What follows belongs to an exercise in optimizing a design on an open flow for small area and a short achievable clock period; a production flow would make more cautious choices. Where RTL was checked, it was by simulation tests only, not by an equivalence proof against the original. Not every run is shown, and edits may drop behaviour that the tests do not exercise. The RTL of runs 2 to 4, 7, 8 and 16 to 19 was laid out without a check of its function.

**flow/config.mk**
```make
export PLATFORM = sky130hd
export DESIGN_NAME = gca_dlnv
export DESIGN_NICKNAME = gca_dlnv
export VERILOG_FILES = /design/flow/design.v
export SDC_FILE = /design/flow/constraint.sdc
export NUM_CORES = 4
export LEC_CHECK = 0
export CAP_MARGIN = 20
export CORE_MARGIN = 2
export CORE_UTILIZATION = 40
export SLEW_MARGIN = 20
```
**flow/constraint.sdc**
```tcl
create_clock -name core_clock -period 5.0 [get_ports {CLK}]
set_input_delay 1.0000 -clock core_clock [delete_from_list [all_inputs] [get_ports {CLK}]]
set_output_delay 1.0000 -clock core_clock [all_outputs]
set_load 0.01 [all_outputs]
```
**flow/design.v**
```verilog
module gca_dlnv(
    input [31:0]    coord0,
    input [31:0]    coord1,
    input           ld,
    input           step,
    input           CLK,
    output          FC,
    output [20:0]   ADDR
);
    reg         [15:0] x0;
    reg         [15:0] y0;
    wire        [15:0] x1;
    wire        [15:0] y1;
    reg  signed [15:0] dx, dy;
    reg  signed [15:0] sx, sy;
    reg  signed [15:0] error;
    wire signed [15:0] e2;
    assign x1 = {5'b0, coord1[10:0]};
    assign y1 = {6'b0, coord1[20:11]};
    assign e2 = error <<< 1;
    assign ADDR = {y0[9:0], x0[10:0]};
    assign FC = !ld && (x0 == x1 && y0 == y1 || e2 >= dy && x0 == x1 || e2 <= dx && y0 == y1);
    always @(posedge CLK) begin
        if(ld) begin
            x0 <= {5'b0, coord0[10:0]};
            y0 <= {6'b0, coord0[20:11]};
            sx <= (x0 > x1) ? -16'd1 : 16'd1;
            sy <= (y0 > y1) ? -16'd1 : 16'd1;
            dx <= (x0 < x1) ? (x1 - x0) : (x0 - x1);
            dy <= (y1 < y0) ? (y1 - y0) : (y0 - y1);
            error <= dx + dy;
        end
        if(step && !ld) begin
            if(e2 >= dy) x0 <= x0 + sx;
            if(e2 <= dx) y0 <= y0 + sy;
            if(e2 >= dy && e2 <= dx)
                error <= error + dx + dy;
            else if(e2 >= dy)
                error <= error + dy;
            else if(e2 <= dx)
                error <= error + dx;
        end
    end
endmodule
```
**flow/run.sh**
```bash
#!/bin/bash
# synth_recipe.tcl (not shown) runs the flow's synth.tcl, then flattens the netlist and writes it again
# the make line also repeats each setting of config.mk as NAME=value (left out here)
make -C /OpenROAD-flow-scripts/flow DESIGN_CONFIG=/design/flow/config.mk WORK_HOME=/design/flow/orfs CLKGATE_MAP_FILE= SYNTH_SCRIPT=/design/flow/synth_recipe.tcl finish
```
==> run_1/port_nets.png <==
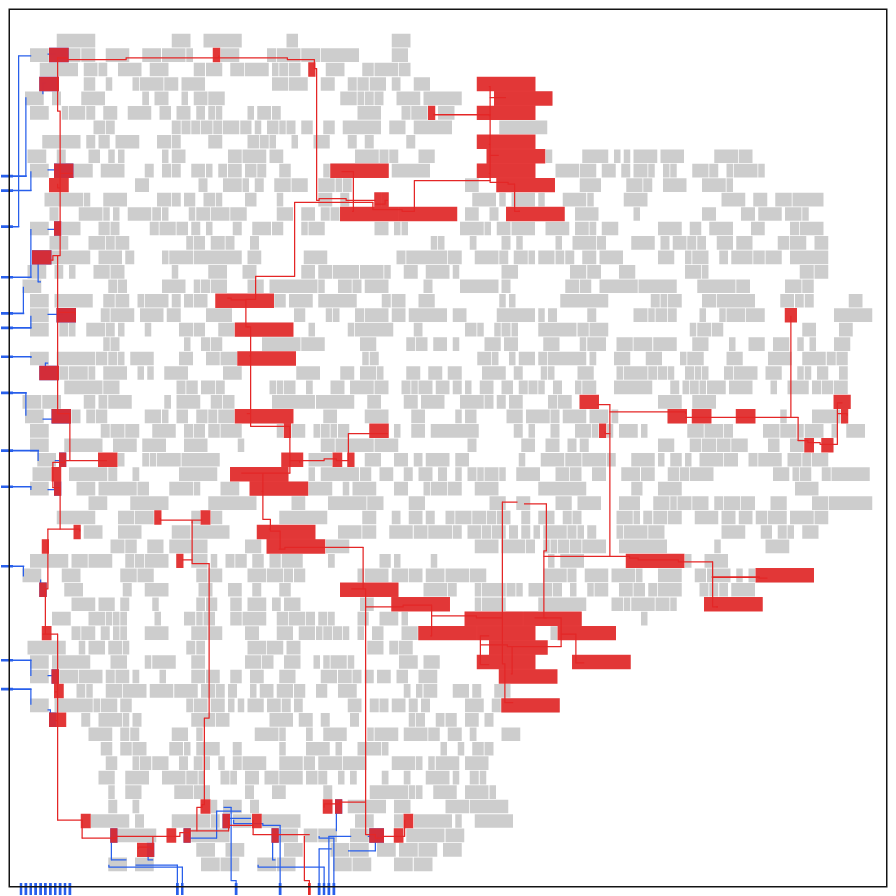
- ld: red (bits 1; direction input; edge south; end cells 94; buffers 3; wire 1,050 um)
- coord0: blue (bits 32; direction input; edge 19 south, 13 west; end cells 21; buffers 21; wire 316 um)

==> run_1/cts_layout.png <==
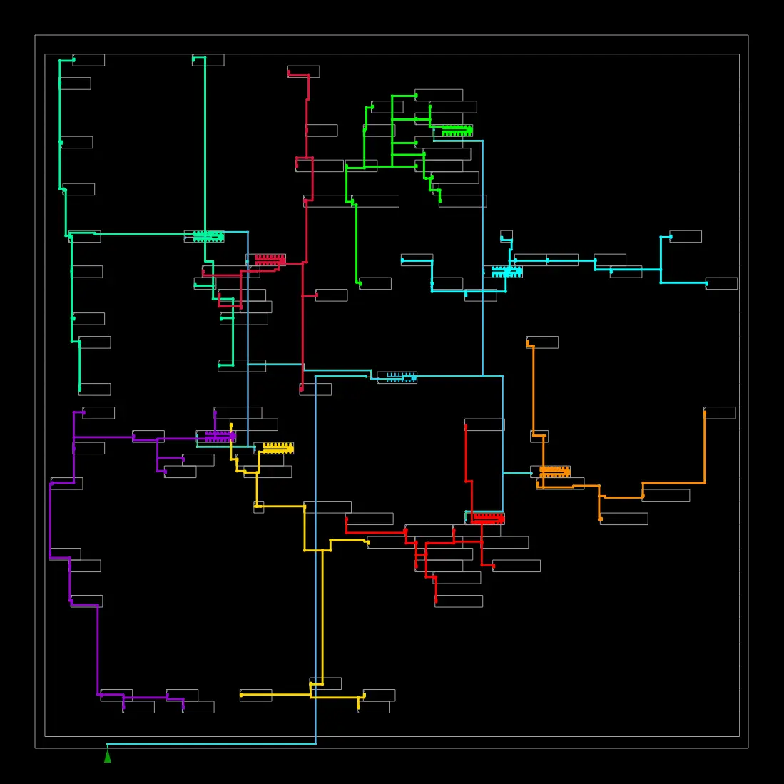
number of CTS-inserted buffers: 9
CTS sink count: 81
Root Driver: clkbuf_16
seq_cells: 81

==> flow_summary.ini, run 1 <==
[status]
status = timing/DRC/antenna clean

[detailed_routing]
vias = 9167
drc = 0
post_drt_wl_per_cell_um = 16.5

[global_route]
grt_usage = 0.208
busiest_layer = met2
met3_usage = 0.0236
grt_pass1_wl_um = 44900
met1_usage = 0.288

[critical_path]
r2r_slack_ns = 0.65
crit_required_ns = 4.00
slowest_delay_ns = 0.56
worst_setup_path_end_kind = output port
cp_cell_sequence = clkdlybuf4s50_1, ha_1, and3_1, nand4_1, nor3_1, inv_1, nand2_1, a22oi_1, nor2_1, clkdlybuf4s50_1
crit_family = buffers and inverters
path_class = in2out

[clock_tree]
h-tree-depth = 3
ctsResizeCount = 0
cts_hold_buf = 0
clk_path_buf_depth = 2

[place]
pre_cts_slack_ns = 0.484
gp_congestion = 0.874

[yosys]
synth-edff-count = 34
synth_compound_area_frac = 0.253
synth_warnings = 1
synth_cell_types = 85
yosysTopAreaCellShare = 0.191
ys_seq_area_frac = 0.189

[final_layout]
final_common_cell = ha_1
nFillCells = 2504
area_growth_pct = 11.9
fin_area_mm2 = 0.0116
regArea_mm2 = 0.00196
layout.nets = 1541
inv_count = 104
n_antenna_cell = 0
dominant_cells = multi-input combinational cells

[timing]
fin_tns_setup_ns = 0
fmax_ghz = 0.221
holdWs_ns = 0.530
setup_ws_ns = 0.470
clock_skew_ns = 0.0124
rsz0062_at_grt = false

[min_path]
hold_class = reg2reg
hp-start = x0[15]

[floorplanning]
rows = 58
die_area_mm2 = 0.0272
die_w_um = 165
n_tap_cell = 330
==> run_1/density.png <==
16 x 16 tiles, from dark purple (low) to yellow (high), 0 to 100% covered.
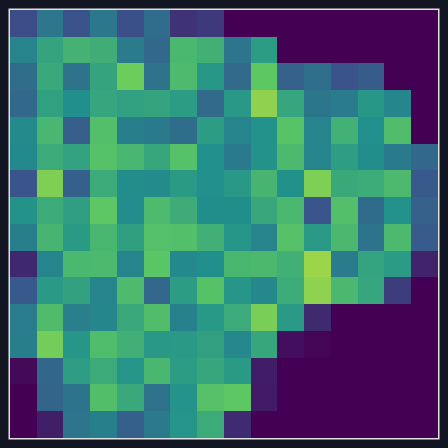
- tiles over 75% full: 3.1%
- nearly empty tiles: 19%
- emptiest ninth of the die: south-east

--- run 2 (diff from run 1) ---
==> flow/design.v (replaced) <==
module gca_dlnv(
    input [31:0]    coord0,
    input [31:0]    coord1,
    input           ld,
    input           step,
    input           CLK,
    output          FC,
    output [20:0]   ADDR
);
    wire [10:0] xs = coord0[10:0];
    wire [9:0]  ys = coord0[20:11];
    wire [10:0] x1 = coord1[10:0];
    wire [9:0]  y1 = coord1[20:11];
    reg  [10:0] x;
    reg  [9:0]  y;
    reg         sx, sy;      
    reg  [10:0] dx;          
    reg  [9:0]  dy;          
    reg  [12:0] err;         
    reg         eqx, eqy;    
    wire [13:0] e2 = {err, 1'b0};
    wire [13:0] t1 = e2 + {4'b0, dy};    
    wire [13:0] t2 = {3'b0, dx} - e2;    
    wire c1 = ~t1[13];
    wire c2 = ~t2[13];
    wire mx = step & c1;
    wire my = step & c2;
    wire [10:0] xn = ld ? xs : mx ? (sx ? x - 11'd1 : x + 11'd1) : x;
    wire [9:0]  yn = ld ? ys : my ? (sy ? y - 10'd1 : y + 10'd1) : y;
    assign ADDR = {y, x};
    assign FC = !ld && (eqx && (eqy || c1) || eqy && c2);
    always @(posedge CLK) begin
        x <= xn;
        y <= yn;
        eqx <= xn == x1;
        eqy <= yn == y1;
        if (ld) begin
            sx <= x > x1;
            sy <= y > y1;
            dx <= (x > x1) ? x - x1 : x1 - x;
            dy <= (y > y1) ? y - y1 : y1 - y;
            err <= {2'b0, dx} - {3'b0, dy};
        end else if (step) begin
            err <= err + (c1 ? -{3'b0, dy} : 13'd0) + (c2 ? {2'b0, dx} : 13'd0);
        end
    end
endmodule
==> run 2 against run 1 <==
Sequential share of layout area grew 1.1 points. First-iteration DRC count decreased by 56%. Core utilization rose by 2.1 points. Critical path depth rose by 9. Cell area down 26%. Final cell count is 30% lower. Maximum frequency shrank 5.0%. Routed wire length down 28%. Die area decreased by 30%. Via count shrank 32%. Flip-flop and latch count down 22. Largest cell class unchanged.
==> flow_summary.ini, run 2 <==
[clock_tree]
clk_path_buf_depth = 2
h-tree-depth = 3
clock-sinks = 59
cts_root_buf = clkbuf_16

[global_route]
met3_usage = 0.0242
busiest_layer = met2
grt_usage = 0.202
grt_pass1_wl_um = 31400

[critical_path]
crit_family = compound AO/OA/AOI/OAI gates
slowest_delay_ns = 0.48
path_class = reg2reg
crit_required_ns = 5.08
r2r_slack_ns = 0.23

[floorplanning]
die_w_um = 138

[timing]
holdWs_ns = 0.651
fin_tns_setup_ns = 0
setup_ws_ns = 0.230
rsz0062_at_grt = false
clock_skew_ns = 0.00686

[min_path]
hold_class = reg2reg
hp-start = x[2]

[status]
status = timing/DRC/antenna clean

[final_layout]
layout.nets = 1101
nFillCells = 1736
regArea_mm2 = 0.00154
inv_count = 88
nFlopsAndLatches = 59
dominant_cells = multi-input combinational cells

[place]
gp_congestion = 0.901

[detailed_routing]
drc = 0
post_drt_wl_per_cell_um = 17.0
vias = 6273

[yosys]
ys_seq_area_frac = 0.213
yosysTopAreaCellShare = 0.168
==> run_2/registers.png <==
Other sequential cells in the stronger gray, the rest of the logic in the fainter gray.
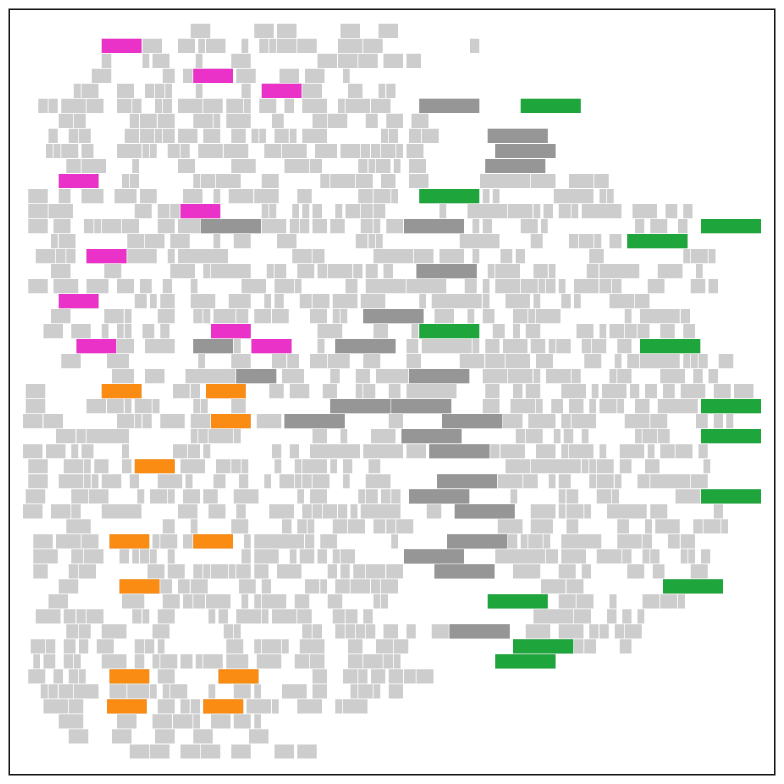
- err: green (flops 13)
- y: magenta (flops 10)
- x: orange (flops 11)
- not colored: 25

==> run_2/final_all.png <==
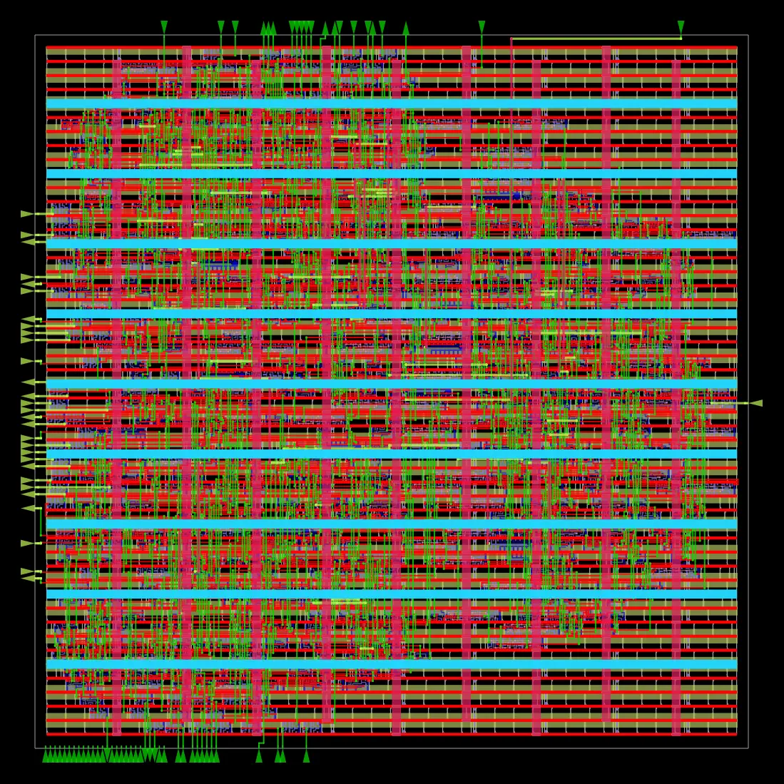
Final Cell Area: 0.00854 mm^2
Final Instance Count excl. Fillers: 1,152
Final Core Density: 0.479

--- run 3 (diff from run 2) ---
==> flow/design.v (replaced) <==
module gca_dlnv(
    input [31:0]    coord0,
    input [31:0]    coord1,
    input           ld,
    input           step,
    input           CLK,
    output          FC,
    output [20:0]   ADDR
);
    wire [10:0] xs = coord0[10:0];
    wire [9:0]  ys = coord0[20:11];
    wire [10:0] x1 = coord1[10:0];
    wire [9:0]  y1 = coord1[20:11];
    reg  [10:0] x;
    reg  [9:0]  y;
    reg         sx, sy;      
    reg  [10:0] dx;          
    reg  [9:0]  dy;          
    reg         xmaj;        
    reg  [11:0] h;           
    reg         eqx, eqy;    
    wire c = ~h[11];
    wire [10:0] msx = {11{sx}};
    wire [9:0]  msy = {10{sy}};
    wire [10:0] adx = (x1 ^ msx) + ~(x ^ msx) + 11'd1;
    wire [9:0]  ady = (y1 ^ msy) + ~(y ^ msy) + 10'd1;
    wire        cmp = dx >= {1'b0, dy};
    wire        sel = ld ? cmp : xmaj;
    wire [11:0] mn  = sel ? {2'b0, dy} : {1'b0, dx};    
    wire [11:0] mj  = sel ? {1'b0, dx} : {2'b0, dy};    
    wire [11:0] op1 = ld ? 12'd0 : h;
    wire [11:0] op3 = ld ? {1'b0, mj[11:1]} : (c ? mj : 12'd0);
    wire        cin = ld ? ~mj[0] : 1'b1;
    wire [11:0] hn  = op1 + mn + ~op3 + {11'd0, cin};
    wire mx = step & (xmaj | c);
    wire my = step & (~xmaj | c);
    wire [10:0] xn = ld ? xs : mx ? x + (sx ? 11'h7ff : 11'h001) : x;
    wire [9:0]  yn = ld ? ys : my ? y + (sy ? 10'h3ff : 10'h001) : y;
    assign ADDR = {y, x};
    assign FC = ~ld & (xmaj ? (eqx | (eqy & c)) : (eqy | (eqx & c)));
    always @(posedge CLK) begin
        x <= xn;
        y <= yn;
        eqx <= xn == x1;
        eqy <= yn == y1;
        if (ld) begin
            sx <= xs > x1;
            sy <= ys > y1;
            dx <= adx;
            dy <= ady;
            xmaj <= cmp;
        end
        if (ld | step)
            h <= hn;
    end
endmodule
==> run 3 against run 2 <==
Worst setup slack improved by 0.023 ns. Via count shrank 19%. Cell area decreased by 14%.
==> flow_summary.ini, run 3 <==
[status]
status = timing/DRC/antenna clean

[floorplanning]
n_tap_cell = 188

[final_layout]
area_growth_pct = 20.9
n_antenna_cell = 0
fin_area_mm2 = 0.00736
final_util = 0.489
nFlopsAndLatches = 59
regArea_mm2 = 0.00153
inv_count = 90
dominant_cells = multi-input combinational cells

[timing]
holdWs_ns = 0.595
setup_ws_ns = 0.253
fmax_ghz = 0.211

[critical_path]
path_class = reg2reg
crit_family = compound AO/OA/AOI/OAI gates
slowest_delay_ns = 0.58
crit_required_ns = 5.08

[clock_tree]
cts_hold_buf = 0
ctsResizeCount = 2
h-tree-depth = 3

[yosys]
yosysTopAreaCellShare = 0.173
synth_compound_area_frac = 0.170
synth_cell_types = 53

[global_route]
busiest_layer = met2
grt_pass1_wl_um = 23200
met3_usage = 0.0214
grt_usage = 0.178

[detailed_routing]
drc = 0
post_drt_wl_per_cell_um = 14.4

[place]
pre_cts_slack_ns = -0.270

[min_path]
hp-start = y[5]
==> run_3/registers.png <==
Other sequential cells in the stronger gray, the rest of the logic in the fainter gray.
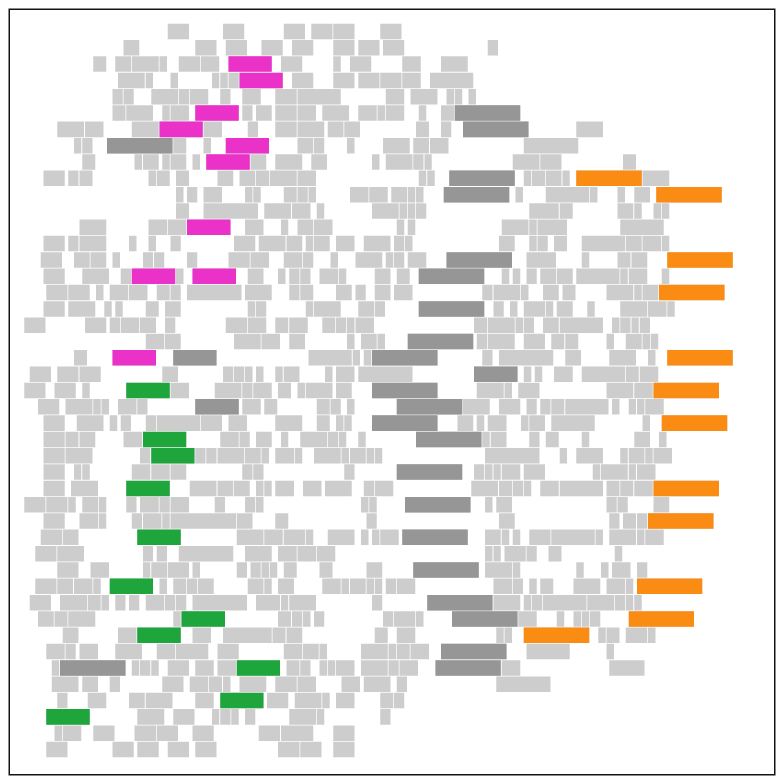
- y: magenta (flops 10; where north-west)
- h: orange (flops 12)
- x: green (flops 11)
- not colored: 26

==> run_3/final_all.png <==
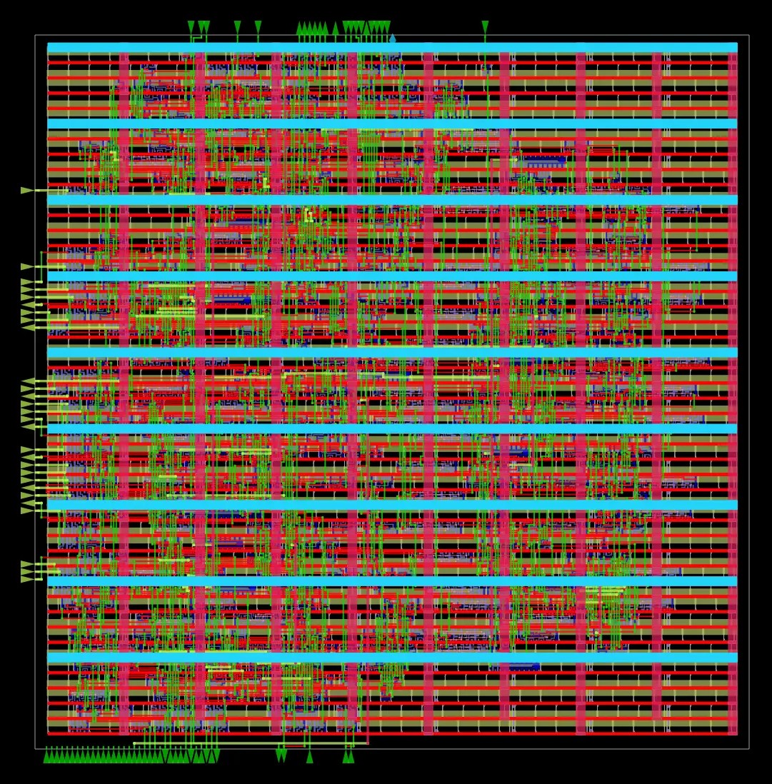
die width: 127 um
Die Area: 0.0162 mm^2

--- run 4 (diff from run 3) ---
--- a/flow/config.mk
+++ b/flow/config.mk
@@ -5,7 +5,9 @@
 export SDC_FILE = /design/flow/constraint.sdc
 export NUM_CORES = 4
 export LEC_CHECK = 0
+export ABC_CLOCK_PERIOD_IN_PS = 2500
 export CAP_MARGIN = 20
 export CORE_MARGIN = 2
 export CORE_UTILIZATION = 40
+export SETUP_SLACK_MARGIN = 2.5
 export SLEW_MARGIN = 20
==> run 4 against run 3 <==
Still clean on timing, DRC and antenna. First-iteration DRC count increased by 52%. Register-to-register slack better by 0.31 ns. Worst setup slack better by 0.31 ns. Highest routed layer unchanged.
==> flow_summary.ini, run 4 <==
[final_layout]
layoutNonFillerInstCount = 1024
final_common_cell = inv_1
regArea_mm2 = 0.00153
nFillCells = 1285
inv_count = 90
dominant_cells = multi-input combinational cells
nFlopsAndLatches = 59
layout.nets = 990
area_growth_pct = 39.9
n_antenna_cell = 0
fin_area_mm2 = 0.00851

[yosys]
yosysTopAreaCellShare = 0.173
synth-simple-area-share = 0.138
synth_compound_area_frac = 0.170
avgSynthCellArea_um2 = 8.61
ys_seq_area_frac = 0.252
synth_warnings = 1
synth_cell_types = 53

[status]
status = timing/DRC/antenna clean

[clock_tree]
insertion_delay_ns = 0.34
cts_root_buf = clkbuf_16
cts_hold_buf = 0
cts_buffers = 9
clk_path_buf_depth = 2

[floorplanning]
n_tap_cell = 188
rows = 45
die_w_um = 127

[detailed_routing]
post_drt_wl_per_cell_um = 15.7
wl_met1_um = 7210
drc = 0
vias = 5421

[global_route]
busiest_layer = met2
grt_usage = 0.196
met3_usage = 0.0272
met1_usage = 0.247
grt_pass1_wl_um = 25400

[place]
gp_congestion = 0.864
pre_cts_slack_ns = 0.0448

[critical_path]
r2r-start = dy[0]
slowest_delay_ns = 0.55
r2r_slack_ns = 0.57
critPathLaunch = dy[0]
crit_required_ns = 5.08
cp_cell_sequence = ha_1, nand2b_4, a21o_1, a21oi_1, o21ai_1, o31a_1, o21ai_4, buf_6, mux2i_4, o22ai_2, fa_2, inv_2, ha_4, a21o_1, a21oi_2, o21ai_2, a21oi_2, o21a_1, o21ai_2, o41ai_2, xnor2_1
worst_setup_path_end_kind = flip-flop
path_class = reg2reg
crit_family = compound AO/OA/AOI/OAI gates

[timing]
fin_tns_setup_ns = 0
slew_headroom = 0.619
clock_skew_ns = 0.00971
fmax_ghz = 0.226
holdWs_ns = 0.576

[min_path]
hp-start = y[5]
hold_class = reg2reg
==> run_4/port_nets.png <==
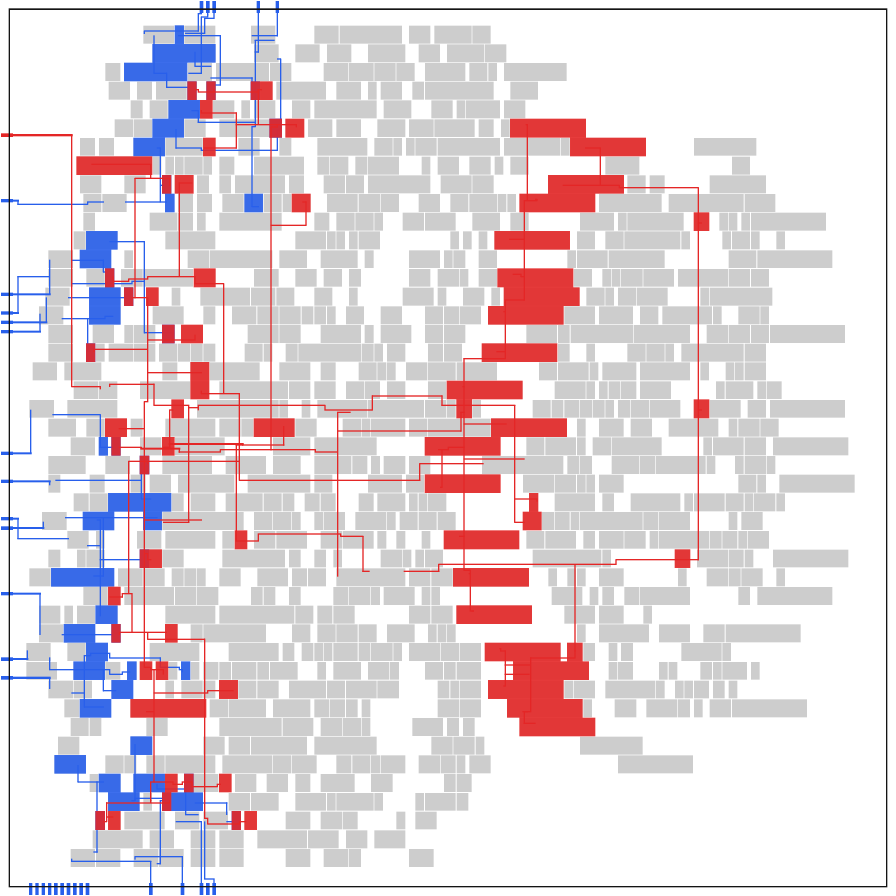
- coord0: blue (bits 32; direction input; edge 15 south, 12 west, 5 north; end cells 48; buffers 21; wire 575 um)
- ld: red (bits 1; direction input; edge west; end cells 73; buffers 6; wire 1,080 um)

==> run_4/cts_layout.png <==
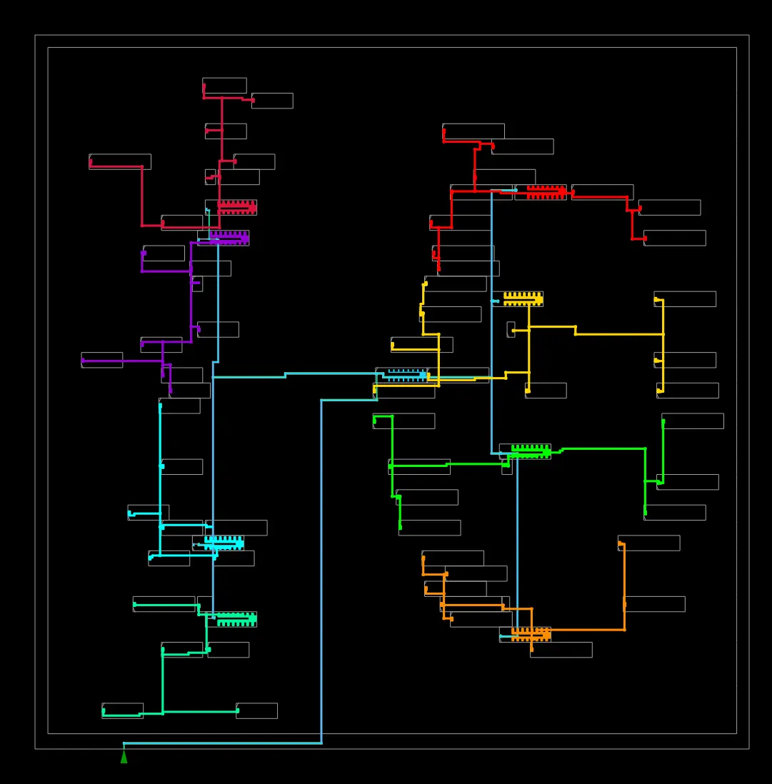
H-tree levels: 3
CTS sink count: 59

--- run 5 (diff from run 4) ---
==> flow/design.v (replaced) <==
module gca_dlnv(
    input [31:0]    coord0,
    input [31:0]    coord1,
    input           ld,
    input           step,
    input           CLK,
    output          FC,
    output [20:0]   ADDR
);
    wire [10:0] xs = coord0[10:0];
    wire [9:0]  ys = coord0[20:11];
    wire [10:0] x1 = coord1[10:0];
    wire [9:0]  y1 = coord1[20:11];
    reg  [10:0] x;
    reg  [9:0]  y;
    reg         sx, sy;      
    reg  [10:0] dx;          
    reg  [9:0]  dy;          
    reg         xmaj;        
    reg  [11:0] h;           
    reg         eqx, eqy;    
    wire c = ~h[11];
    wire [11:0] px = {1'b0, x1} - {1'b0, xs};
    wire [11:0] nx = {1'b0, xs} - {1'b0, x1};
    wire [10:0] py = {1'b0, y1} - {1'b0, ys};
    wire [10:0] ny = {1'b0, ys} - {1'b0, y1};
    wire [11:0] mn = xmaj ? {2'b0, dy} : {1'b0, dx};
    wire [11:0] mj = xmaj ? {1'b0, dx} : {2'b0, dy};
    wire [11:0] h0 = mn + ~{1'b0, mj[11:1]} + {11'd0, ~mj[0]};
    wire [11:0] hs = h + mn - (c ? mj : 12'd0);
    wire mx = step & (xmaj | c);
    wire my = step & (~xmaj | c);
    wire [10:0] xn = ld ? xs : mx ? x + (sx ? 11'h7ff : 11'h001) : x;
    wire [9:0]  yn = ld ? ys : my ? y + (sy ? 10'h3ff : 10'h001) : y;
    assign ADDR = {y, x};
    assign FC = ~ld & (xmaj ? eqx : eqy);
    always @(posedge CLK) begin
        x <= xn;
        y <= yn;
        eqx <= xn == x1;
        eqy <= yn == y1;
        if (ld) begin
            sx <= px[11];
            sy <= py[10];
            dx <= px[11] ? nx[10:0] : px[10:0];
            dy <= py[10] ? ny[9:0] : py[9:0];
            xmaj <= dx >= {1'b0, dy};
            h <= h0;
        end else if (step) begin
            h <= hs;
        end
    end
endmodule
==> flow/config.mk (replaced) <==
export PLATFORM = sky130hd
export DESIGN_NAME = gca_dlnv
export DESIGN_NICKNAME = gca_dlnv
export VERILOG_FILES = /design/flow/design.v
export SDC_FILE = /design/flow/constraint.sdc
export NUM_CORES = 4
export LEC_CHECK = 0
export CAP_MARGIN = 20
export CORE_MARGIN = 2
export CORE_UTILIZATION = 40
export SLEW_MARGIN = 20
==> run 5 against run 4 <==
Sequential share of layout area increased by 1.2 points. Maximum frequency increased by 9.4%. Via count increased by 1.7%. Die area increased by 13%. Routed wire length decreased by 0.82%. Flip-flop and latch count unchanged. Synthesized cell count increased by 12%. Critical path depth decreased by 9. Critical path type is now in2reg. Largest cell class unchanged.
==> flow_summary.ini, run 5 <==
[yosys]
avgSynthCellArea_um2 = 8.73
synth_cell_types = 73
ys_seq_area_frac = 0.224
yosysTopAreaCellShare = 0.160
synth_warnings = 1

[final_layout]
inv_count = 113
layout.nets = 1021

[detailed_routing]
vias = 5514
drc = 0

[clock_tree]
clk_path_buf_depth = 2
cts_root_buf = clkbuf_16
cts_hold_buf = 0

[timing]
rsz0062_at_grt = false
fmax_ghz = 0.247
slew_headroom = 0.432
holdWs_ns = 0.558
clock_skew_ns = 0.0125
setup_ws_ns = 0.945

[global_route]
grt_pass1_wl_um = 26500

[critical_path]
crit_required_ns = 5.09
cp_cell_sequence = clkdlybuf4s50_1, inv_1, ha_1, nor2b_1, o31ai_1, a21oi_2, a31o_2, inv_6, mux2_1, a31oi_1, o221ai_1, a21o_1
r2r-start = xmaj
crit_family = compound AO/OA/AOI/OAI gates
worst_setup_path_end_kind = flip-flop

[floorplanning]
die_area_mm2 = 0.0183
die_w_um = 135

[status]
status = timing/DRC/antenna clean
==> run_5/registers.png <==
Other sequential cells in the stronger gray, the rest of the logic in the fainter gray.
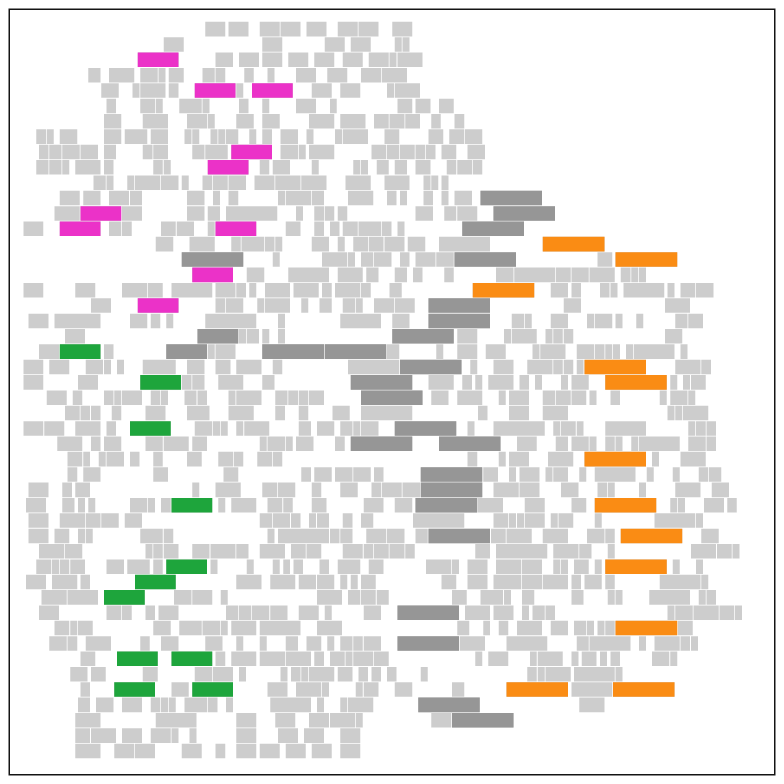
- x: green (flops 11)
- y: magenta (flops 10; where north-west)
- h: orange (flops 12)

==> run_5/port_nets.png <==
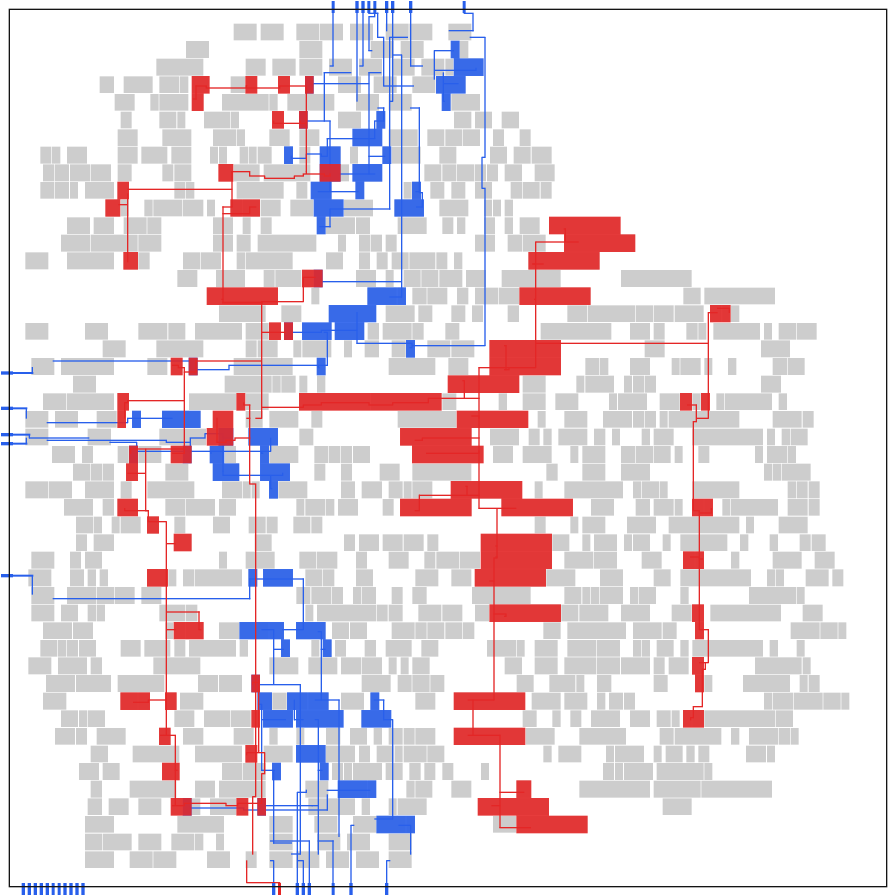
- coord0: blue (bits 32; direction input; edge 18 south, 9 north, 5 west; end cells 64; buffers 21; wire 906 um)
- ld: red (bits 1; direction input; edge south; end cells 87; buffers 2; wire 746 um)

--- run 6 (diff from run 5) ---
==> flow/flow/run.sh (new file) <==
#!/bin/bash
# Own layout flow: the standard ORFS flow (standard.sh) with
#  - ORFS's full/half-adder extraction turned off, so ABC maps the adders
#  - plain buffers on the ports instead of the delay cells ORFS picks
set -euo pipefail
export ADDER_MAP_FILE=
export BUFFER_PORTS_ARGS="-buffer_cell sky130_fd_sc_hd__buf_2"
bash standard.sh > standard.log 2>&1
==> flow/standard.sh (new file) <==
#!/bin/bash
# synth_recipe.tcl (not shown) runs the flow's synth.tcl, then flattens the netlist and writes it again
# the make line also repeats each setting of config.mk as NAME=value (left out here)
make -C /OpenROAD-flow-scripts/flow DESIGN_CONFIG=/design/flow/config.mk WORK_HOME=/design/flow/orfs CLKGATE_MAP_FILE= SYNTH_SCRIPT=/design/flow/synth_recipe.tcl "${@:-finish}"
removed: flow/run.sh
==> run 6 against run 5 <==
Maximum frequency grew 12%. Global-route usage grew 1.3 points. Worst hold slack gained 0.071 ns. First-iteration DRC count grew 50%. Still clean. Final cell count grew 13%. Area after synthesis grew 7.8%. Via count grew 23%. Clock skew grew 0.0024 ns. Routed wire length grew 17%. Clock-buffer cell count grew 2.
==> flow_summary.ini, run 6 <==
[yosys]
yosysTopAreaCellShare = 0.145
synth-edff-count = 36
synth_warnings = 1
synth_cell_types = 97
avgSynthCellArea_um2 = 7.77
synth-simple-area-share = 0.226
synth_compound_area_frac = 0.253

[clock_tree]
cts_buffers = 9
ctsResizeCount = 0
cts_root_buf = clkbuf_16
cts_hold_buf = 0
clock-sinks = 59
h-tree-depth = 3

[timing]
holdWs_ns = 0.629
fmax_ghz = 0.276
setup_ws_ns = 1.37
rsz0062_at_grt = false
clock_skew_ns = 0.0149
fin_tns_setup_ns = 0

[global_route]
met3_usage = 0.0205
busiest_layer = met2
met1_usage = 0.272
grt_usage = 0.195

[detailed_routing]
vias = 6757
drc = 0

[min_path]
hold_class = reg2reg

[final_layout]
n_antenna_cell = 0
final_common_cell = nand2_1
layout.nets = 1047
layoutNonFillerInstCount = 1214
final_util = 0.445
fin_area_mm2 = 0.00805
nFillCells = 1802
regArea_mm2 = 0.00154

[critical_path]
crit_required_ns = 5.09
critPathLaunch = xmaj
crit_family = compound AO/OA/AOI/OAI gates
path_class = reg2reg

[floorplanning]
die_w_um = 140

[place]
pre_cts_slack_ns = 1.09

[status]
status = timing/DRC/antenna clean
==> run_6/met3.png <==
Scale bar: 50 um.
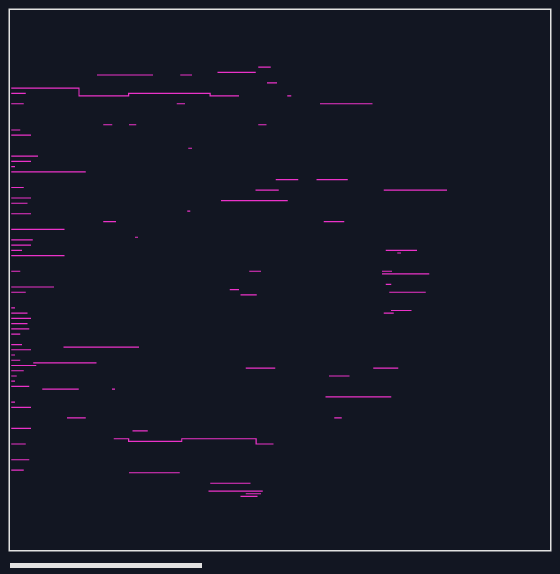
- nets with wire on the layer: 75
- share of all routed wire: 3.2%

==> run_6/port_nets.png <==
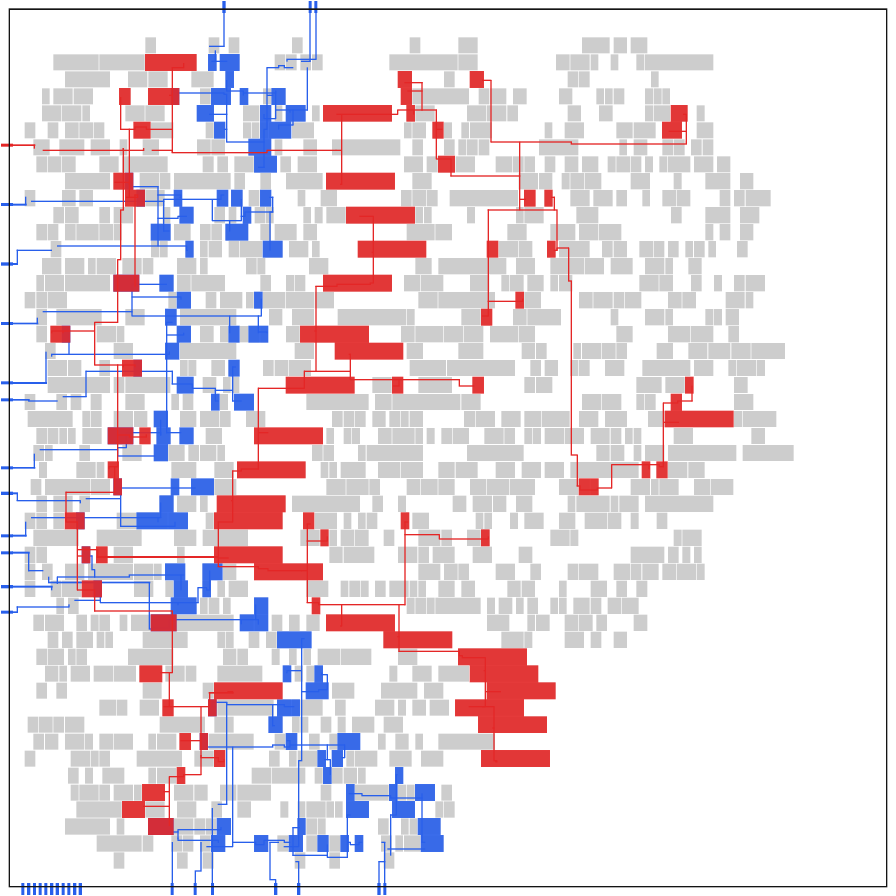
- coord0: blue (bits 32; direction input; edge 18 south, 11 west, 3 north; end cells 97; buffers 21; wire 942 um)
- ld: red (bits 1; direction input; edge west; end cells 86; buffers 2; wire 829 um)

--- run 7 (diff from run 6) ---
--- a/flow/design.v
+++ b/flow/design.v
@@ -20,10 +20,10 @@
     reg  [11:0] h;           
     reg         eqx, eqy;    
     wire c = ~h[11];
-    wire [11:0] px = {1'b0, x1} - {1'b0, xs};
-    wire [11:0] nx = {1'b0, xs} - {1'b0, x1};
-    wire [10:0] py = {1'b0, y1} - {1'b0, ys};
-    wire [10:0] ny = {1'b0, ys} - {1'b0, y1};
+    wire [11:0] tx = {1'b0, x1} + {1'b0, ~xs};
+    wire [10:0] ty = {1'b0, y1} + {1'b0, ~ys};
+    wire [10:0] adx = tx[11] ? tx[10:0] + 11'd1 : ~tx[10:0];
+    wire [9:0]  ady = ty[10] ? ty[9:0] + 10'd1 : ~ty[9:0];
     wire [11:0] mn = xmaj ? {2'b0, dy} : {1'b0, dx};
     wire [11:0] mj = xmaj ? {1'b0, dx} : {2'b0, dy};
     wire [11:0] h0 = mn + ~{1'b0, mj[11:1]} + {11'd0, ~mj[0]};
@@ -40,10 +40,10 @@
         eqx <= xn == x1;
         eqy <= yn == y1;
         if (ld) begin
-            sx <= px[11];
-            sy <= py[10];
-            dx <= px[11] ? nx[10:0] : px[10:0];
-            dy <= py[10] ? ny[9:0] : py[9:0];
+            sx <= ~tx[11];
+            sy <= ~ty[10];
+            dx <= adx;
+            dy <= ady;
             xmaj <= dx >= {1'b0, dy};
             h <= h0;
         end else if (step) begin
--- a/flow/config.mk
+++ b/flow/config.mk
@@ -8,4 +8,6 @@
 export CAP_MARGIN = 20
 export CORE_MARGIN = 2
 export CORE_UTILIZATION = 40
+export CTS_BUF_LIST = sky130_fd_sc_hd__clkbuf_4 sky130_fd_sc_hd__clkbuf_8
+export SETUP_SLACK_MARGIN = 2.3
 export SLEW_MARGIN = 20
==> run 7 against run 6 <==
Routed wire length shrank 7.1%. Clock skew shrank 0.0042 ns. Critical endpoint is now dx[9]. Non-clock buffer count grew 81. Core utilization grew 10 points. Still clean. Clock-buffer cell count shrank 1. Register-to-register slack gained 0.30 ns. Area after synthesis shrank 13%. Via count shrank 6.8%. Critical path type is now in2reg. Highest routed layer unchanged. Cell area grew 7.5%.
==> flow_summary.ini, run 7 <==
[global_route]
met1_usage = 0.275
busiest_layer = met2
grt_usage = 0.206
met3_usage = 0.0289
grt_pass1_wl_um = 28000

[detailed_routing]
wl_met1_um = 8100
vias = 6298
post_drt_wl_per_cell_um = 14.7

[critical_path]
r2r-start = xmaj
cp_cell_sequence = buf_6, and2b_4, nand2_4, a41oi_4, o2111ai_4, a31oi_4, nor3_2, a221oi_2, maj3_2, a21oi_4, buf_6, buf_6, nor2_2, xnor2_1
worst_setup_path_end_kind = flip-flop
r2r_slack_ns = 1.68
slowest_delay_ns = 0.32
path_class = in2reg
crit_required_ns = 5.11
crit_family = compound AO/OA/AOI/OAI gates

[min_path]
hold_class = reg2reg
hp-start = y[8]

[yosys]
yosysTopAreaCellShare = 0.168
synth-edff-count = 36
synth_cell_types = 67
synth_warnings = 1
avgSynthCellArea_um2 = 7.70
synth_compound_area_frac = 0.206

[clock_tree]
cts_root_buf = clkbuf_8
clk_path_buf_depth = 2
insertion_delay_ns = 0.37
ctsResizeCount = 80
cts_buffers = 9
h-tree-depth = 3
cts_hold_buf = 0

[final_layout]
layout.nets = 1025
n_antenna_cell = 0
final_common_cell = xnor2_1
inv_count = 42
area_growth_pct = 34.4
regArea_mm2 = 0.00154
nFillCells = 1438
fin_area_mm2 = 0.00866

[timing]
holdWs_ns = 0.638
slew_headroom = 0.472
setup_ws_ns = 1.68
fin_tns_setup_ns = 0
clock_skew_ns = 0.0108

[floorplanning]
n_tap_cell = 216
die_area_mm2 = 0.0171
die_w_um = 131

[place]
pre_cts_slack_ns = 1.06

[status]
status = timing/DRC/antenna clean
==> run_7/final_all.png <==
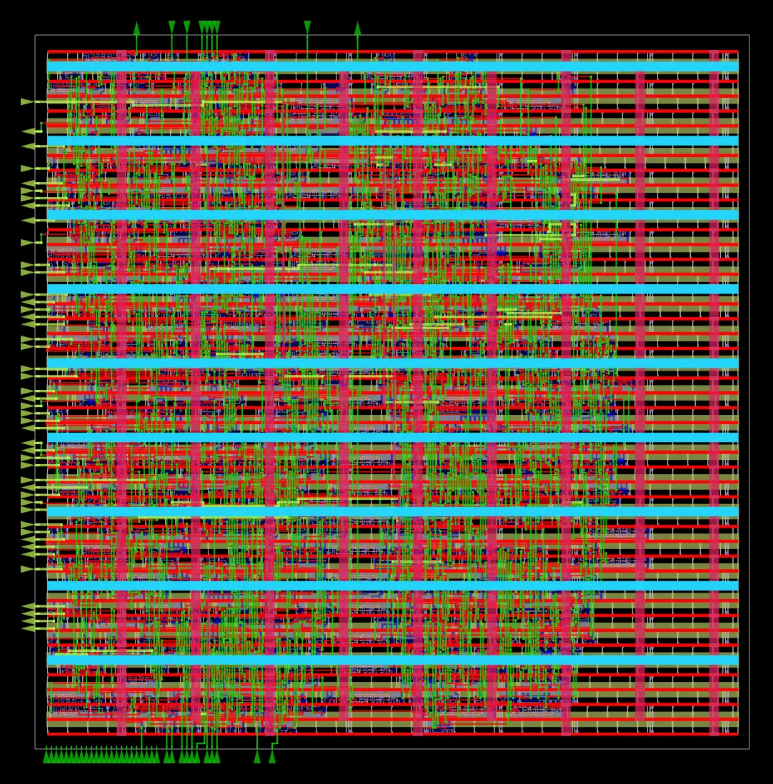
Final Instance Count excl. Fillers: 1,179
Ports: 89
Rows: 46
Die Ht: 131 um

==> run_7/density.png <==
13 x 13 tiles, from dark purple (low) to yellow (high), 0 to 100% covered.
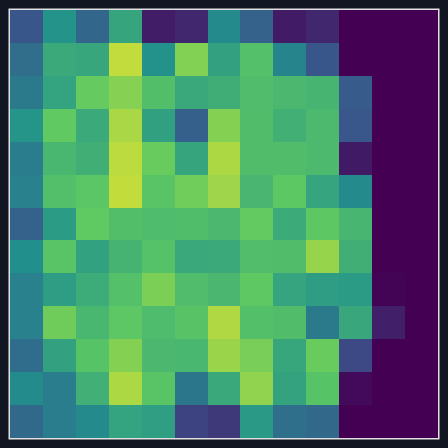
- tiles over 75% full: 15%
- nearly empty tiles: 17%
- mean over tiles: 49%
- emptiest ninth of the die: north-east
- fullest tile: 91%
- densest ninth of the die: center

--- run 8 (diff from run 7) ---
--- a/flow/config.mk
+++ b/flow/config.mk
@@ -8,6 +8,4 @@
 export CAP_MARGIN = 20
 export CORE_MARGIN = 2
 export CORE_UTILIZATION = 40
-export CTS_BUF_LIST = sky130_fd_sc_hd__clkbuf_4 sky130_fd_sc_hd__clkbuf_8
-export SETUP_SLACK_MARGIN = 2.3
 export SLEW_MARGIN = 20
==> run 8 against run 7 <==
Routed wire length shrank 12%. Critical endpoint is now dx[5]. Critical path type unchanged. Clock-buffer cell count grew 1. Highest routed layer unchanged. Area after synthesis is the same. Still clean on timing, DRC and antenna. Critical path depth shrank 2.
==> flow_summary.ini, run 8 <==
[status]
status = timing/DRC/antenna clean

[yosys]
ys_seq_area_frac = 0.239
synth-simple-area-share = 0.223
yosysTopAreaCellShare = 0.168
synth_warnings = 1
avgSynthCellArea_um2 = 7.70
synth_cell_types = 67

[timing]
clock_skew_ns = 0.0123
rsz0062_at_grt = false
fin_tns_setup_ns = 0

[clock_tree]
clock-sinks = 59
cts_buffers = 9
cts_root_buf = clkbuf_16
cts_hold_buf = 0
ctsResizeCount = 0
clk_path_buf_depth = 2
h-tree-depth = 3

[detailed_routing]
drc = 0
wl_met1_um = 7830
vias = 5787
post_drt_wl_per_cell_um = 13.9

[final_layout]
nFlopsAndLatches = 59
regArea_mm2 = 0.00154
area_growth_pct = 12.1
n_antenna_cell = 0
nFillCells = 1631
inv_count = 42
layout.nets = 945
dominant_cells = multi-input combinational cells

[floorplanning]
die_area_mm2 = 0.0171
rows = 46
io_pins = 89
n_tap_cell = 216

[critical_path]
path_class = in2reg
r2r_slack_ns = 1.08
r2r-start = xmaj
crit_required_ns = 5.07
worst_setup_path_end_kind = flip-flop
cp_cell_sequence = buf_2, and2b_1, o21ai_0, a41oi_1, o2111ai_1, a31oi_1, o31ai_1, a221oi_1, maj3_1, a21oi_2, mux2_2, xnor2_1

[global_route]
met3_usage = 0.0261
grt_usage = 0.186
grt_pass1_wl_um = 25400
busiest_layer = met2

[place]
gp_congestion = 0.811
pre_cts_slack_ns = 0.748

[min_path]
hp-start = y[7]
==> run_8/registers.png <==
Other sequential cells in the stronger gray, the rest of the logic in the fainter gray.
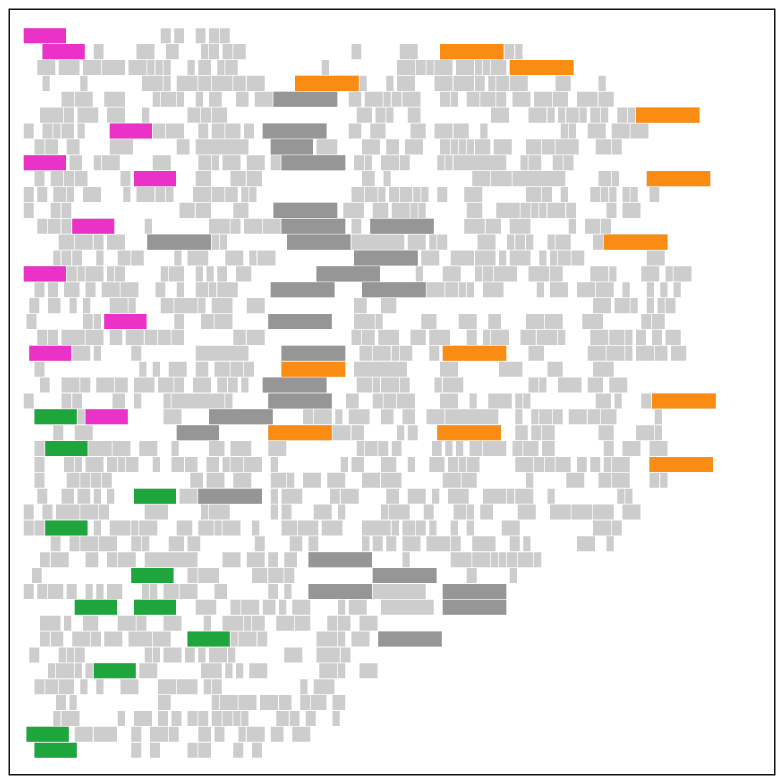
- h: orange (flops 12)
- x: green (flops 11)
- y: magenta (flops 10)

==> run_8/final_all.png <==
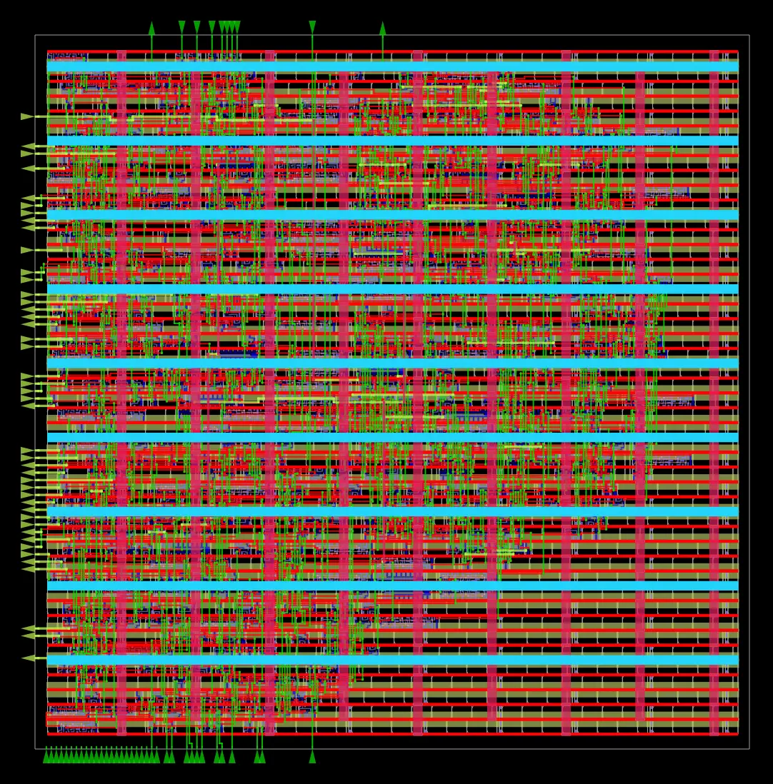
die width: 131 um
Final Cell Area: 0.00722 mm^2
Final Core Density: 0.456
Final Instance Count excl. Fillers: 1,099

--- run 9 (diff from run 8) ---
--- a/flow/design.v
+++ b/flow/design.v
@@ -20,10 +20,12 @@
     reg  [11:0] h;           
     reg         eqx, eqy;    
     wire c = ~h[11];
-    wire [11:0] tx = {1'b0, x1} + {1'b0, ~xs};
-    wire [10:0] ty = {1'b0, y1} + {1'b0, ~ys};
-    wire [10:0] adx = tx[11] ? tx[10:0] + 11'd1 : ~tx[10:0];
-    wire [9:0]  ady = ty[10] ? ty[9:0] + 10'd1 : ~ty[9:0];
+    wire [11:0] tx  = {1'b0, x1} + {1'b0, ~xs};
+    wire [10:0] ty  = {1'b0, y1} + {1'b0, ~ys};
+    wire [10:0] tx1 = x1 + ~xs + 11'd1;
+    wire [9:0]  ty1 = y1 + ~ys + 10'd1;
+    wire [10:0] adx = tx[11] ? tx1 : ~tx[10:0];
+    wire [9:0]  ady = ty[10] ? ty1 : ~ty[9:0];
     wire [11:0] mn = xmaj ? {2'b0, dy} : {1'b0, dx};
     wire [11:0] mj = xmaj ? {1'b0, dx} : {2'b0, dy};
     wire [11:0] h0 = mn + ~{1'b0, mj[11:1]} + {11'd0, ~mj[0]};
--- a/flow/config.mk
+++ b/flow/config.mk
@@ -8,4 +8,5 @@
 export CAP_MARGIN = 20
 export CORE_MARGIN = 2
 export CORE_UTILIZATION = 40
+export CTS_BUF_LIST = sky130_fd_sc_hd__clkbuf_4 sky130_fd_sc_hd__clkbuf_8
 export SLEW_MARGIN = 20
==> run 9 against run 8 <==
Still clean on timing, DRC and antenna. Worst setup slack worse by 0.072 ns. Area after synthesis up 3.2%. Via count up 4.9%. Critical path type is now reg2reg.
==> flow_summary.ini, run 9 <==
[clock_tree]
clk_path_buf_depth = 2
h-tree-depth = 3
ctsResizeCount = 0
insertion_delay_ns = 0.36

[final_layout]
area_growth_pct = 8.98
nFillCells = 1680

[critical_path]
path_class = reg2reg
worst_setup_path_end_kind = flip-flop
r2r_slack_ns = 1.01
crit_required_ns = 5.11
slowest_delay_ns = 0.78
r2r-start = xmaj

[yosys]
avgSynthCellArea_um2 = 7.85
synth_warnings = 1
synth_compound_area_frac = 0.229

[status]
status = timing/DRC/antenna clean

[min_path]
hp-start = x[10]
hold_class = reg2reg

[place]
gp_congestion = 0.838

[detailed_routing]
vias = 6069

[floorplanning]
n_tap_cell = 220

[global_route]
met1_usage = 0.262

[timing]
fmax_ghz = 0.250
==> run_9/met3.png <==
Scale bar: 50 um.
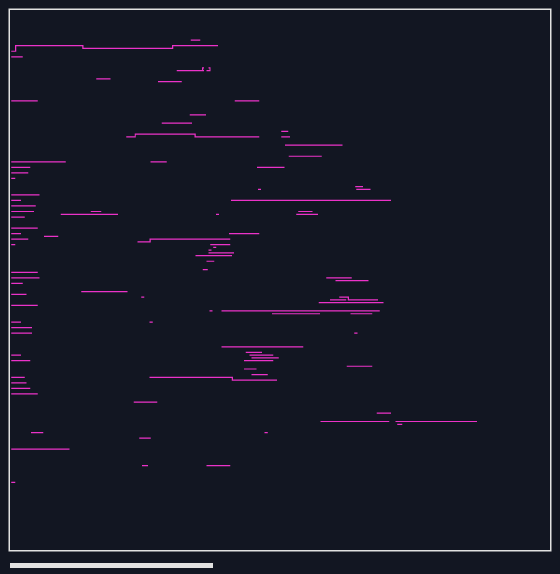
- wire length on this layer: 679 um
- main direction: horizontal
- nets with wire on the layer: 79
- longest straight run: 39.1 um
- share of all routed wire: 4.1%

==> run_9/registers.png <==
Other sequential cells in the stronger gray, the rest of the logic in the fainter gray.
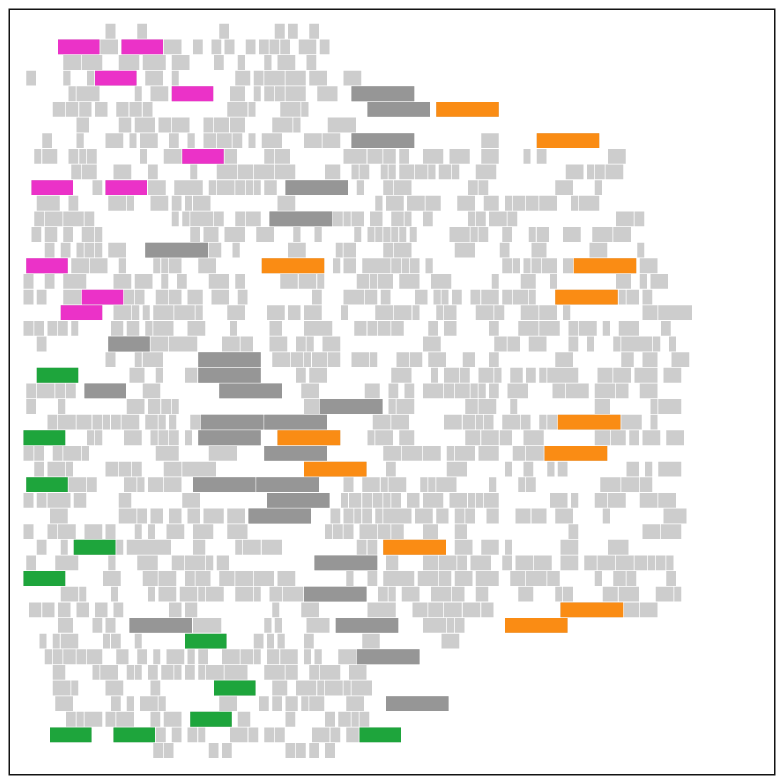
- y: magenta (flops 10; where north-west)
- x: green (flops 11; where south-west)
- h: orange (flops 12)
- not colored: 26

--- run 10 (diff from run 9) ---
--- a/flow/config.mk
+++ b/flow/config.mk
@@ -9,4 +9,5 @@
 export CORE_MARGIN = 2
 export CORE_UTILIZATION = 40
 export CTS_BUF_LIST = sky130_fd_sc_hd__clkbuf_4 sky130_fd_sc_hd__clkbuf_8
+export SETUP_SLACK_MARGIN = 2.2
 export SLEW_MARGIN = 20
==> run 10 against run 9 <==
Still clean. Flip-flop and latch count did not move. Die area did not move. Non-clock buffer count rose by 72. Routed wire length rose by 11%. Worst setup slack improved by 0.60 ns. Register-to-register slack improved by 0.61 ns. First-iteration DRC count rose by 3.1%. Synthesized cell count did not move. Critical path type is now in2reg.
==> flow_summary.ini, run 10 <==
[floorplanning]
rows = 47
die_w_um = 133

[yosys]
synth-simple-area-share = 0.193
synth_cell_types = 69
synth-edff-count = 36
ys_seq_area_frac = 0.232
synth_compound_area_frac = 0.229

[global_route]
met1_usage = 0.271
busiest_layer = met2
met3_usage = 0.0257
grt_pass1_wl_um = 29600

[final_layout]
n_antenna_cell = 0
layoutNonFillerInstCount = 1177
dominant_cells = multi-input combinational cells
final_common_cell = xnor2_1
nFillCells = 1552
area_growth_pct = 28.0

[detailed_routing]
drc = 0
post_drt_wl_per_cell_um = 15.6
vias = 6437

[min_path]
hp-start = x[10]
hold_class = reg2reg

[timing]
clock_skew_ns = 0.0104
holdWs_ns = 0.647
setup_ws_ns = 1.60

[critical_path]
cp_cell_sequence = buf_6, nand2b_4, o211ai_1, a32o_2, a21o_1, nand4_1, a21oi_2, o31ai_4, maj3_2, a21oi_4, buf_12, mux2_4, xor2_1
r2r_slack_ns = 1.62
crit_family = compound AO/OA/AOI/OAI gates
slowest_delay_ns = 0.35
crit_required_ns = 5.12
r2r-start = xmaj

[place]
pre_cts_slack_ns = 1.06

[clock_tree]
insertion_delay_ns = 0.36
cts_buffers = 9
ctsResizeCount = 84
clk_path_buf_depth = 2

[status]
status = timing/DRC/antenna clean
==> run_10/cts_layout.png <==
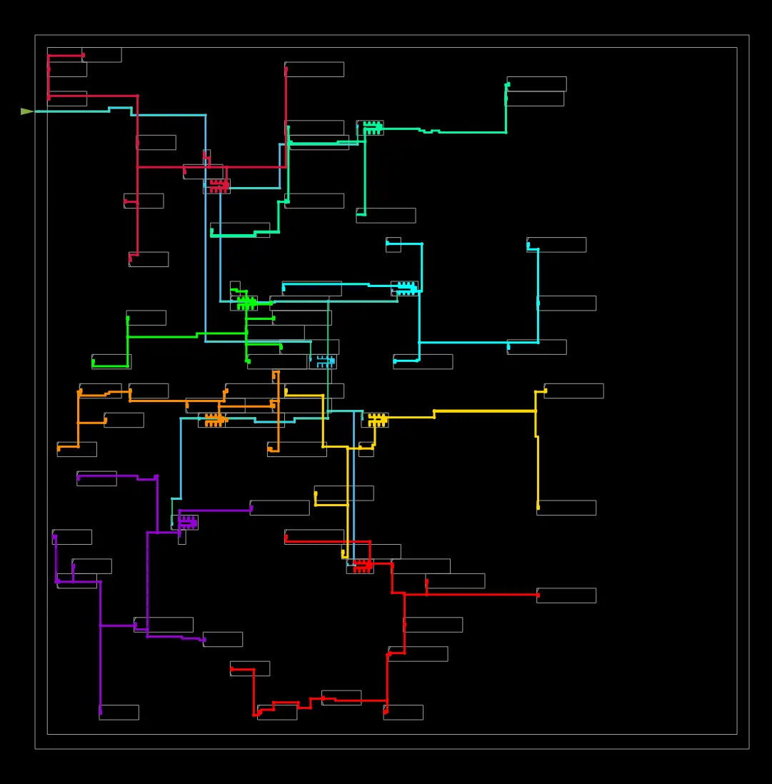
Root Driver: clkbuf_8
seq_cells: 59

==> run_10/registers.png <==
Other sequential cells in the stronger gray, the rest of the logic in the fainter gray.
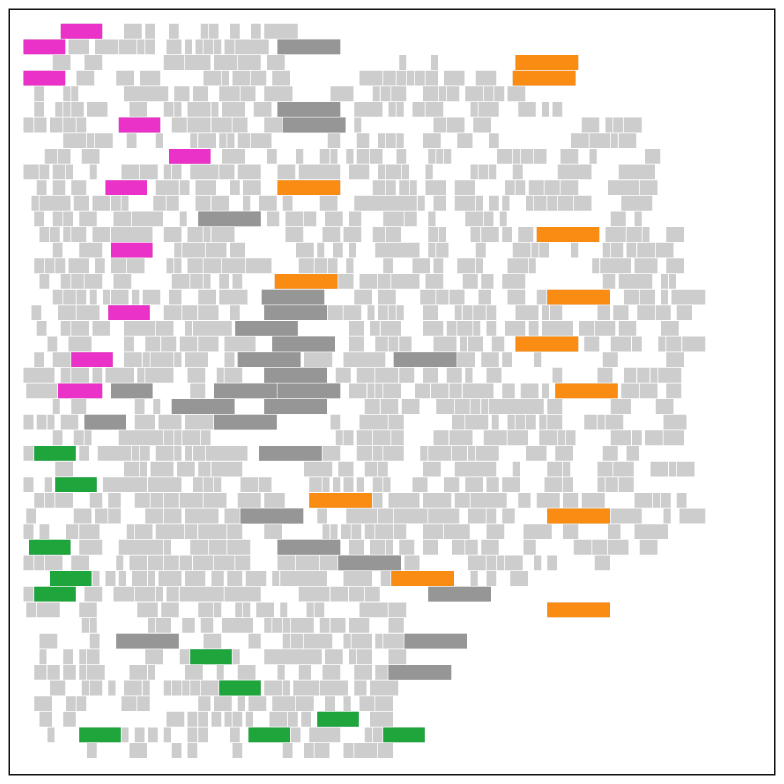
- h: orange (flops 12)
- y: magenta (flops 10)
- x: green (flops 11; where south-west)
- not colored: 26

--- run 11 (diff from run 10) ---
==> flow/flow/run.sh (replaced) <==
#!/bin/bash
# Own layout flow: the standard ORFS flow (standard.sh) with
#  - ORFS's full/half-adder extraction turned off, so ABC maps the adders
#  - a shorter ABC mapping script (structural choices, then delay mapping)
#  - plain buffers on the ports instead of the delay cells ORFS picks
set -euo pipefail
here=$(pwd)
rm -rf "$here/scripts_mod"
cp -r "$FLOW_HOME/scripts" "$here/scripts_mod"
cp "$here/flow/abc_speed.script" "$here/scripts_mod/abc_speed.script"
export SCRIPTS_DIR="$here/scripts_mod"
export ADDER_MAP_FILE=
export BUFFER_PORTS_ARGS="-buffer_cell sky130_fd_sc_hd__buf_2"
bash standard.sh > standard.log 2>&1
==> flow/flow/abc_speed.script (new file) <==
&get -n
&st
&dch
&nf
&put
--- a/flow/config.mk
+++ b/flow/config.mk
@@ -9,5 +9,4 @@
 export CORE_MARGIN = 2
 export CORE_UTILIZATION = 40
 export CTS_BUF_LIST = sky130_fd_sc_hd__clkbuf_4 sky130_fd_sc_hd__clkbuf_8
-export SETUP_SLACK_MARGIN = 2.2
 export SLEW_MARGIN = 20
==> run 11 against run 10 <==
Final cell count shrank 18%. Core utilization shrank 4.8 points. Area after synthesis shrank 13%. Critical path depth shrank 4. Non-clock buffer count shrank 73. Clock skew grew 0.0033 ns. Highest routed layer unchanged.
==> flow_summary.ini, run 11 <==
[detailed_routing]
drc = 0
post_drt_wl_per_cell_um = 15.4
ant_nets = 0
wl_met1_um = 7110

[yosys]
ys_seq_area_frac = 0.266
yosysTopAreaCellShare = 0.187
synth_warnings = 1
synth-simple-area-share = 0.183
synth-edff-count = 36
synth_top_family_by_area = XOR/XNOR gates
synth_compound_area_frac = 0.222
syn_nets = 770

[clock_tree]
cts_buffers = 9
cts_hold_buf = 0
clock-sinks = 59
ctsResizeCount = 0
clk_path_buf_depth = 2
insertion_delay_ns = 0.36

[place]
gp_congestion = 0.932
pre_cts_slack_ns = 1.12

[timing]
fin_tns_setup_ns = 0
rsz0062_at_grt = false
setup_ws_ns = 1.29
slew_headroom = 0.302
clock_skew_ns = 0.0137
fmax_ghz = 0.270

[critical_path]
crit_required_ns = 5.11
worst_setup_path_end_kind = flip-flop
critPathLaunch = xmaj
r2r-start = xmaj
slowest_delay_ns = 0.90

[final_layout]
regArea_mm2 = 0.00154
layout.nets = 852
dominant_cells = multi-input combinational cells
n_antenna_cell = 0
nFlopsAndLatches = 59
final_util = 0.470
fin_area_mm2 = 0.00658
nFillCells = 1387
inv_count = 25
layoutNonFillerInstCount = 970
final_common_cell = o21ai_0

[global_route]
met3_usage = 0.0266
grt_usage = 0.195
met1_usage = 0.255
grt_pass1_wl_um = 24900

[floorplanning]
die_h_um = 124
n_tap_cell = 180
rows = 43

[min_path]
hold_class = reg2reg
hp-start = x[10]

[status]
status = timing/DRC/antenna clean
==> run_11/density.png <==
12 x 12 tiles, from dark purple (low) to yellow (high), 0 to 100% covered.
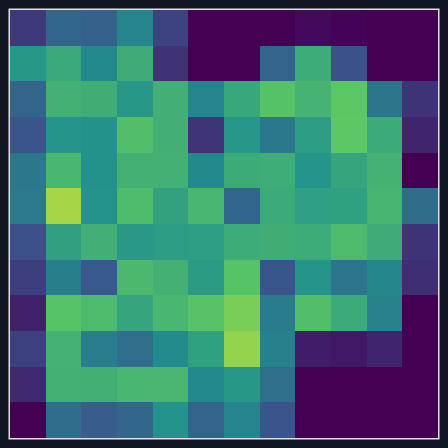
- tiles over 75% full: 2.1%
- emptiest ninth of the die: south-east
- nearly empty tiles: 15%

==> run_11/port_nets.png <==
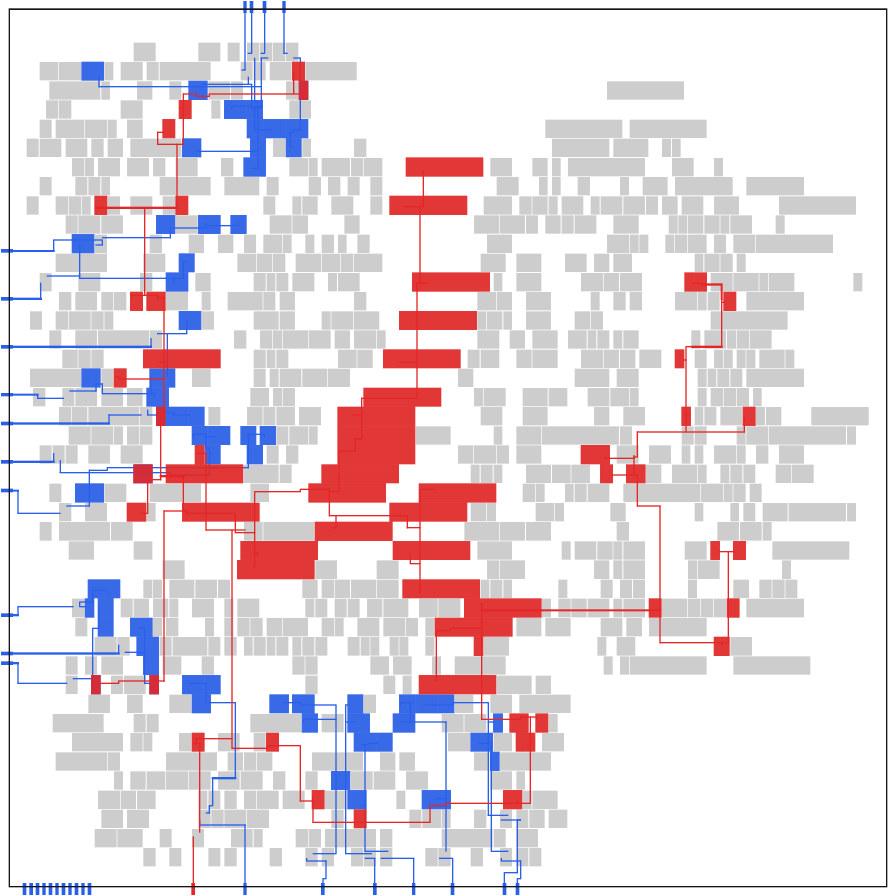
- coord0: blue (bits 32; direction input; edge 18 south, 10 west, 4 north; end cells 64; buffers 21; wire 693 um)
- ld: red (bits 1; direction input; edge south; end cells 62; buffers 2; wire 631 um)

--- run 12 (diff from run 11) ---
--- a/flow/config.mk
+++ b/flow/config.mk
@@ -9,4 +9,5 @@
 export CORE_MARGIN = 2
 export CORE_UTILIZATION = 40
 export CTS_BUF_LIST = sky130_fd_sc_hd__clkbuf_4 sky130_fd_sc_hd__clkbuf_8
+export SETUP_SLACK_MARGIN = 2.3
 export SLEW_MARGIN = 20
==> run 12 against run 11 <==
Global-route usage up 0.70 points. Critical path depth rose by 2. Still clean. Cell area up 26%. Core utilization up 12 points. Die area is the same. Worst hold slack better by 0.014 ns. Largest cell class unchanged. Highest routed layer unchanged.
==> flow_summary.ini, run 12 <==
[final_layout]
nFillCells = 1227
nFlopsAndLatches = 59
fin_area_mm2 = 0.00826
layoutNonFillerInstCount = 1031
area_growth_pct = 42.8
final_util = 0.591
dominant_cells = multi-input combinational cells
layout.nets = 913

[status]
status = timing/DRC/antenna clean

[global_route]
grt_pass1_wl_um = 25800
busiest_layer = met2
grt_usage = 0.202

[yosys]
synth_compound_area_frac = 0.222
synth-simple-area-share = 0.183

[critical_path]
worst_setup_path_end_kind = flip-flop
crit_required_ns = 5.11
critPathLaunch = xmaj

[place]
pre_cts_slack_ns = 1.86

[timing]
fmax_ghz = 0.342
setup_ws_ns = 2.07
fin_tns_setup_ns = 0
clock_skew_ns = 0.00656

[clock_tree]
clk_path_buf_depth = 2
ctsResizeCount = 50
h-tree-depth = 3
cts_root_buf = clkbuf_8
cts_hold_buf = 0
insertion_delay_ns = 0.36

[detailed_routing]
vias = 5662
post_drt_wl_per_cell_um = 16.4

[floorplanning]
rows = 43
io_pins = 89

[min_path]
hp-start = y[8]
==> run_12/port_nets.png <==
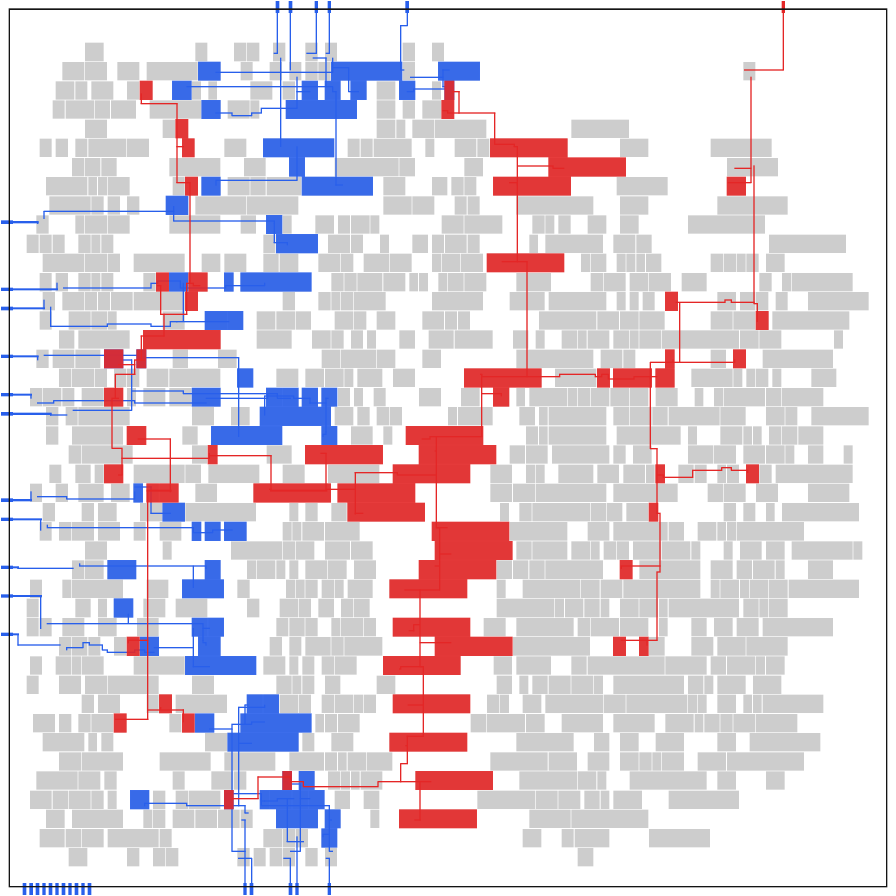
- ld: red (bits 1; direction input; edge north; end cells 62; buffers 2; wire 596 um)
- coord0: blue (bits 32; direction input; edge 16 south, 11 west, 5 north; end cells 64; buffers 21; wire 755 um)

==> run_12/met3.png <==
Scale bar: 20 um.
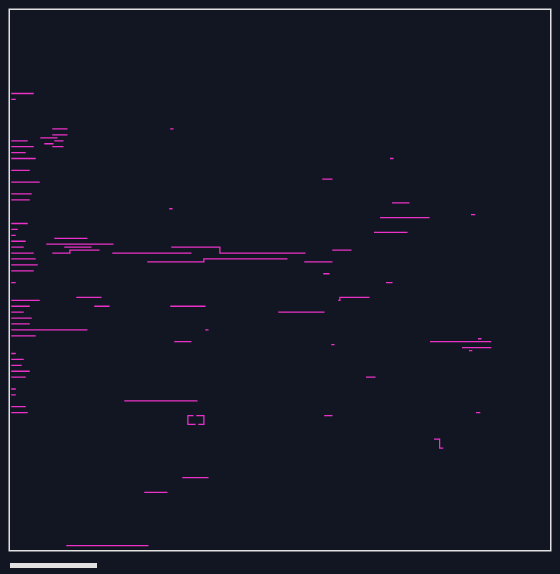
- longest straight run: 19.6 um
- nets with wire on the layer: 67
- wire length on this layer: 436 um

--- run 13 (diff from run 12) ---
--- a/flow/config.mk
+++ b/flow/config.mk
@@ -9,5 +9,5 @@
 export CORE_MARGIN = 2
 export CORE_UTILIZATION = 40
 export CTS_BUF_LIST = sky130_fd_sc_hd__clkbuf_4 sky130_fd_sc_hd__clkbuf_8
-export SETUP_SLACK_MARGIN = 2.3
+export SETUP_SLACK_MARGIN = 2.6
 export SLEW_MARGIN = 20
==> run 13 against run 12 <==
Still clean on timing, DRC and antenna. Highest routed layer unchanged. Cell area grew 6.6%. Sequential share of layout area shrank 1.1 points. Synthesized cell count is the same. Die area is the same. Maximum frequency grew 2.5%. Core utilization grew 3.9 points. First-iteration DRC count grew 19%. Register-to-register slack gained 0.07 ns.
==> flow_summary.ini, run 13 <==
[timing]
fin_tns_setup_ns = 0
holdWs_ns = 0.616
fmax_ghz = 0.350
rsz0062_at_grt = true
clock_skew_ns = 0.00862
setup_ws_ns = 2.14

[critical_path]
r2r-start = xmaj
r2r_slack_ns = 2.14
crit_family = multiplexers
crit_required_ns = 5.10

[yosys]
synth_warnings = 1
avgSynthCellArea_um2 = 8.23
synth-edff-count = 36
syn_nets = 770

[clock_tree]
cts_buffers = 9
clock-sinks = 59
clk_path_buf_depth = 2
insertion_delay_ns = 0.35
cts_hold_buf = 0
h-tree-depth = 3

[min_path]
hold_class = reg2reg

[final_layout]
nFlopsAndLatches = 59
inv_count = 25
layout.nets = 929
nFillCells = 1147
n_antenna_cell = 0
final_util = 0.629
final_common_cell = buf_4
regArea_mm2 = 0.00154
dominant_cells = multi-input combinational cells

[place]
gp_congestion = 0.868
pre_cts_slack_ns = 1.28

[detailed_routing]
wl_met1_um = 7740
post_drt_wl_per_cell_um = 16.6
drc = 0
ant_nets = 0

[global_route]
busiest_layer = met2
grt_usage = 0.211
met1_usage = 0.283
grt_pass1_wl_um = 27100

[status]
status = timing/DRC/antenna clean

[floorplanning]
rows = 43
n_tap_cell = 180
die_h_um = 124
==> run_13/cts_layout.png <==
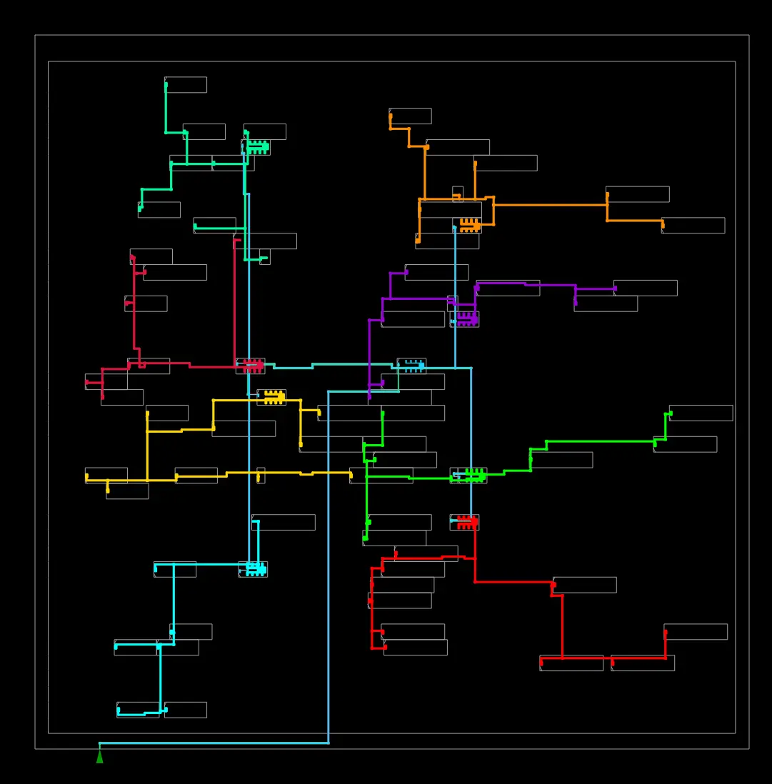

==> run_13/density.png <==
12 x 12 tiles, from dark purple (low) to yellow (high), 0 to 100% covered.
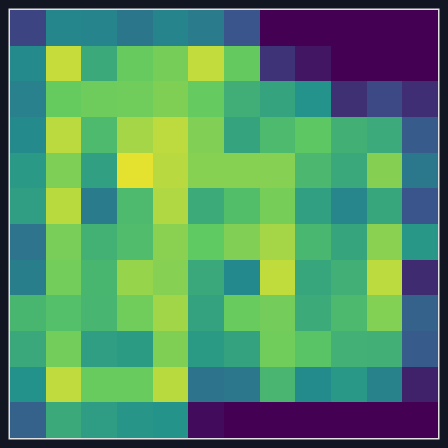
- nearly empty tiles: 9.7%
- densest ninth of the die: center
- emptiest ninth of the die: north-east
- fullest tile: 96%
- mean over tiles: 56%

--- run 14 (diff from run 13) ---
--- a/flow/config.mk
+++ b/flow/config.mk
@@ -9,5 +9,5 @@
 export CORE_MARGIN = 2
 export CORE_UTILIZATION = 40
 export CTS_BUF_LIST = sky130_fd_sc_hd__clkbuf_4 sky130_fd_sc_hd__clkbuf_8
-export SETUP_SLACK_MARGIN = 2.6
+export SETUP_SLACK_MARGIN = 2.0
 export SLEW_MARGIN = 20
==> run 14 against run 13 <==
Via count is 7.5% lower. Area after synthesis stayed put. Clock-buffer cell count is 3 higher. Register-to-register slack worse by 0.10 ns. Flip-flop and latch count stayed put. Routed wire length is 9.8% lower. Maximum frequency is 3.5% lower. Cell area is 18% lower. Non-clock buffer count is 55 lower. Synthesized cell count stayed put. Die area stayed put.
==> flow_summary.ini, run 14 <==
[status]
status = timing/DRC/antenna clean

[min_path]
hp-start = x[10]

[global_route]
met3_usage = 0.0245

[clock_tree]
h-tree-depth = 3
ctsResizeCount = 5
insertion_delay_ns = 0.36
cts_root_buf = clkbuf_8

[final_layout]
nFlopsAndLatches = 59
final_util = 0.518
inv_count = 25
dominant_cells = multi-input combinational cells
layout.nets = 873

[place]
gp_congestion = 0.892

[yosys]
synth_compound_area_frac = 0.222
synth-simple-area-share = 0.183
avgSynthCellArea_um2 = 8.23
synth_warnings = 1

[detailed_routing]
vias = 5471

[timing]
holdWs_ns = 0.617
clock_skew_ns = 0.00758

[critical_path]
critPathLaunch = xmaj

[floorplanning]
die_area_mm2 = 0.0154
==> run_14/port_nets.png <==
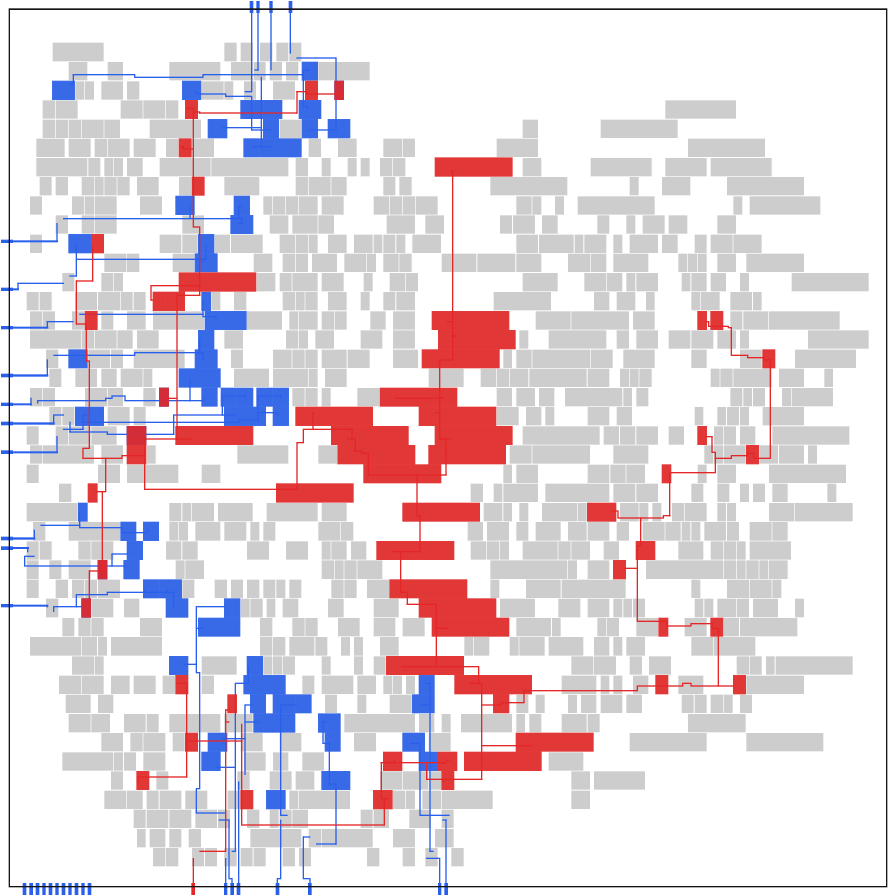
- coord0: blue (bits 32; direction input; edge 18 south, 10 west, 4 north; end cells 64; buffers 21; wire 700 um)
- ld: red (bits 1; direction input; edge south; end cells 62; buffers 2; wire 635 um)

==> run_14/final_all.png <==
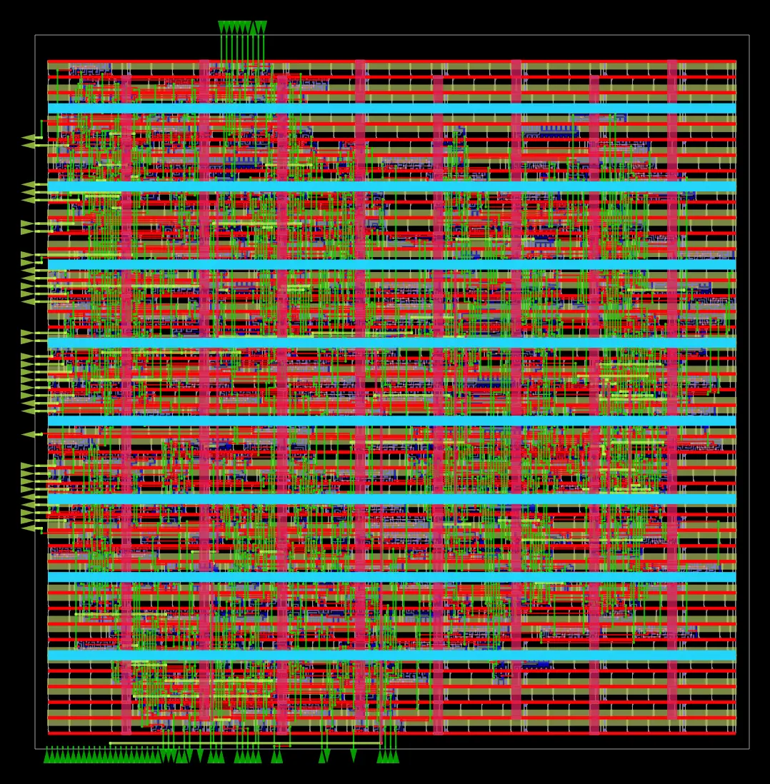
Final Instance Count excl. Fillers: 991
final wirelength: 15,600 um
Die Ht: 124 um
die width: 124 um

--- run 15 (diff from run 14) ---
--- a/flow/config.mk
+++ b/flow/config.mk
@@ -9,5 +9,5 @@
 export CORE_MARGIN = 2
 export CORE_UTILIZATION = 40
 export CTS_BUF_LIST = sky130_fd_sc_hd__clkbuf_4 sky130_fd_sc_hd__clkbuf_8
-export SETUP_SLACK_MARGIN = 2.0
+export SETUP_SLACK_MARGIN = 1.8
 export SLEW_MARGIN = 20
==> run 15 against run 14 <==
Cell area down 6.2%. Sequential share of layout area rose by 1.4 points. Clock-buffer cell count down 3. Area after synthesis unchanged. First-iteration DRC count decreased by 5.7%. Synthesized cell count stayed put. Maximum frequency is 3.8% lower. Largest cell class unchanged.
==> flow_summary.ini, run 15 <==
[status]
status = timing/DRC/antenna clean

[critical_path]
crit_family = simple AND/OR/NAND/NOR gates
slowest_delay_ns = 0.54
r2r_slack_ns = 1.97
r2r-start = xmaj
critPathLaunch = coord0[9]

[yosys]
synth-edff-count = 36
synth_top_family_by_area = XOR/XNOR gates
yosysTopAreaCellShare = 0.187
ys_seq_area_frac = 0.266
avgSynthCellArea_um2 = 8.23
synth_cell_types = 48
synth_warnings = 1
synth-simple-area-share = 0.183
synth_compound_area_frac = 0.222

[floorplanning]
die_w_um = 124
die_h_um = 124
io_pins = 89
rows = 43
n_tap_cell = 180

[global_route]
busiest_layer = met2
grt_pass1_wl_um = 25300
grt_usage = 0.197
met1_usage = 0.261

[final_layout]
layout.nets = 858
nFillCells = 1391
area_growth_pct = 17.4
dominant_cells = multi-input combinational cells
final_util = 0.486
nFlopsAndLatches = 59

[min_path]
hp-start = x[10]
hold_class = reg2reg

[timing]
fmax_ghz = 0.325
setup_ws_ns = 1.92
fin_tns_setup_ns = 0
holdWs_ns = 0.636
slew_headroom = 0.303

[clock_tree]
h-tree-depth = 3
clk_path_buf_depth = 2
insertion_delay_ns = 0.37
cts_root_buf = clkbuf_8
ctsResizeCount = 1
cts_buffers = 9

[detailed_routing]
totalWireLength_um = 15400
drc = 0
post_drt_wl_per_cell_um = 15.8
wl_met1_um = 7090
vias = 5395

[place]
pre_cts_slack_ns = 1.35
==> run_15/final_all.png <==
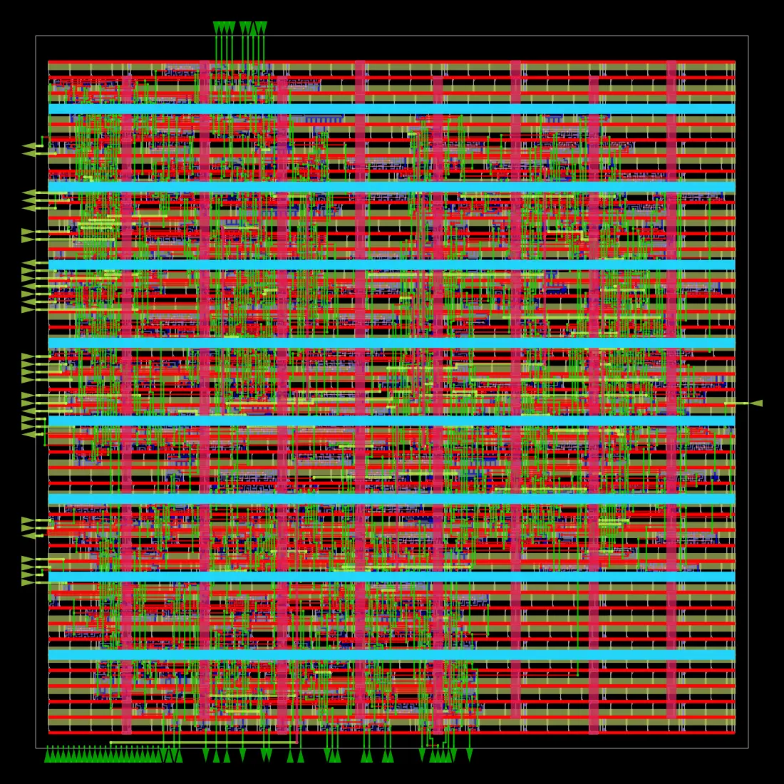
Final Instance Count excl. Fillers: 976
Final Cell Area: 0.00679 mm^2

==> run_15/port_nets.png <==
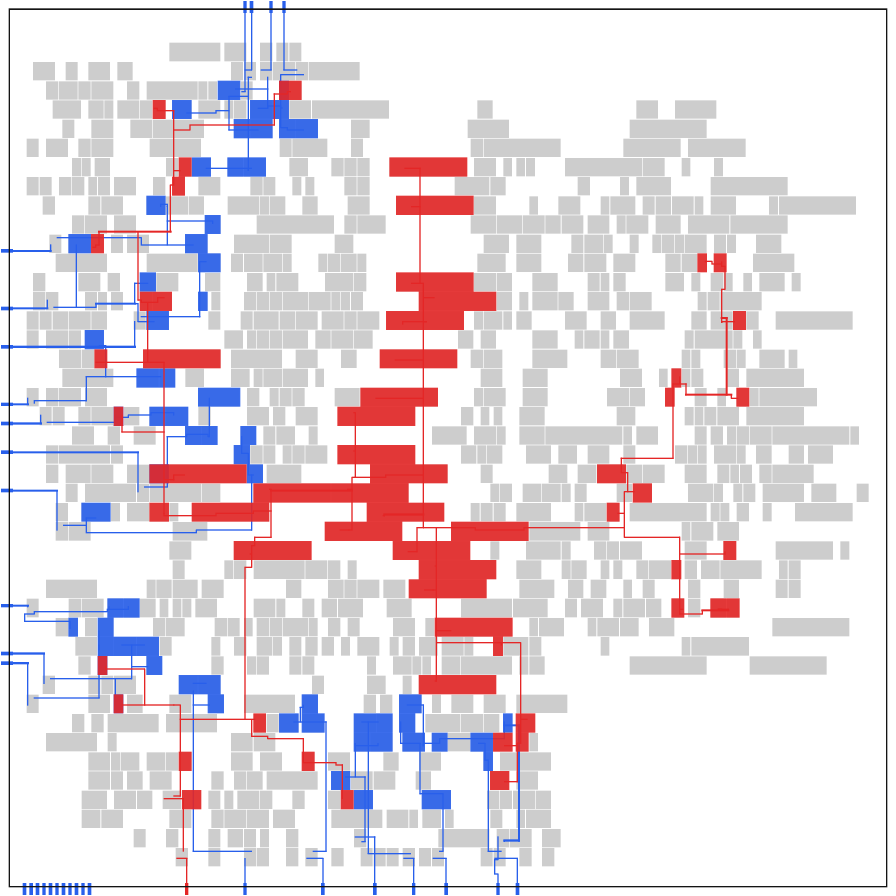
- ld: red (bits 1; direction input; edge south; end cells 62; buffers 2; wire 583 um)
- coord0: blue (bits 32; direction input; edge 18 south, 10 west, 4 north; end cells 64; buffers 21; wire 710 um)

--- run 16 (diff from run 15) ---
==> flow/design.v (replaced) <==
module gca_dlnv(
    input [31:0]    coord0,
    input [31:0]    coord1,
    input           ld,
    input           step,
    input           CLK,
    output          FC,
    output [20:0]   ADDR
);
    wire [10:0] xs = coord0[10:0];
    wire [9:0]  ys = coord0[20:11];
    wire [10:0] x1 = coord1[10:0];
    wire [9:0]  y1 = coord1[20:11];
    reg  [10:0] x;
    reg  [9:0]  y;
    reg         sx, sy;      
    reg  [10:0] dx;          
    reg  [9:0]  dy;          
    reg         xmaj;        
    reg         xmaj_n;      
    reg         xmaj_m;      
    reg  [11:0] h;           
    reg         eqx, eqy;    
    wire c = ~h[11];
    wire [11:0] tx  = {1'b0, x1} + {1'b0, ~xs};
    wire [10:0] ty  = {1'b0, y1} + {1'b0, ~ys};
    wire [10:0] tx1 = x1 + ~xs + 11'd1;
    wire [9:0]  ty1 = y1 + ~ys + 10'd1;
    wire [10:0] adx = tx[11] ? tx1 : ~tx[10:0];
    wire [9:0]  ady = ty[10] ? ty1 : ~ty[9:0];
    wire        cmp = dx >= {1'b0, dy};
    wire [11:0] mn = xmaj_m ? {2'b0, dy} : {1'b0, dx};
    wire [11:0] mj = xmaj_n ? {2'b0, dy} : {1'b0, dx};
    wire [11:0] h0 = mn + ~{1'b0, mj[11:1]} + {11'd0, ~mj[0]};
    wire        cxa = c & ~xmaj_n;
    wire        cxb = c & xmaj_n;
    wire [11:0] nm  = ~(({12{cxa}} & {1'b0, dx}) | ({12{cxb}} & {2'b0, dy}));
    wire [11:0] cs  = h ^ mn ^ nm;
    wire [11:0] cc  = (h & mn) | (h & nm) | (mn & nm);
    wire [11:0] hs  = cs + {cc[10:0], 1'b1};
    wire mx = step & ~ld & (xmaj | c);
    wire my = step & ~ld & (~xmaj | c);
    wire [10:0] wx = x ^ {11{sx}};
    wire [9:0]  wy = y ^ {10{sy}};
    wire [10:0] fx;
    wire [9:0]  fy;
    assign fx[0] = 1'b1;
    assign fy[0] = 1'b1;
    genvar i;
    generate
        for (i = 1; i < 11; i = i + 1) begin : gfx
            assign fx[i] = &wx[i-1:0];
        end
        for (i = 1; i < 10; i = i + 1) begin : gfy
            assign fy[i] = &wy[i-1:0];
        end
    endgenerate
    wire [10:0] ex = x ^ x1;
    wire [9:0]  ey = y ^ y1;
    wire eqx_hold = ~|ex;
    wire eqy_hold = ~|ey;
    wire eqx_step = ex == fx;
    wire eqy_step = ey == fy;
    assign ADDR = {y, x};
    assign FC = ~ld & (xmaj ? eqx : eqy);
    always @(posedge CLK) begin
        x <= ld ? xs : x ^ ({11{mx}} & fx);
        y <= ld ? ys : y ^ ({10{my}} & fy);
        eqx <= mx ? eqx_step : eqx_hold;
        eqy <= my ? eqy_step : eqy_hold;
        if (ld) begin
            sx <= ~tx[11];
            sy <= ~ty[10];
            dx <= adx;
            dy <= ady;
            xmaj <= cmp;
            xmaj_n <= ~cmp;
            xmaj_m <= cmp;
            h <= h0;
        end else if (step) begin
            h <= hs;
        end
    end
endmodule
==> run 16 against run 15 <==
Via count shrank 1.9%. Worst hold slack lost 0.053 ns. Maximum frequency shrank 2.1%. Worst setup slack lost 0.067 ns. Global-route usage shrank 0.37 points. Area after synthesis shrank 1.8%. Critical path type is now reg2reg. Critical endpoint is now h[11].
==> flow_summary.ini, run 16 <==
[status]
status = timing/DRC/antenna clean

[floorplanning]
die_area_mm2 = 0.0152
rows = 43
die_w_um = 123
die_h_um = 123

[detailed_routing]
wl_met1_um = 6820
ant_nets = 0
totalWireLength_um = 14300

[critical_path]
r2r_slack_ns = 1.85
r2r-start = xmaj_m
path_class = reg2reg
worst_setup_path_end_kind = flip-flop
crit_family = compound AO/OA/AOI/OAI gates
cp_cell_sequence = mux2_1, o22ai_1, a21boi_0, xnor2_1, nor4_1, clkinv_1, o211ai_1, xnor2_1, o21ai_0
slowest_delay_ns = 0.52
critPathLaunch = xmaj_m

[timing]
slew_headroom = 0.310
rsz0062_at_grt = true
clock_skew_ns = 0.0103
holdWs_ns = 0.583
fmax_ghz = 0.318
fin_tns_setup_ns = 0

[yosys]
synth_warnings = 1
avgSynthCellArea_um2 = 7.86
synth_cell_types = 42
syn_nets = 790
synth-edff-count = 37
synth-simple-area-share = 0.205
yosysTopAreaCellShare = 0.196

[final_layout]
layoutNonFillerInstCount = 1003
regArea_mm2 = 0.00157
final_common_cell = xnor2_1
area_growth_pct = 18.6
dominant_cells = multi-input combinational cells
inv_count = 24
final_util = 0.486
n_antenna_cell = 0
layout.nets = 885

[clock_tree]
insertion_delay_ns = 0.35
cts_buffers = 9
cts_root_buf = clkbuf_8
clk_path_buf_depth = 2
cts_hold_buf = 0
clock-sinks = 60
ctsResizeCount = 1
h-tree-depth = 3

[min_path]
hp-start = y[9]

[place]
gp_congestion = 0.931
pre_cts_slack_ns = 1.30

[global_route]
met3_usage = 0.0226
met1_usage = 0.260
grt_usage = 0.194
==> run_16/port_nets.png <==
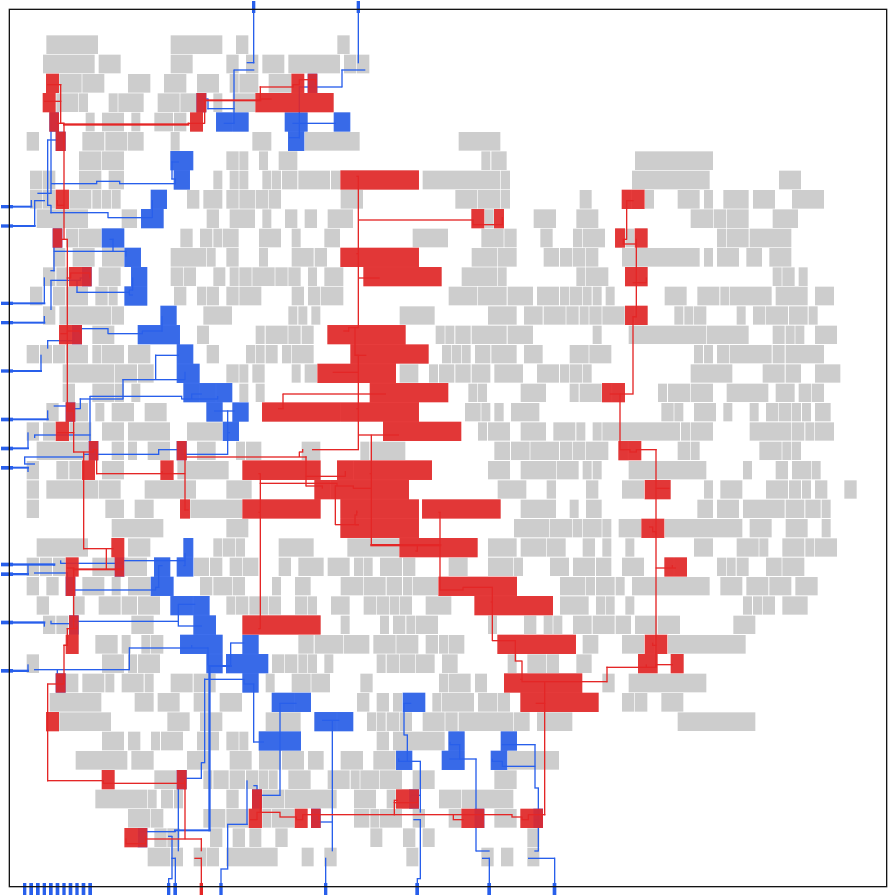
- coord0: blue (bits 32; direction input; edge 18 south, 12 west, 2 north; end cells 67; buffers 21; wire 716 um)
- ld: red (bits 1; direction input; edge south; end cells 93; buffers 2; wire 691 um)

==> run_16/registers.png <==
Other sequential cells in the stronger gray, the rest of the logic in the fainter gray.
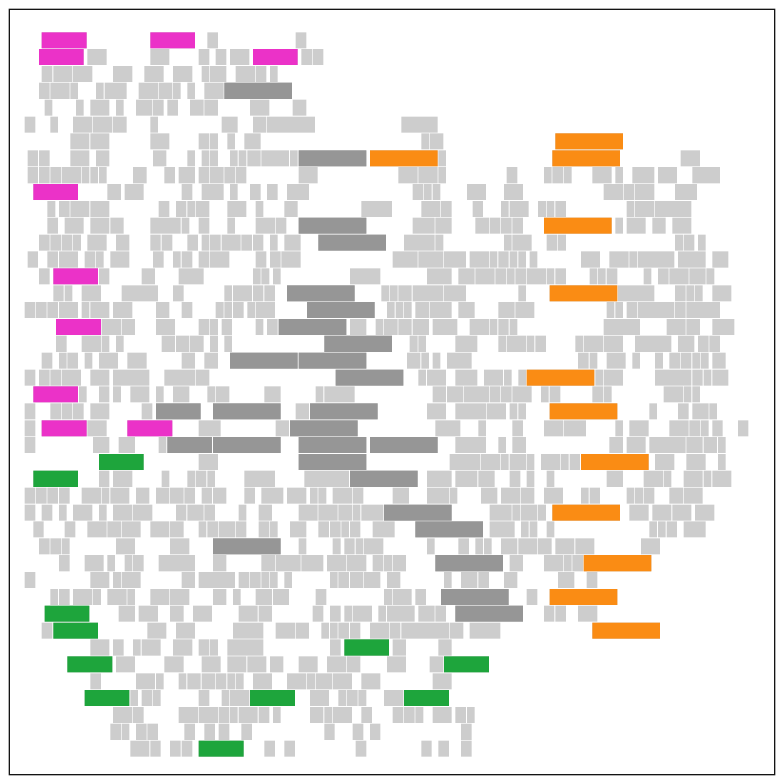
- x: green (flops 11)
- h: orange (flops 12)
- y: magenta (flops 10)

--- run 17 (diff from run 16) ---
--- a/flow/config.mk
+++ b/flow/config.mk
@@ -9,5 +9,5 @@
 export CORE_MARGIN = 2
 export CORE_UTILIZATION = 40
 export CTS_BUF_LIST = sky130_fd_sc_hd__clkbuf_4 sky130_fd_sc_hd__clkbuf_8
-export SETUP_SLACK_MARGIN = 1.8
+export SETUP_SLACK_MARGIN = 2.2
 export SLEW_MARGIN = 20
==> run 17 against run 16 <==
Clock skew is 0.0034 ns lower. Die area did not move. Final cell count is 2.8% higher. First-iteration DRC count up 24%. Routed wire length grew 8.2%. Area after synthesis is the same. Critical endpoint is now h[8]. Cell area up 17%. Critical path type unchanged. Global-route usage up 0.37 points. Flip-flop and latch count unchanged.
==> flow_summary.ini, run 17 <==
[critical_path]
cp_cell_sequence = buf_4, mux2i_4, nor2_2, maj3_2, xnor2_4, nor2_1, a21o_1, a31oi_2, xnor2_1, o21ai_0
crit_required_ns = 5.09
slowest_delay_ns = 0.48
r2r_end = h[8]
critPathLaunch = xmaj_n
crit_family = compound AO/OA/AOI/OAI gates

[status]
status = timing/DRC/antenna clean

[floorplanning]
n_tap_cell = 180
die_area_mm2 = 0.0152
rows = 43
die_w_um = 123
die_h_um = 123

[clock_tree]
cts_hold_buf = 0
cts_buffers = 9
ctsResizeCount = 51
cts_root_buf = clkbuf_8
clk_path_buf_depth = 2
insertion_delay_ns = 0.36

[detailed_routing]
vias = 5471
wl_met1_um = 7050
totalWireLength_um = 15500
post_drt_wl_per_cell_um = 15.1

[yosys]
syn_area_mm2 = 0.00568
synth_top_family_by_area = XOR/XNOR gates
synth-edff-count = 37
synth_warnings = 1
avgSynthCellArea_um2 = 7.86
syn_inst = 723
ys_seq_area_frac = 0.277
syn_nets = 790
synth_compound_area_frac = 0.169
synth_cell_types = 42

[final_layout]
n_antenna_cell = 0
nFillCells = 1274
layout.nets = 914
dominant_cells = multi-input combinational cells
final_util = 0.569
layoutNonFillerInstCount = 1031
area_growth_pct = 38.9
regArea_mm2 = 0.00157

[timing]
slew_headroom = 0.389
fin_tns_setup_ns = 0
rsz0062_at_grt = true
holdWs_ns = 0.596
clock_skew_ns = 0.00689
tightest_slew_ns = 0.916
setup_ws_ns = 2.20

[global_route]
grt_pass1_wl_um = 23800
busiest_layer = met2
grt_usage = 0.197
gr-total-overflow = 0

[place]
gp_congestion = 0.867
pre_cts_slack_ns = 1.48

[min_path]
hp-start = y[9]
==> run_17/met3.png <==
Scale bar: 20 um.
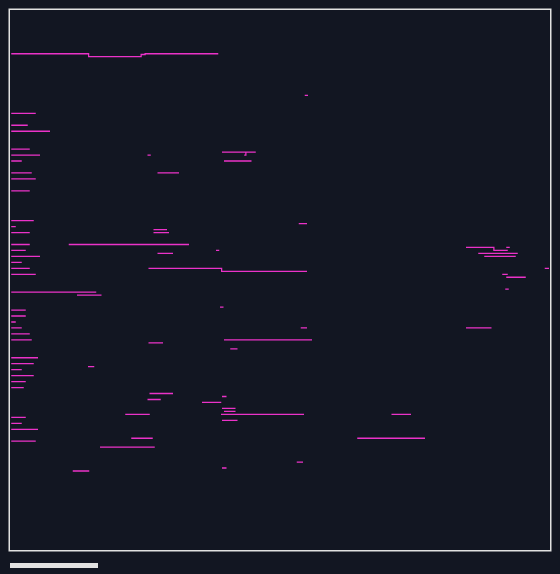
- wire length on this layer: 450 um
- main direction: horizontal
- nets with wire on the layer: 67
- longest straight run: 27.1 um
- share of all routed wire: 2.9%

==> run_17/cts_layout.png <==
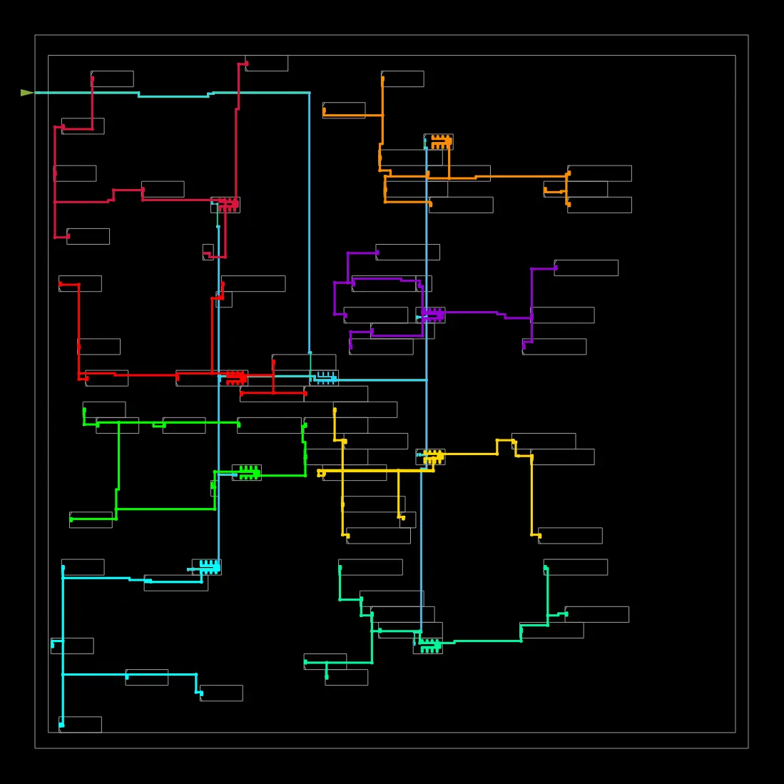
CTS sink count: 60
seq_cells: 60

--- run 18 (diff from run 17) ---
--- a/flow/config.mk
+++ b/flow/config.mk
@@ -7,7 +7,8 @@
 export LEC_CHECK = 0
 export CAP_MARGIN = 20
 export CORE_MARGIN = 2
-export CORE_UTILIZATION = 40
+export CORE_UTILIZATION = 65
 export CTS_BUF_LIST = sky130_fd_sc_hd__clkbuf_4 sky130_fd_sc_hd__clkbuf_8
+export GPL_TIMING_DRIVEN = 1
 export SETUP_SLACK_MARGIN = 2.2
 export SLEW_MARGIN = 20
==> run 18 against run 17 <==
Worst hold slack better by 0.0030 ns. Non-clock buffer count is 18 higher. Critical path type unchanged. Largest cell class unchanged.
==> flow_summary.ini, run 18 <==
[detailed_routing]
post_drt_wl_per_cell_um = 22.3
drc = 0

[clock_tree]
cts_buffers = 9
clk_path_buf_depth = 2

[global_route]
grt_pass1_wl_um = 26400
gr-total-overflow = 0
busiest_layer = met2
met1_usage = 0.404

[yosys]
ys_seq_area_frac = 0.277
syn_area_mm2 = 0.00568
synth_cell_types = 42
synth_compound_area_frac = 0.169
syn_inst = 723

[critical_path]
critPathLaunch = xmaj_n
cp_cell_sequence = buf_6, mux2i_2, nor2_2, xnor2_2, xnor2_2, o21ai_0, a21oi_1, o211ai_1, xnor2_1, o21ai_0
r2r_slack_ns = 1.85
r2r_end = h[9]

[final_layout]
area_growth_pct = 40.6
regArea_mm2 = 0.00157
nFlopsAndLatches = 60
final_common_cell = xnor2_1

[status]
status = timing/DRC/antenna clean

[floorplanning]
io_pins = 89

[timing]
slew_headroom = 0.296
fin_tns_setup_ns = 0
==> run_18/cts_layout.png <==
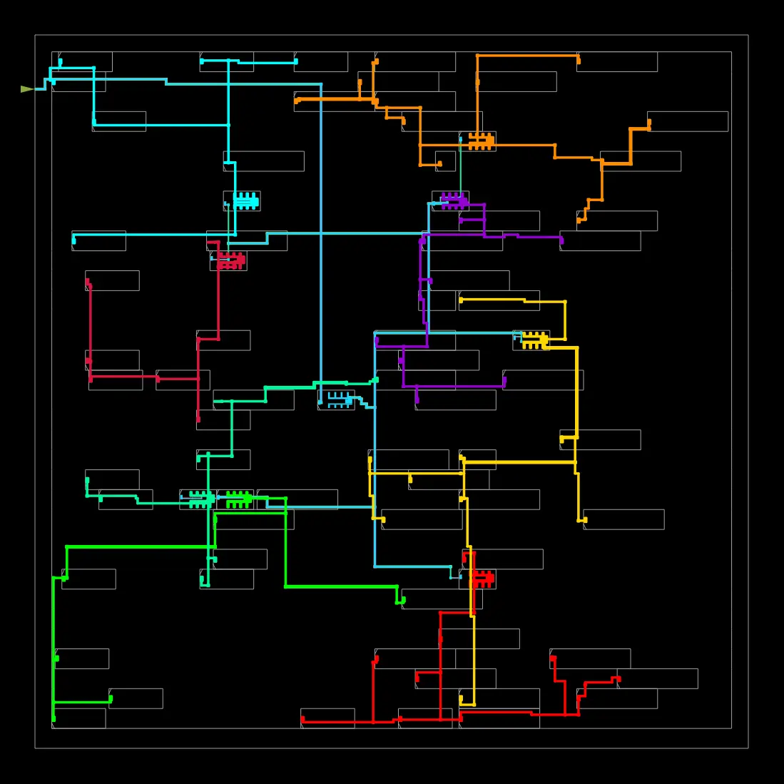

==> run_18/final_all.png <==
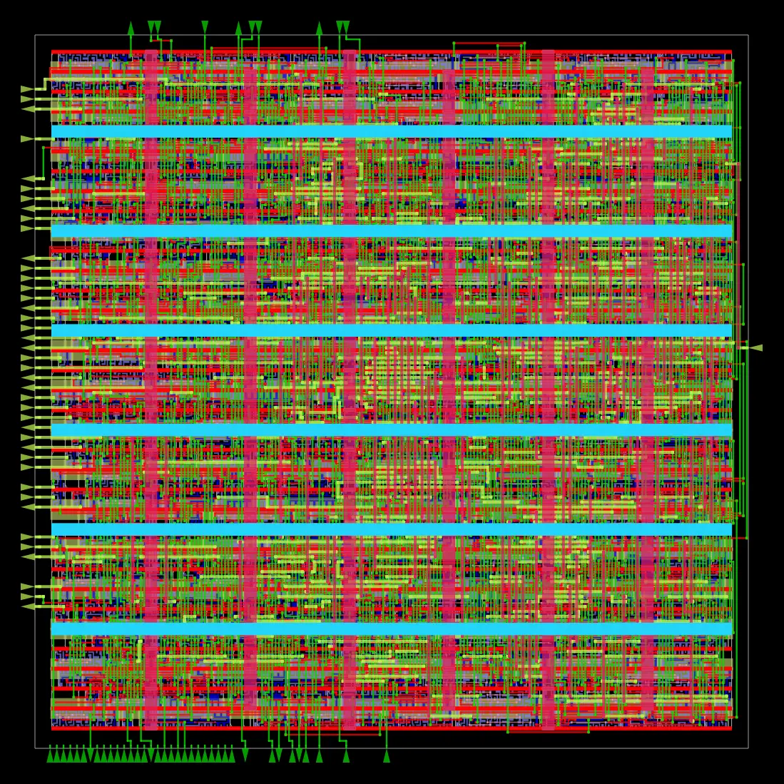
Die Area: 0.00951 mm^2
Final Instance Count excl. Fillers: 979
final wirelength: 21,800 um
die width: 97.5 um

--- run 19 (diff from run 18) ---
--- a/flow/design.v
+++ b/flow/design.v
@@ -21,7 +21,6 @@
     reg         xmaj_m;      
     reg  [11:0] h;           
     reg         eqx, eqy;    
-    wire c = ~h[11];
     wire [11:0] tx  = {1'b0, x1} + {1'b0, ~xs};
     wire [10:0] ty  = {1'b0, y1} + {1'b0, ~ys};
     wire [10:0] tx1 = x1 + ~xs + 11'd1;
@@ -29,17 +28,19 @@
     wire [10:0] adx = tx[11] ? tx1 : ~tx[10:0];
     wire [9:0]  ady = ty[10] ? ty1 : ~ty[9:0];
     wire        cmp = dx >= {1'b0, dy};
-    wire [11:0] mn = xmaj_m ? {2'b0, dy} : {1'b0, dx};
-    wire [11:0] mj = xmaj_n ? {2'b0, dy} : {1'b0, dx};
-    wire [11:0] h0 = mn + ~{1'b0, mj[11:1]} + {11'd0, ~mj[0]};
-    wire        cxa = c & ~xmaj_n;
-    wire        cxb = c & xmaj_n;
-    wire [11:0] nm  = ~(({12{cxa}} & {1'b0, dx}) | ({12{cxb}} & {2'b0, dy}));
-    wire [11:0] cs  = h ^ mn ^ nm;
-    wire [11:0] cc  = (h & mn) | (h & nm) | (mn & nm);
-    wire [11:0] hs  = cs + {cc[10:0], 1'b1};
-    wire mx = step & ~ld & (xmaj | c);
-    wire my = step & ~ld & (~xmaj | c);
+    wire gox = xmaj | h[11];         
+    wire goy = xmaj_n | ~h[11];      
+    wire [11:0] sa  = xmaj_m ? {2'b0, dy} : {3'b0, dy[9:1]};
+    wire [11:0] sb  = xmaj_m ? ~{2'b0, dx[10:1]} : ~{1'b0, dx};
+    wire        sci = xmaj_m ? ~dx[0] : dy[0];
+    wire [11:0] h0  = sa + sb + {11'd0, sci};
+    wire [11:0] pa = {2'b0, dy & {10{gox}}};
+    wire [11:0] pb = ~{1'b0, dx & {11{goy}}};
+    wire [11:0] cs = h ^ pa ^ pb;
+    wire [11:0] cc = (h & pa) | (h & pb) | (pa & pb);
+    wire [11:0] hs = cs + {cc[10:0], 1'b1};
+    wire mx = step & ~ld & gox;
+    wire my = step & ~ld & goy;
     wire [10:0] wx = x ^ {11{sx}};
     wire [9:0]  wy = y ^ {10{sy}};
     wire [10:0] fx;
--- a/flow/config.mk
+++ b/flow/config.mk
@@ -7,8 +7,7 @@
 export LEC_CHECK = 0
 export CAP_MARGIN = 20
 export CORE_MARGIN = 2
-export CORE_UTILIZATION = 65
+export CORE_UTILIZATION = 40
 export CTS_BUF_LIST = sky130_fd_sc_hd__clkbuf_4 sky130_fd_sc_hd__clkbuf_8
-export GPL_TIMING_DRIVEN = 1
-export SETUP_SLACK_MARGIN = 2.2
+export SETUP_SLACK_MARGIN = 1.8
 export SLEW_MARGIN = 20
==> run 19 against run 18 <==
Still clean. Die area grew 65%. Non-clock buffer count shrank 53. First-iteration DRC count decreased by 74%. Flip-flop and latch count unchanged. Via count fell by 19%. Critical endpoint is now h[11]. Largest cell class unchanged.
==> flow_summary.ini, run 19 <==
[clock_tree]
cts_hold_buf = 0
clk_path_buf_depth = 2
cts_root_buf = clkbuf_8

[detailed_routing]
post_drt_wl_per_cell_um = 14.4
totalWireLength_um = 14700
ant_nets = 0
vias = 5421

[critical_path]
r2r-start = xmaj_m
crit_family = compound AO/OA/AOI/OAI gates
slowest_delay_ns = 0.54
critPathLaunch = xmaj_m
r2r_end = h[11]
worst_setup_path_end_kind = flip-flop
r2r_slack_ns = 1.90

[timing]
rsz0062_at_grt = true
setup_ws_ns = 1.90

[global_route]
grt_pass1_wl_um = 24100
busiest_layer = met2
met1_usage = 0.253

[final_layout]
final_common_cell = xnor2_1
n_antenna_cell = 0
layout.nets = 898
area_growth_pct = 15.6
nFillCells = 1442
inv_count = 21
regArea_mm2 = 0.00157
final_util = 0.471
nFlopsAndLatches = 60

[floorplanning]
rows = 44

[min_path]
hold_class = reg2reg
hp-start = x[10]

[yosys]
synth_warnings = 1
synth_top_family_by_area = XOR/XNOR gates
ys_seq_area_frac = 0.267
synth_compound_area_frac = 0.199

[status]
status = timing/DRC/antenna clean

[place]
gp_congestion = 0.858
==> run_19/final_all.png <==
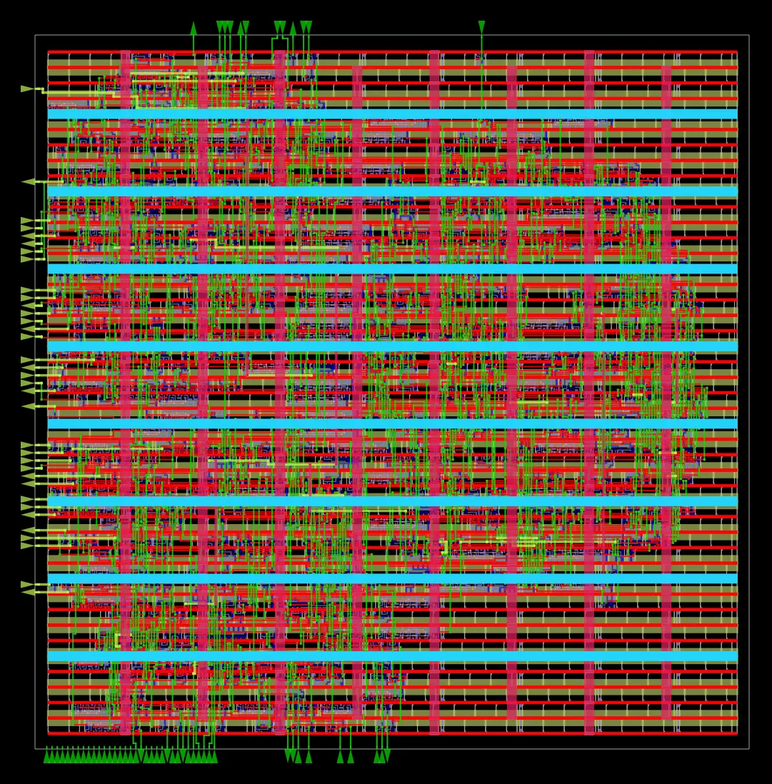
Final Cell Area: 0.00682 mm^2
Die Area: 0.0157 mm^2
die width: 125 um

==> run_19/cts_layout.png <==
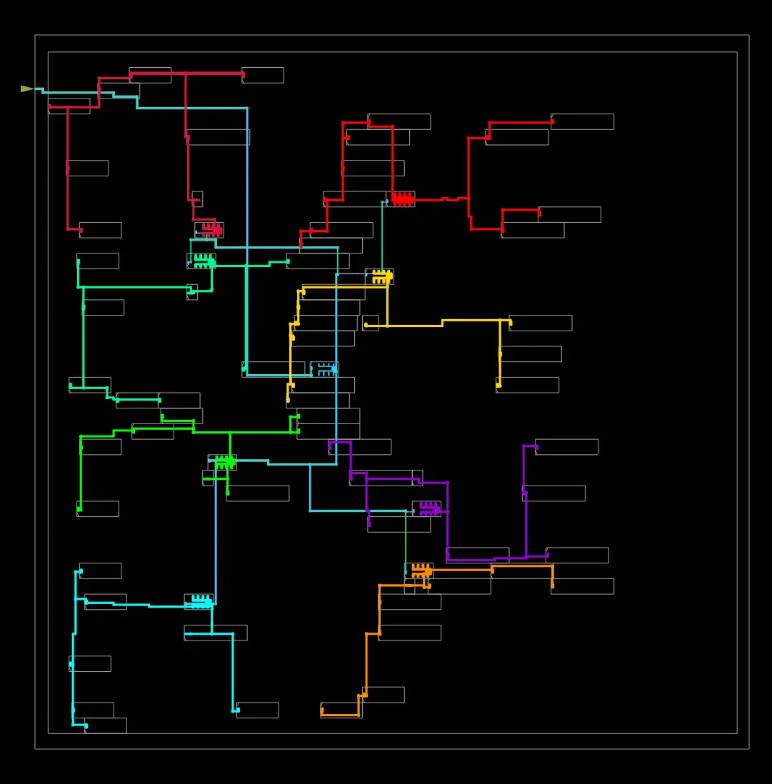


==> notes/layouts.md <==
Pictures saved along the way, in no particular order.

Local utilization.
picture 1
13 x 13 tiles, from dark purple (low) to yellow (high), 0 to 100% covered.
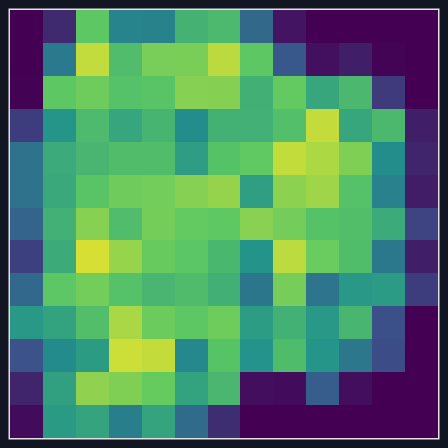
picture 2
13 x 13 tiles, from dark purple (low) to yellow (high), 0 to 100% covered.
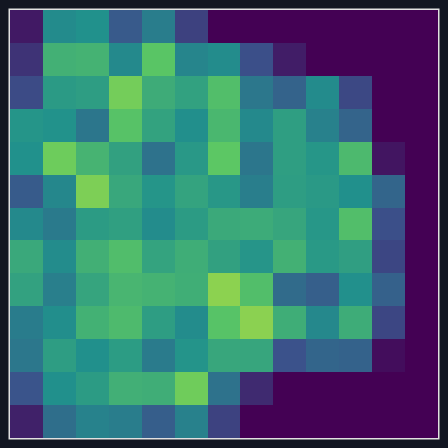
picture 3
14 x 14 tiles, from dark purple (low) to yellow (high), 0 to 100% covered.
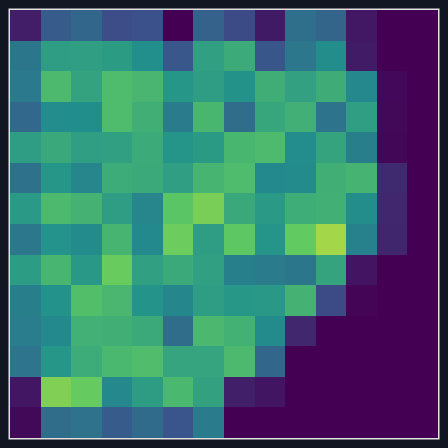
picture 4
13 x 13 tiles, from dark purple (low) to yellow (high), 0 to 100% covered.
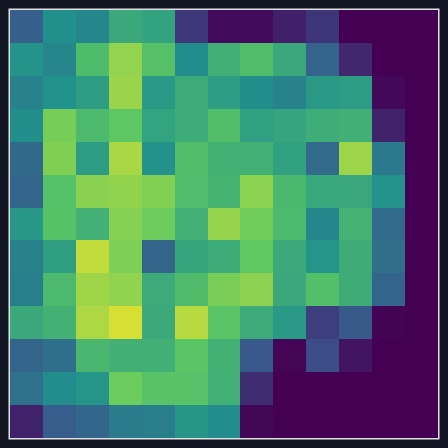
picture 5
13 x 13 tiles, from dark purple (low) to yellow (high), 0 to 100% covered.
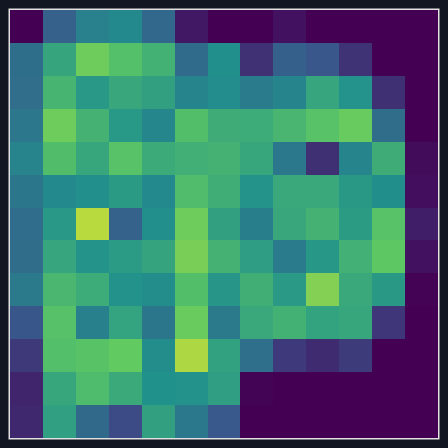
picture 6
12 x 12 tiles, from dark purple (low) to yellow (high), 0 to 100% covered.
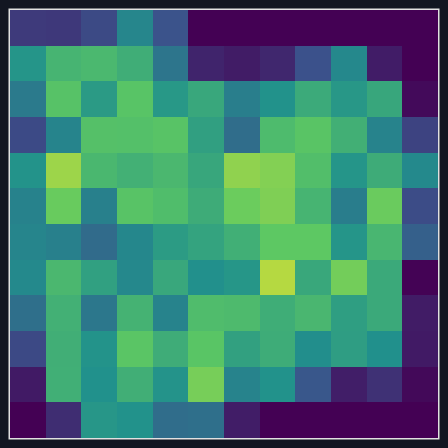
run 14: picture 6
run 9: picture 2
run 10: picture 4
run 4: picture 1
run 19: picture 5
run 6: picture 3

Key to picture 3:
- tiles over 75% full: 3.6%
- fullest tile: 86%
- emptiest ninth of the die: south-east


==> notes/layouts.md <==
Pictures saved along the way, in no particular order.

Local utilization.
image #1
13 x 13 tiles, from dark purple (low) to yellow (high), 0 to 100% covered.
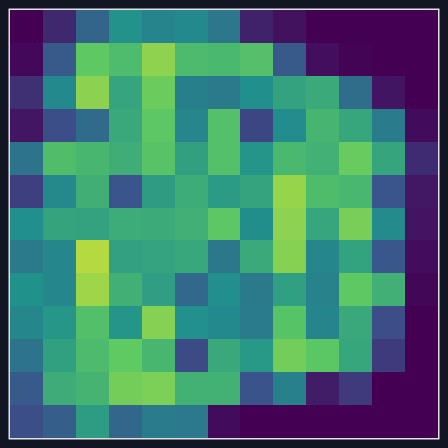
image #2
13 x 13 tiles, from dark purple (low) to yellow (high), 0 to 100% covered.
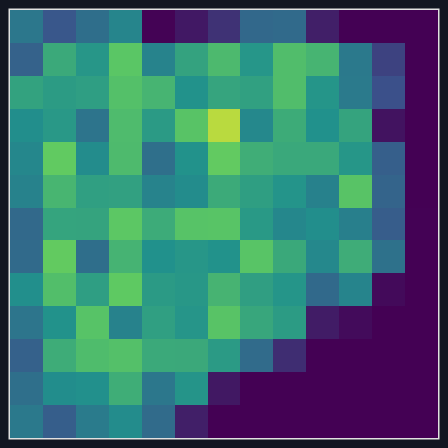
image #3
12 x 12 tiles, from dark purple (low) to yellow (high), 0 to 100% covered.
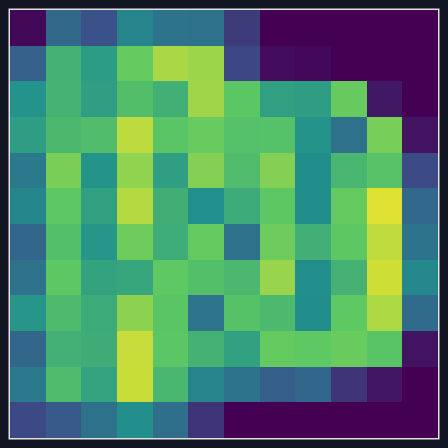
image #4
12 x 12 tiles, from dark purple (low) to yellow (high), 0 to 100% covered.
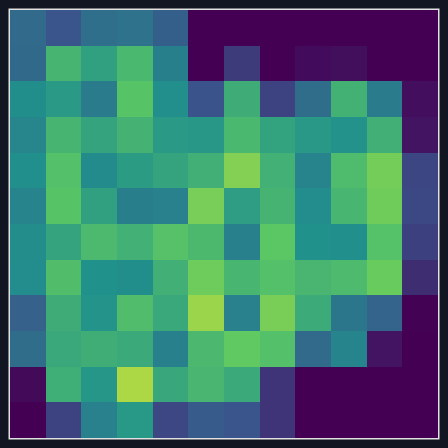
image #5
10 x 10 tiles, from dark purple (low) to yellow (high), 0 to 100% covered.
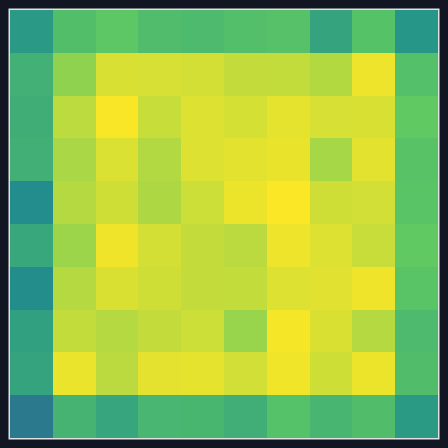
image #6
12 x 12 tiles, from dark purple (low) to yellow (high), 0 to 100% covered.
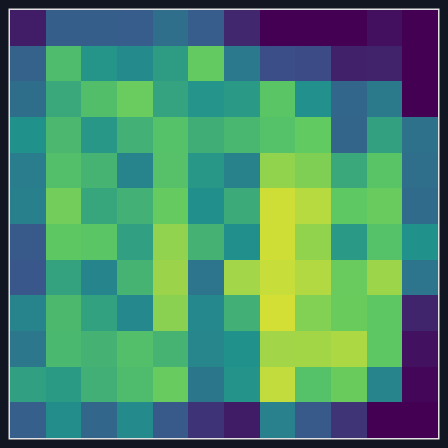
Run 8 is image #2.
Run 17 is image #3.
Run 18 is image #5.
Run 3 is image #1.
Run 16 is image #4.
Run 12 is image #6.

Key to image #3:
- fullest tile: 95%
- nearly empty tiles: 11%
- emptiest ninth of the die: north-east
- mean over tiles: 51%

## static timing again, ports no longer ideal
The results above use ideal ports. As a check the final layouts listed here were re-extracted and re-timed, cells and wires unchanged.
Step 1 (the two cells are an assumption about what drives the block):
set clk [get_ports {CLK}]
set_driving_cell -lib_cell sky130_fd_sc_hd__clkbuf_16 $clk
set_driving_cell -lib_cell sky130_fd_sc_hd__buf_2 [delete_from_list [all_inputs] $clk]
Step 2 also shifts input and output timing later by t, the mid clock arrival at the registers, as if the neighbouring blocks saw the same clock.
a / b / c = ideal / step 1 / step 2; a / b = the first two.
| run | t (ns) | setup slack, ns | worst setup path at the end | slew at the worst register clock pin (ns) |
|---|---|---|---|---|
| run 1 | 0.402 | 0.470 / 0.448 / 0.448 | input to output | 0.08 / 0.08 |
| run 2 | 0.374 | 0.230 / 0.230 / 0.230 | register to register | 0.06 / 0.06 |
| run 3 | 0.371 | 0.253 / 0.253 / 0.005 | input to register | 0.05 / 0.05 |
| run 4 | 0.379 | 0.566 / 0.566 / 0.225 | input to register | 0.06 / 0.06 |
| run 5 | 0.368 | 0.945 / 0.949 / 0.595 | input to register | 0.06 / 0.06 |
| run 6 | 0.388 | 1.373 / 1.373 / 1.085 | input to register | 0.06 / 0.06 |
| run 7 | 0.401 | 1.675 / 1.671 / 1.269 | input to register | 0.08 / 0.08 |
| run 8 | 0.378 | 1.079 / 1.081 / 0.716 | input to register | 0.06 / 0.06 |
| run 9 | 0.389 | 1.007 / 1.007 / 0.885 | input to register | 0.08 / 0.08 |
| run 10 | 0.391 | 1.602 / 1.595 / 1.205 | input to register | 0.08 / 0.08 |
| run 11 | 0.388 | 1.291 / 1.291 / 1.062 | input to register | 0.08 / 0.08 |
| run 12 | 0.395 | 2.074 / 2.074 / 1.987 | input to register | 0.08 / 0.08 |
| run 13 | 0.387 | 2.144 / 2.144 / 2.019 | input to register | 0.08 / 0.08 |
| run 14 | 0.391 | 2.039 / 2.039 / 1.723 | input to register | 0.08 / 0.08 |
| run 15 | 0.398 | 1.921 / 1.935 / 1.538 | input to register | 0.08 / 0.08 |
| run 16 | 0.376 | 1.854 / 1.854 / 1.571 | input to register | 0.07 / 0.07 |
| run 17 | 0.389 | 2.200 / 2.200 / 1.847 | input to register | 0.07 / 0.07 |
| run 18 | 0.383 | 1.850 / 1.850 / 1.664 | input to register | 0.09 / 0.09 |
| run 19 | 0.374 | 1.898 / 1.898 / 1.576 | input to register | 0.07 / 0.07 |
After both steps setup and hold are still met in every run listed. For run 7, which loses most, drivers alone change the setup slack by -0.004 ns; drivers and shift together by -0.406 ns.
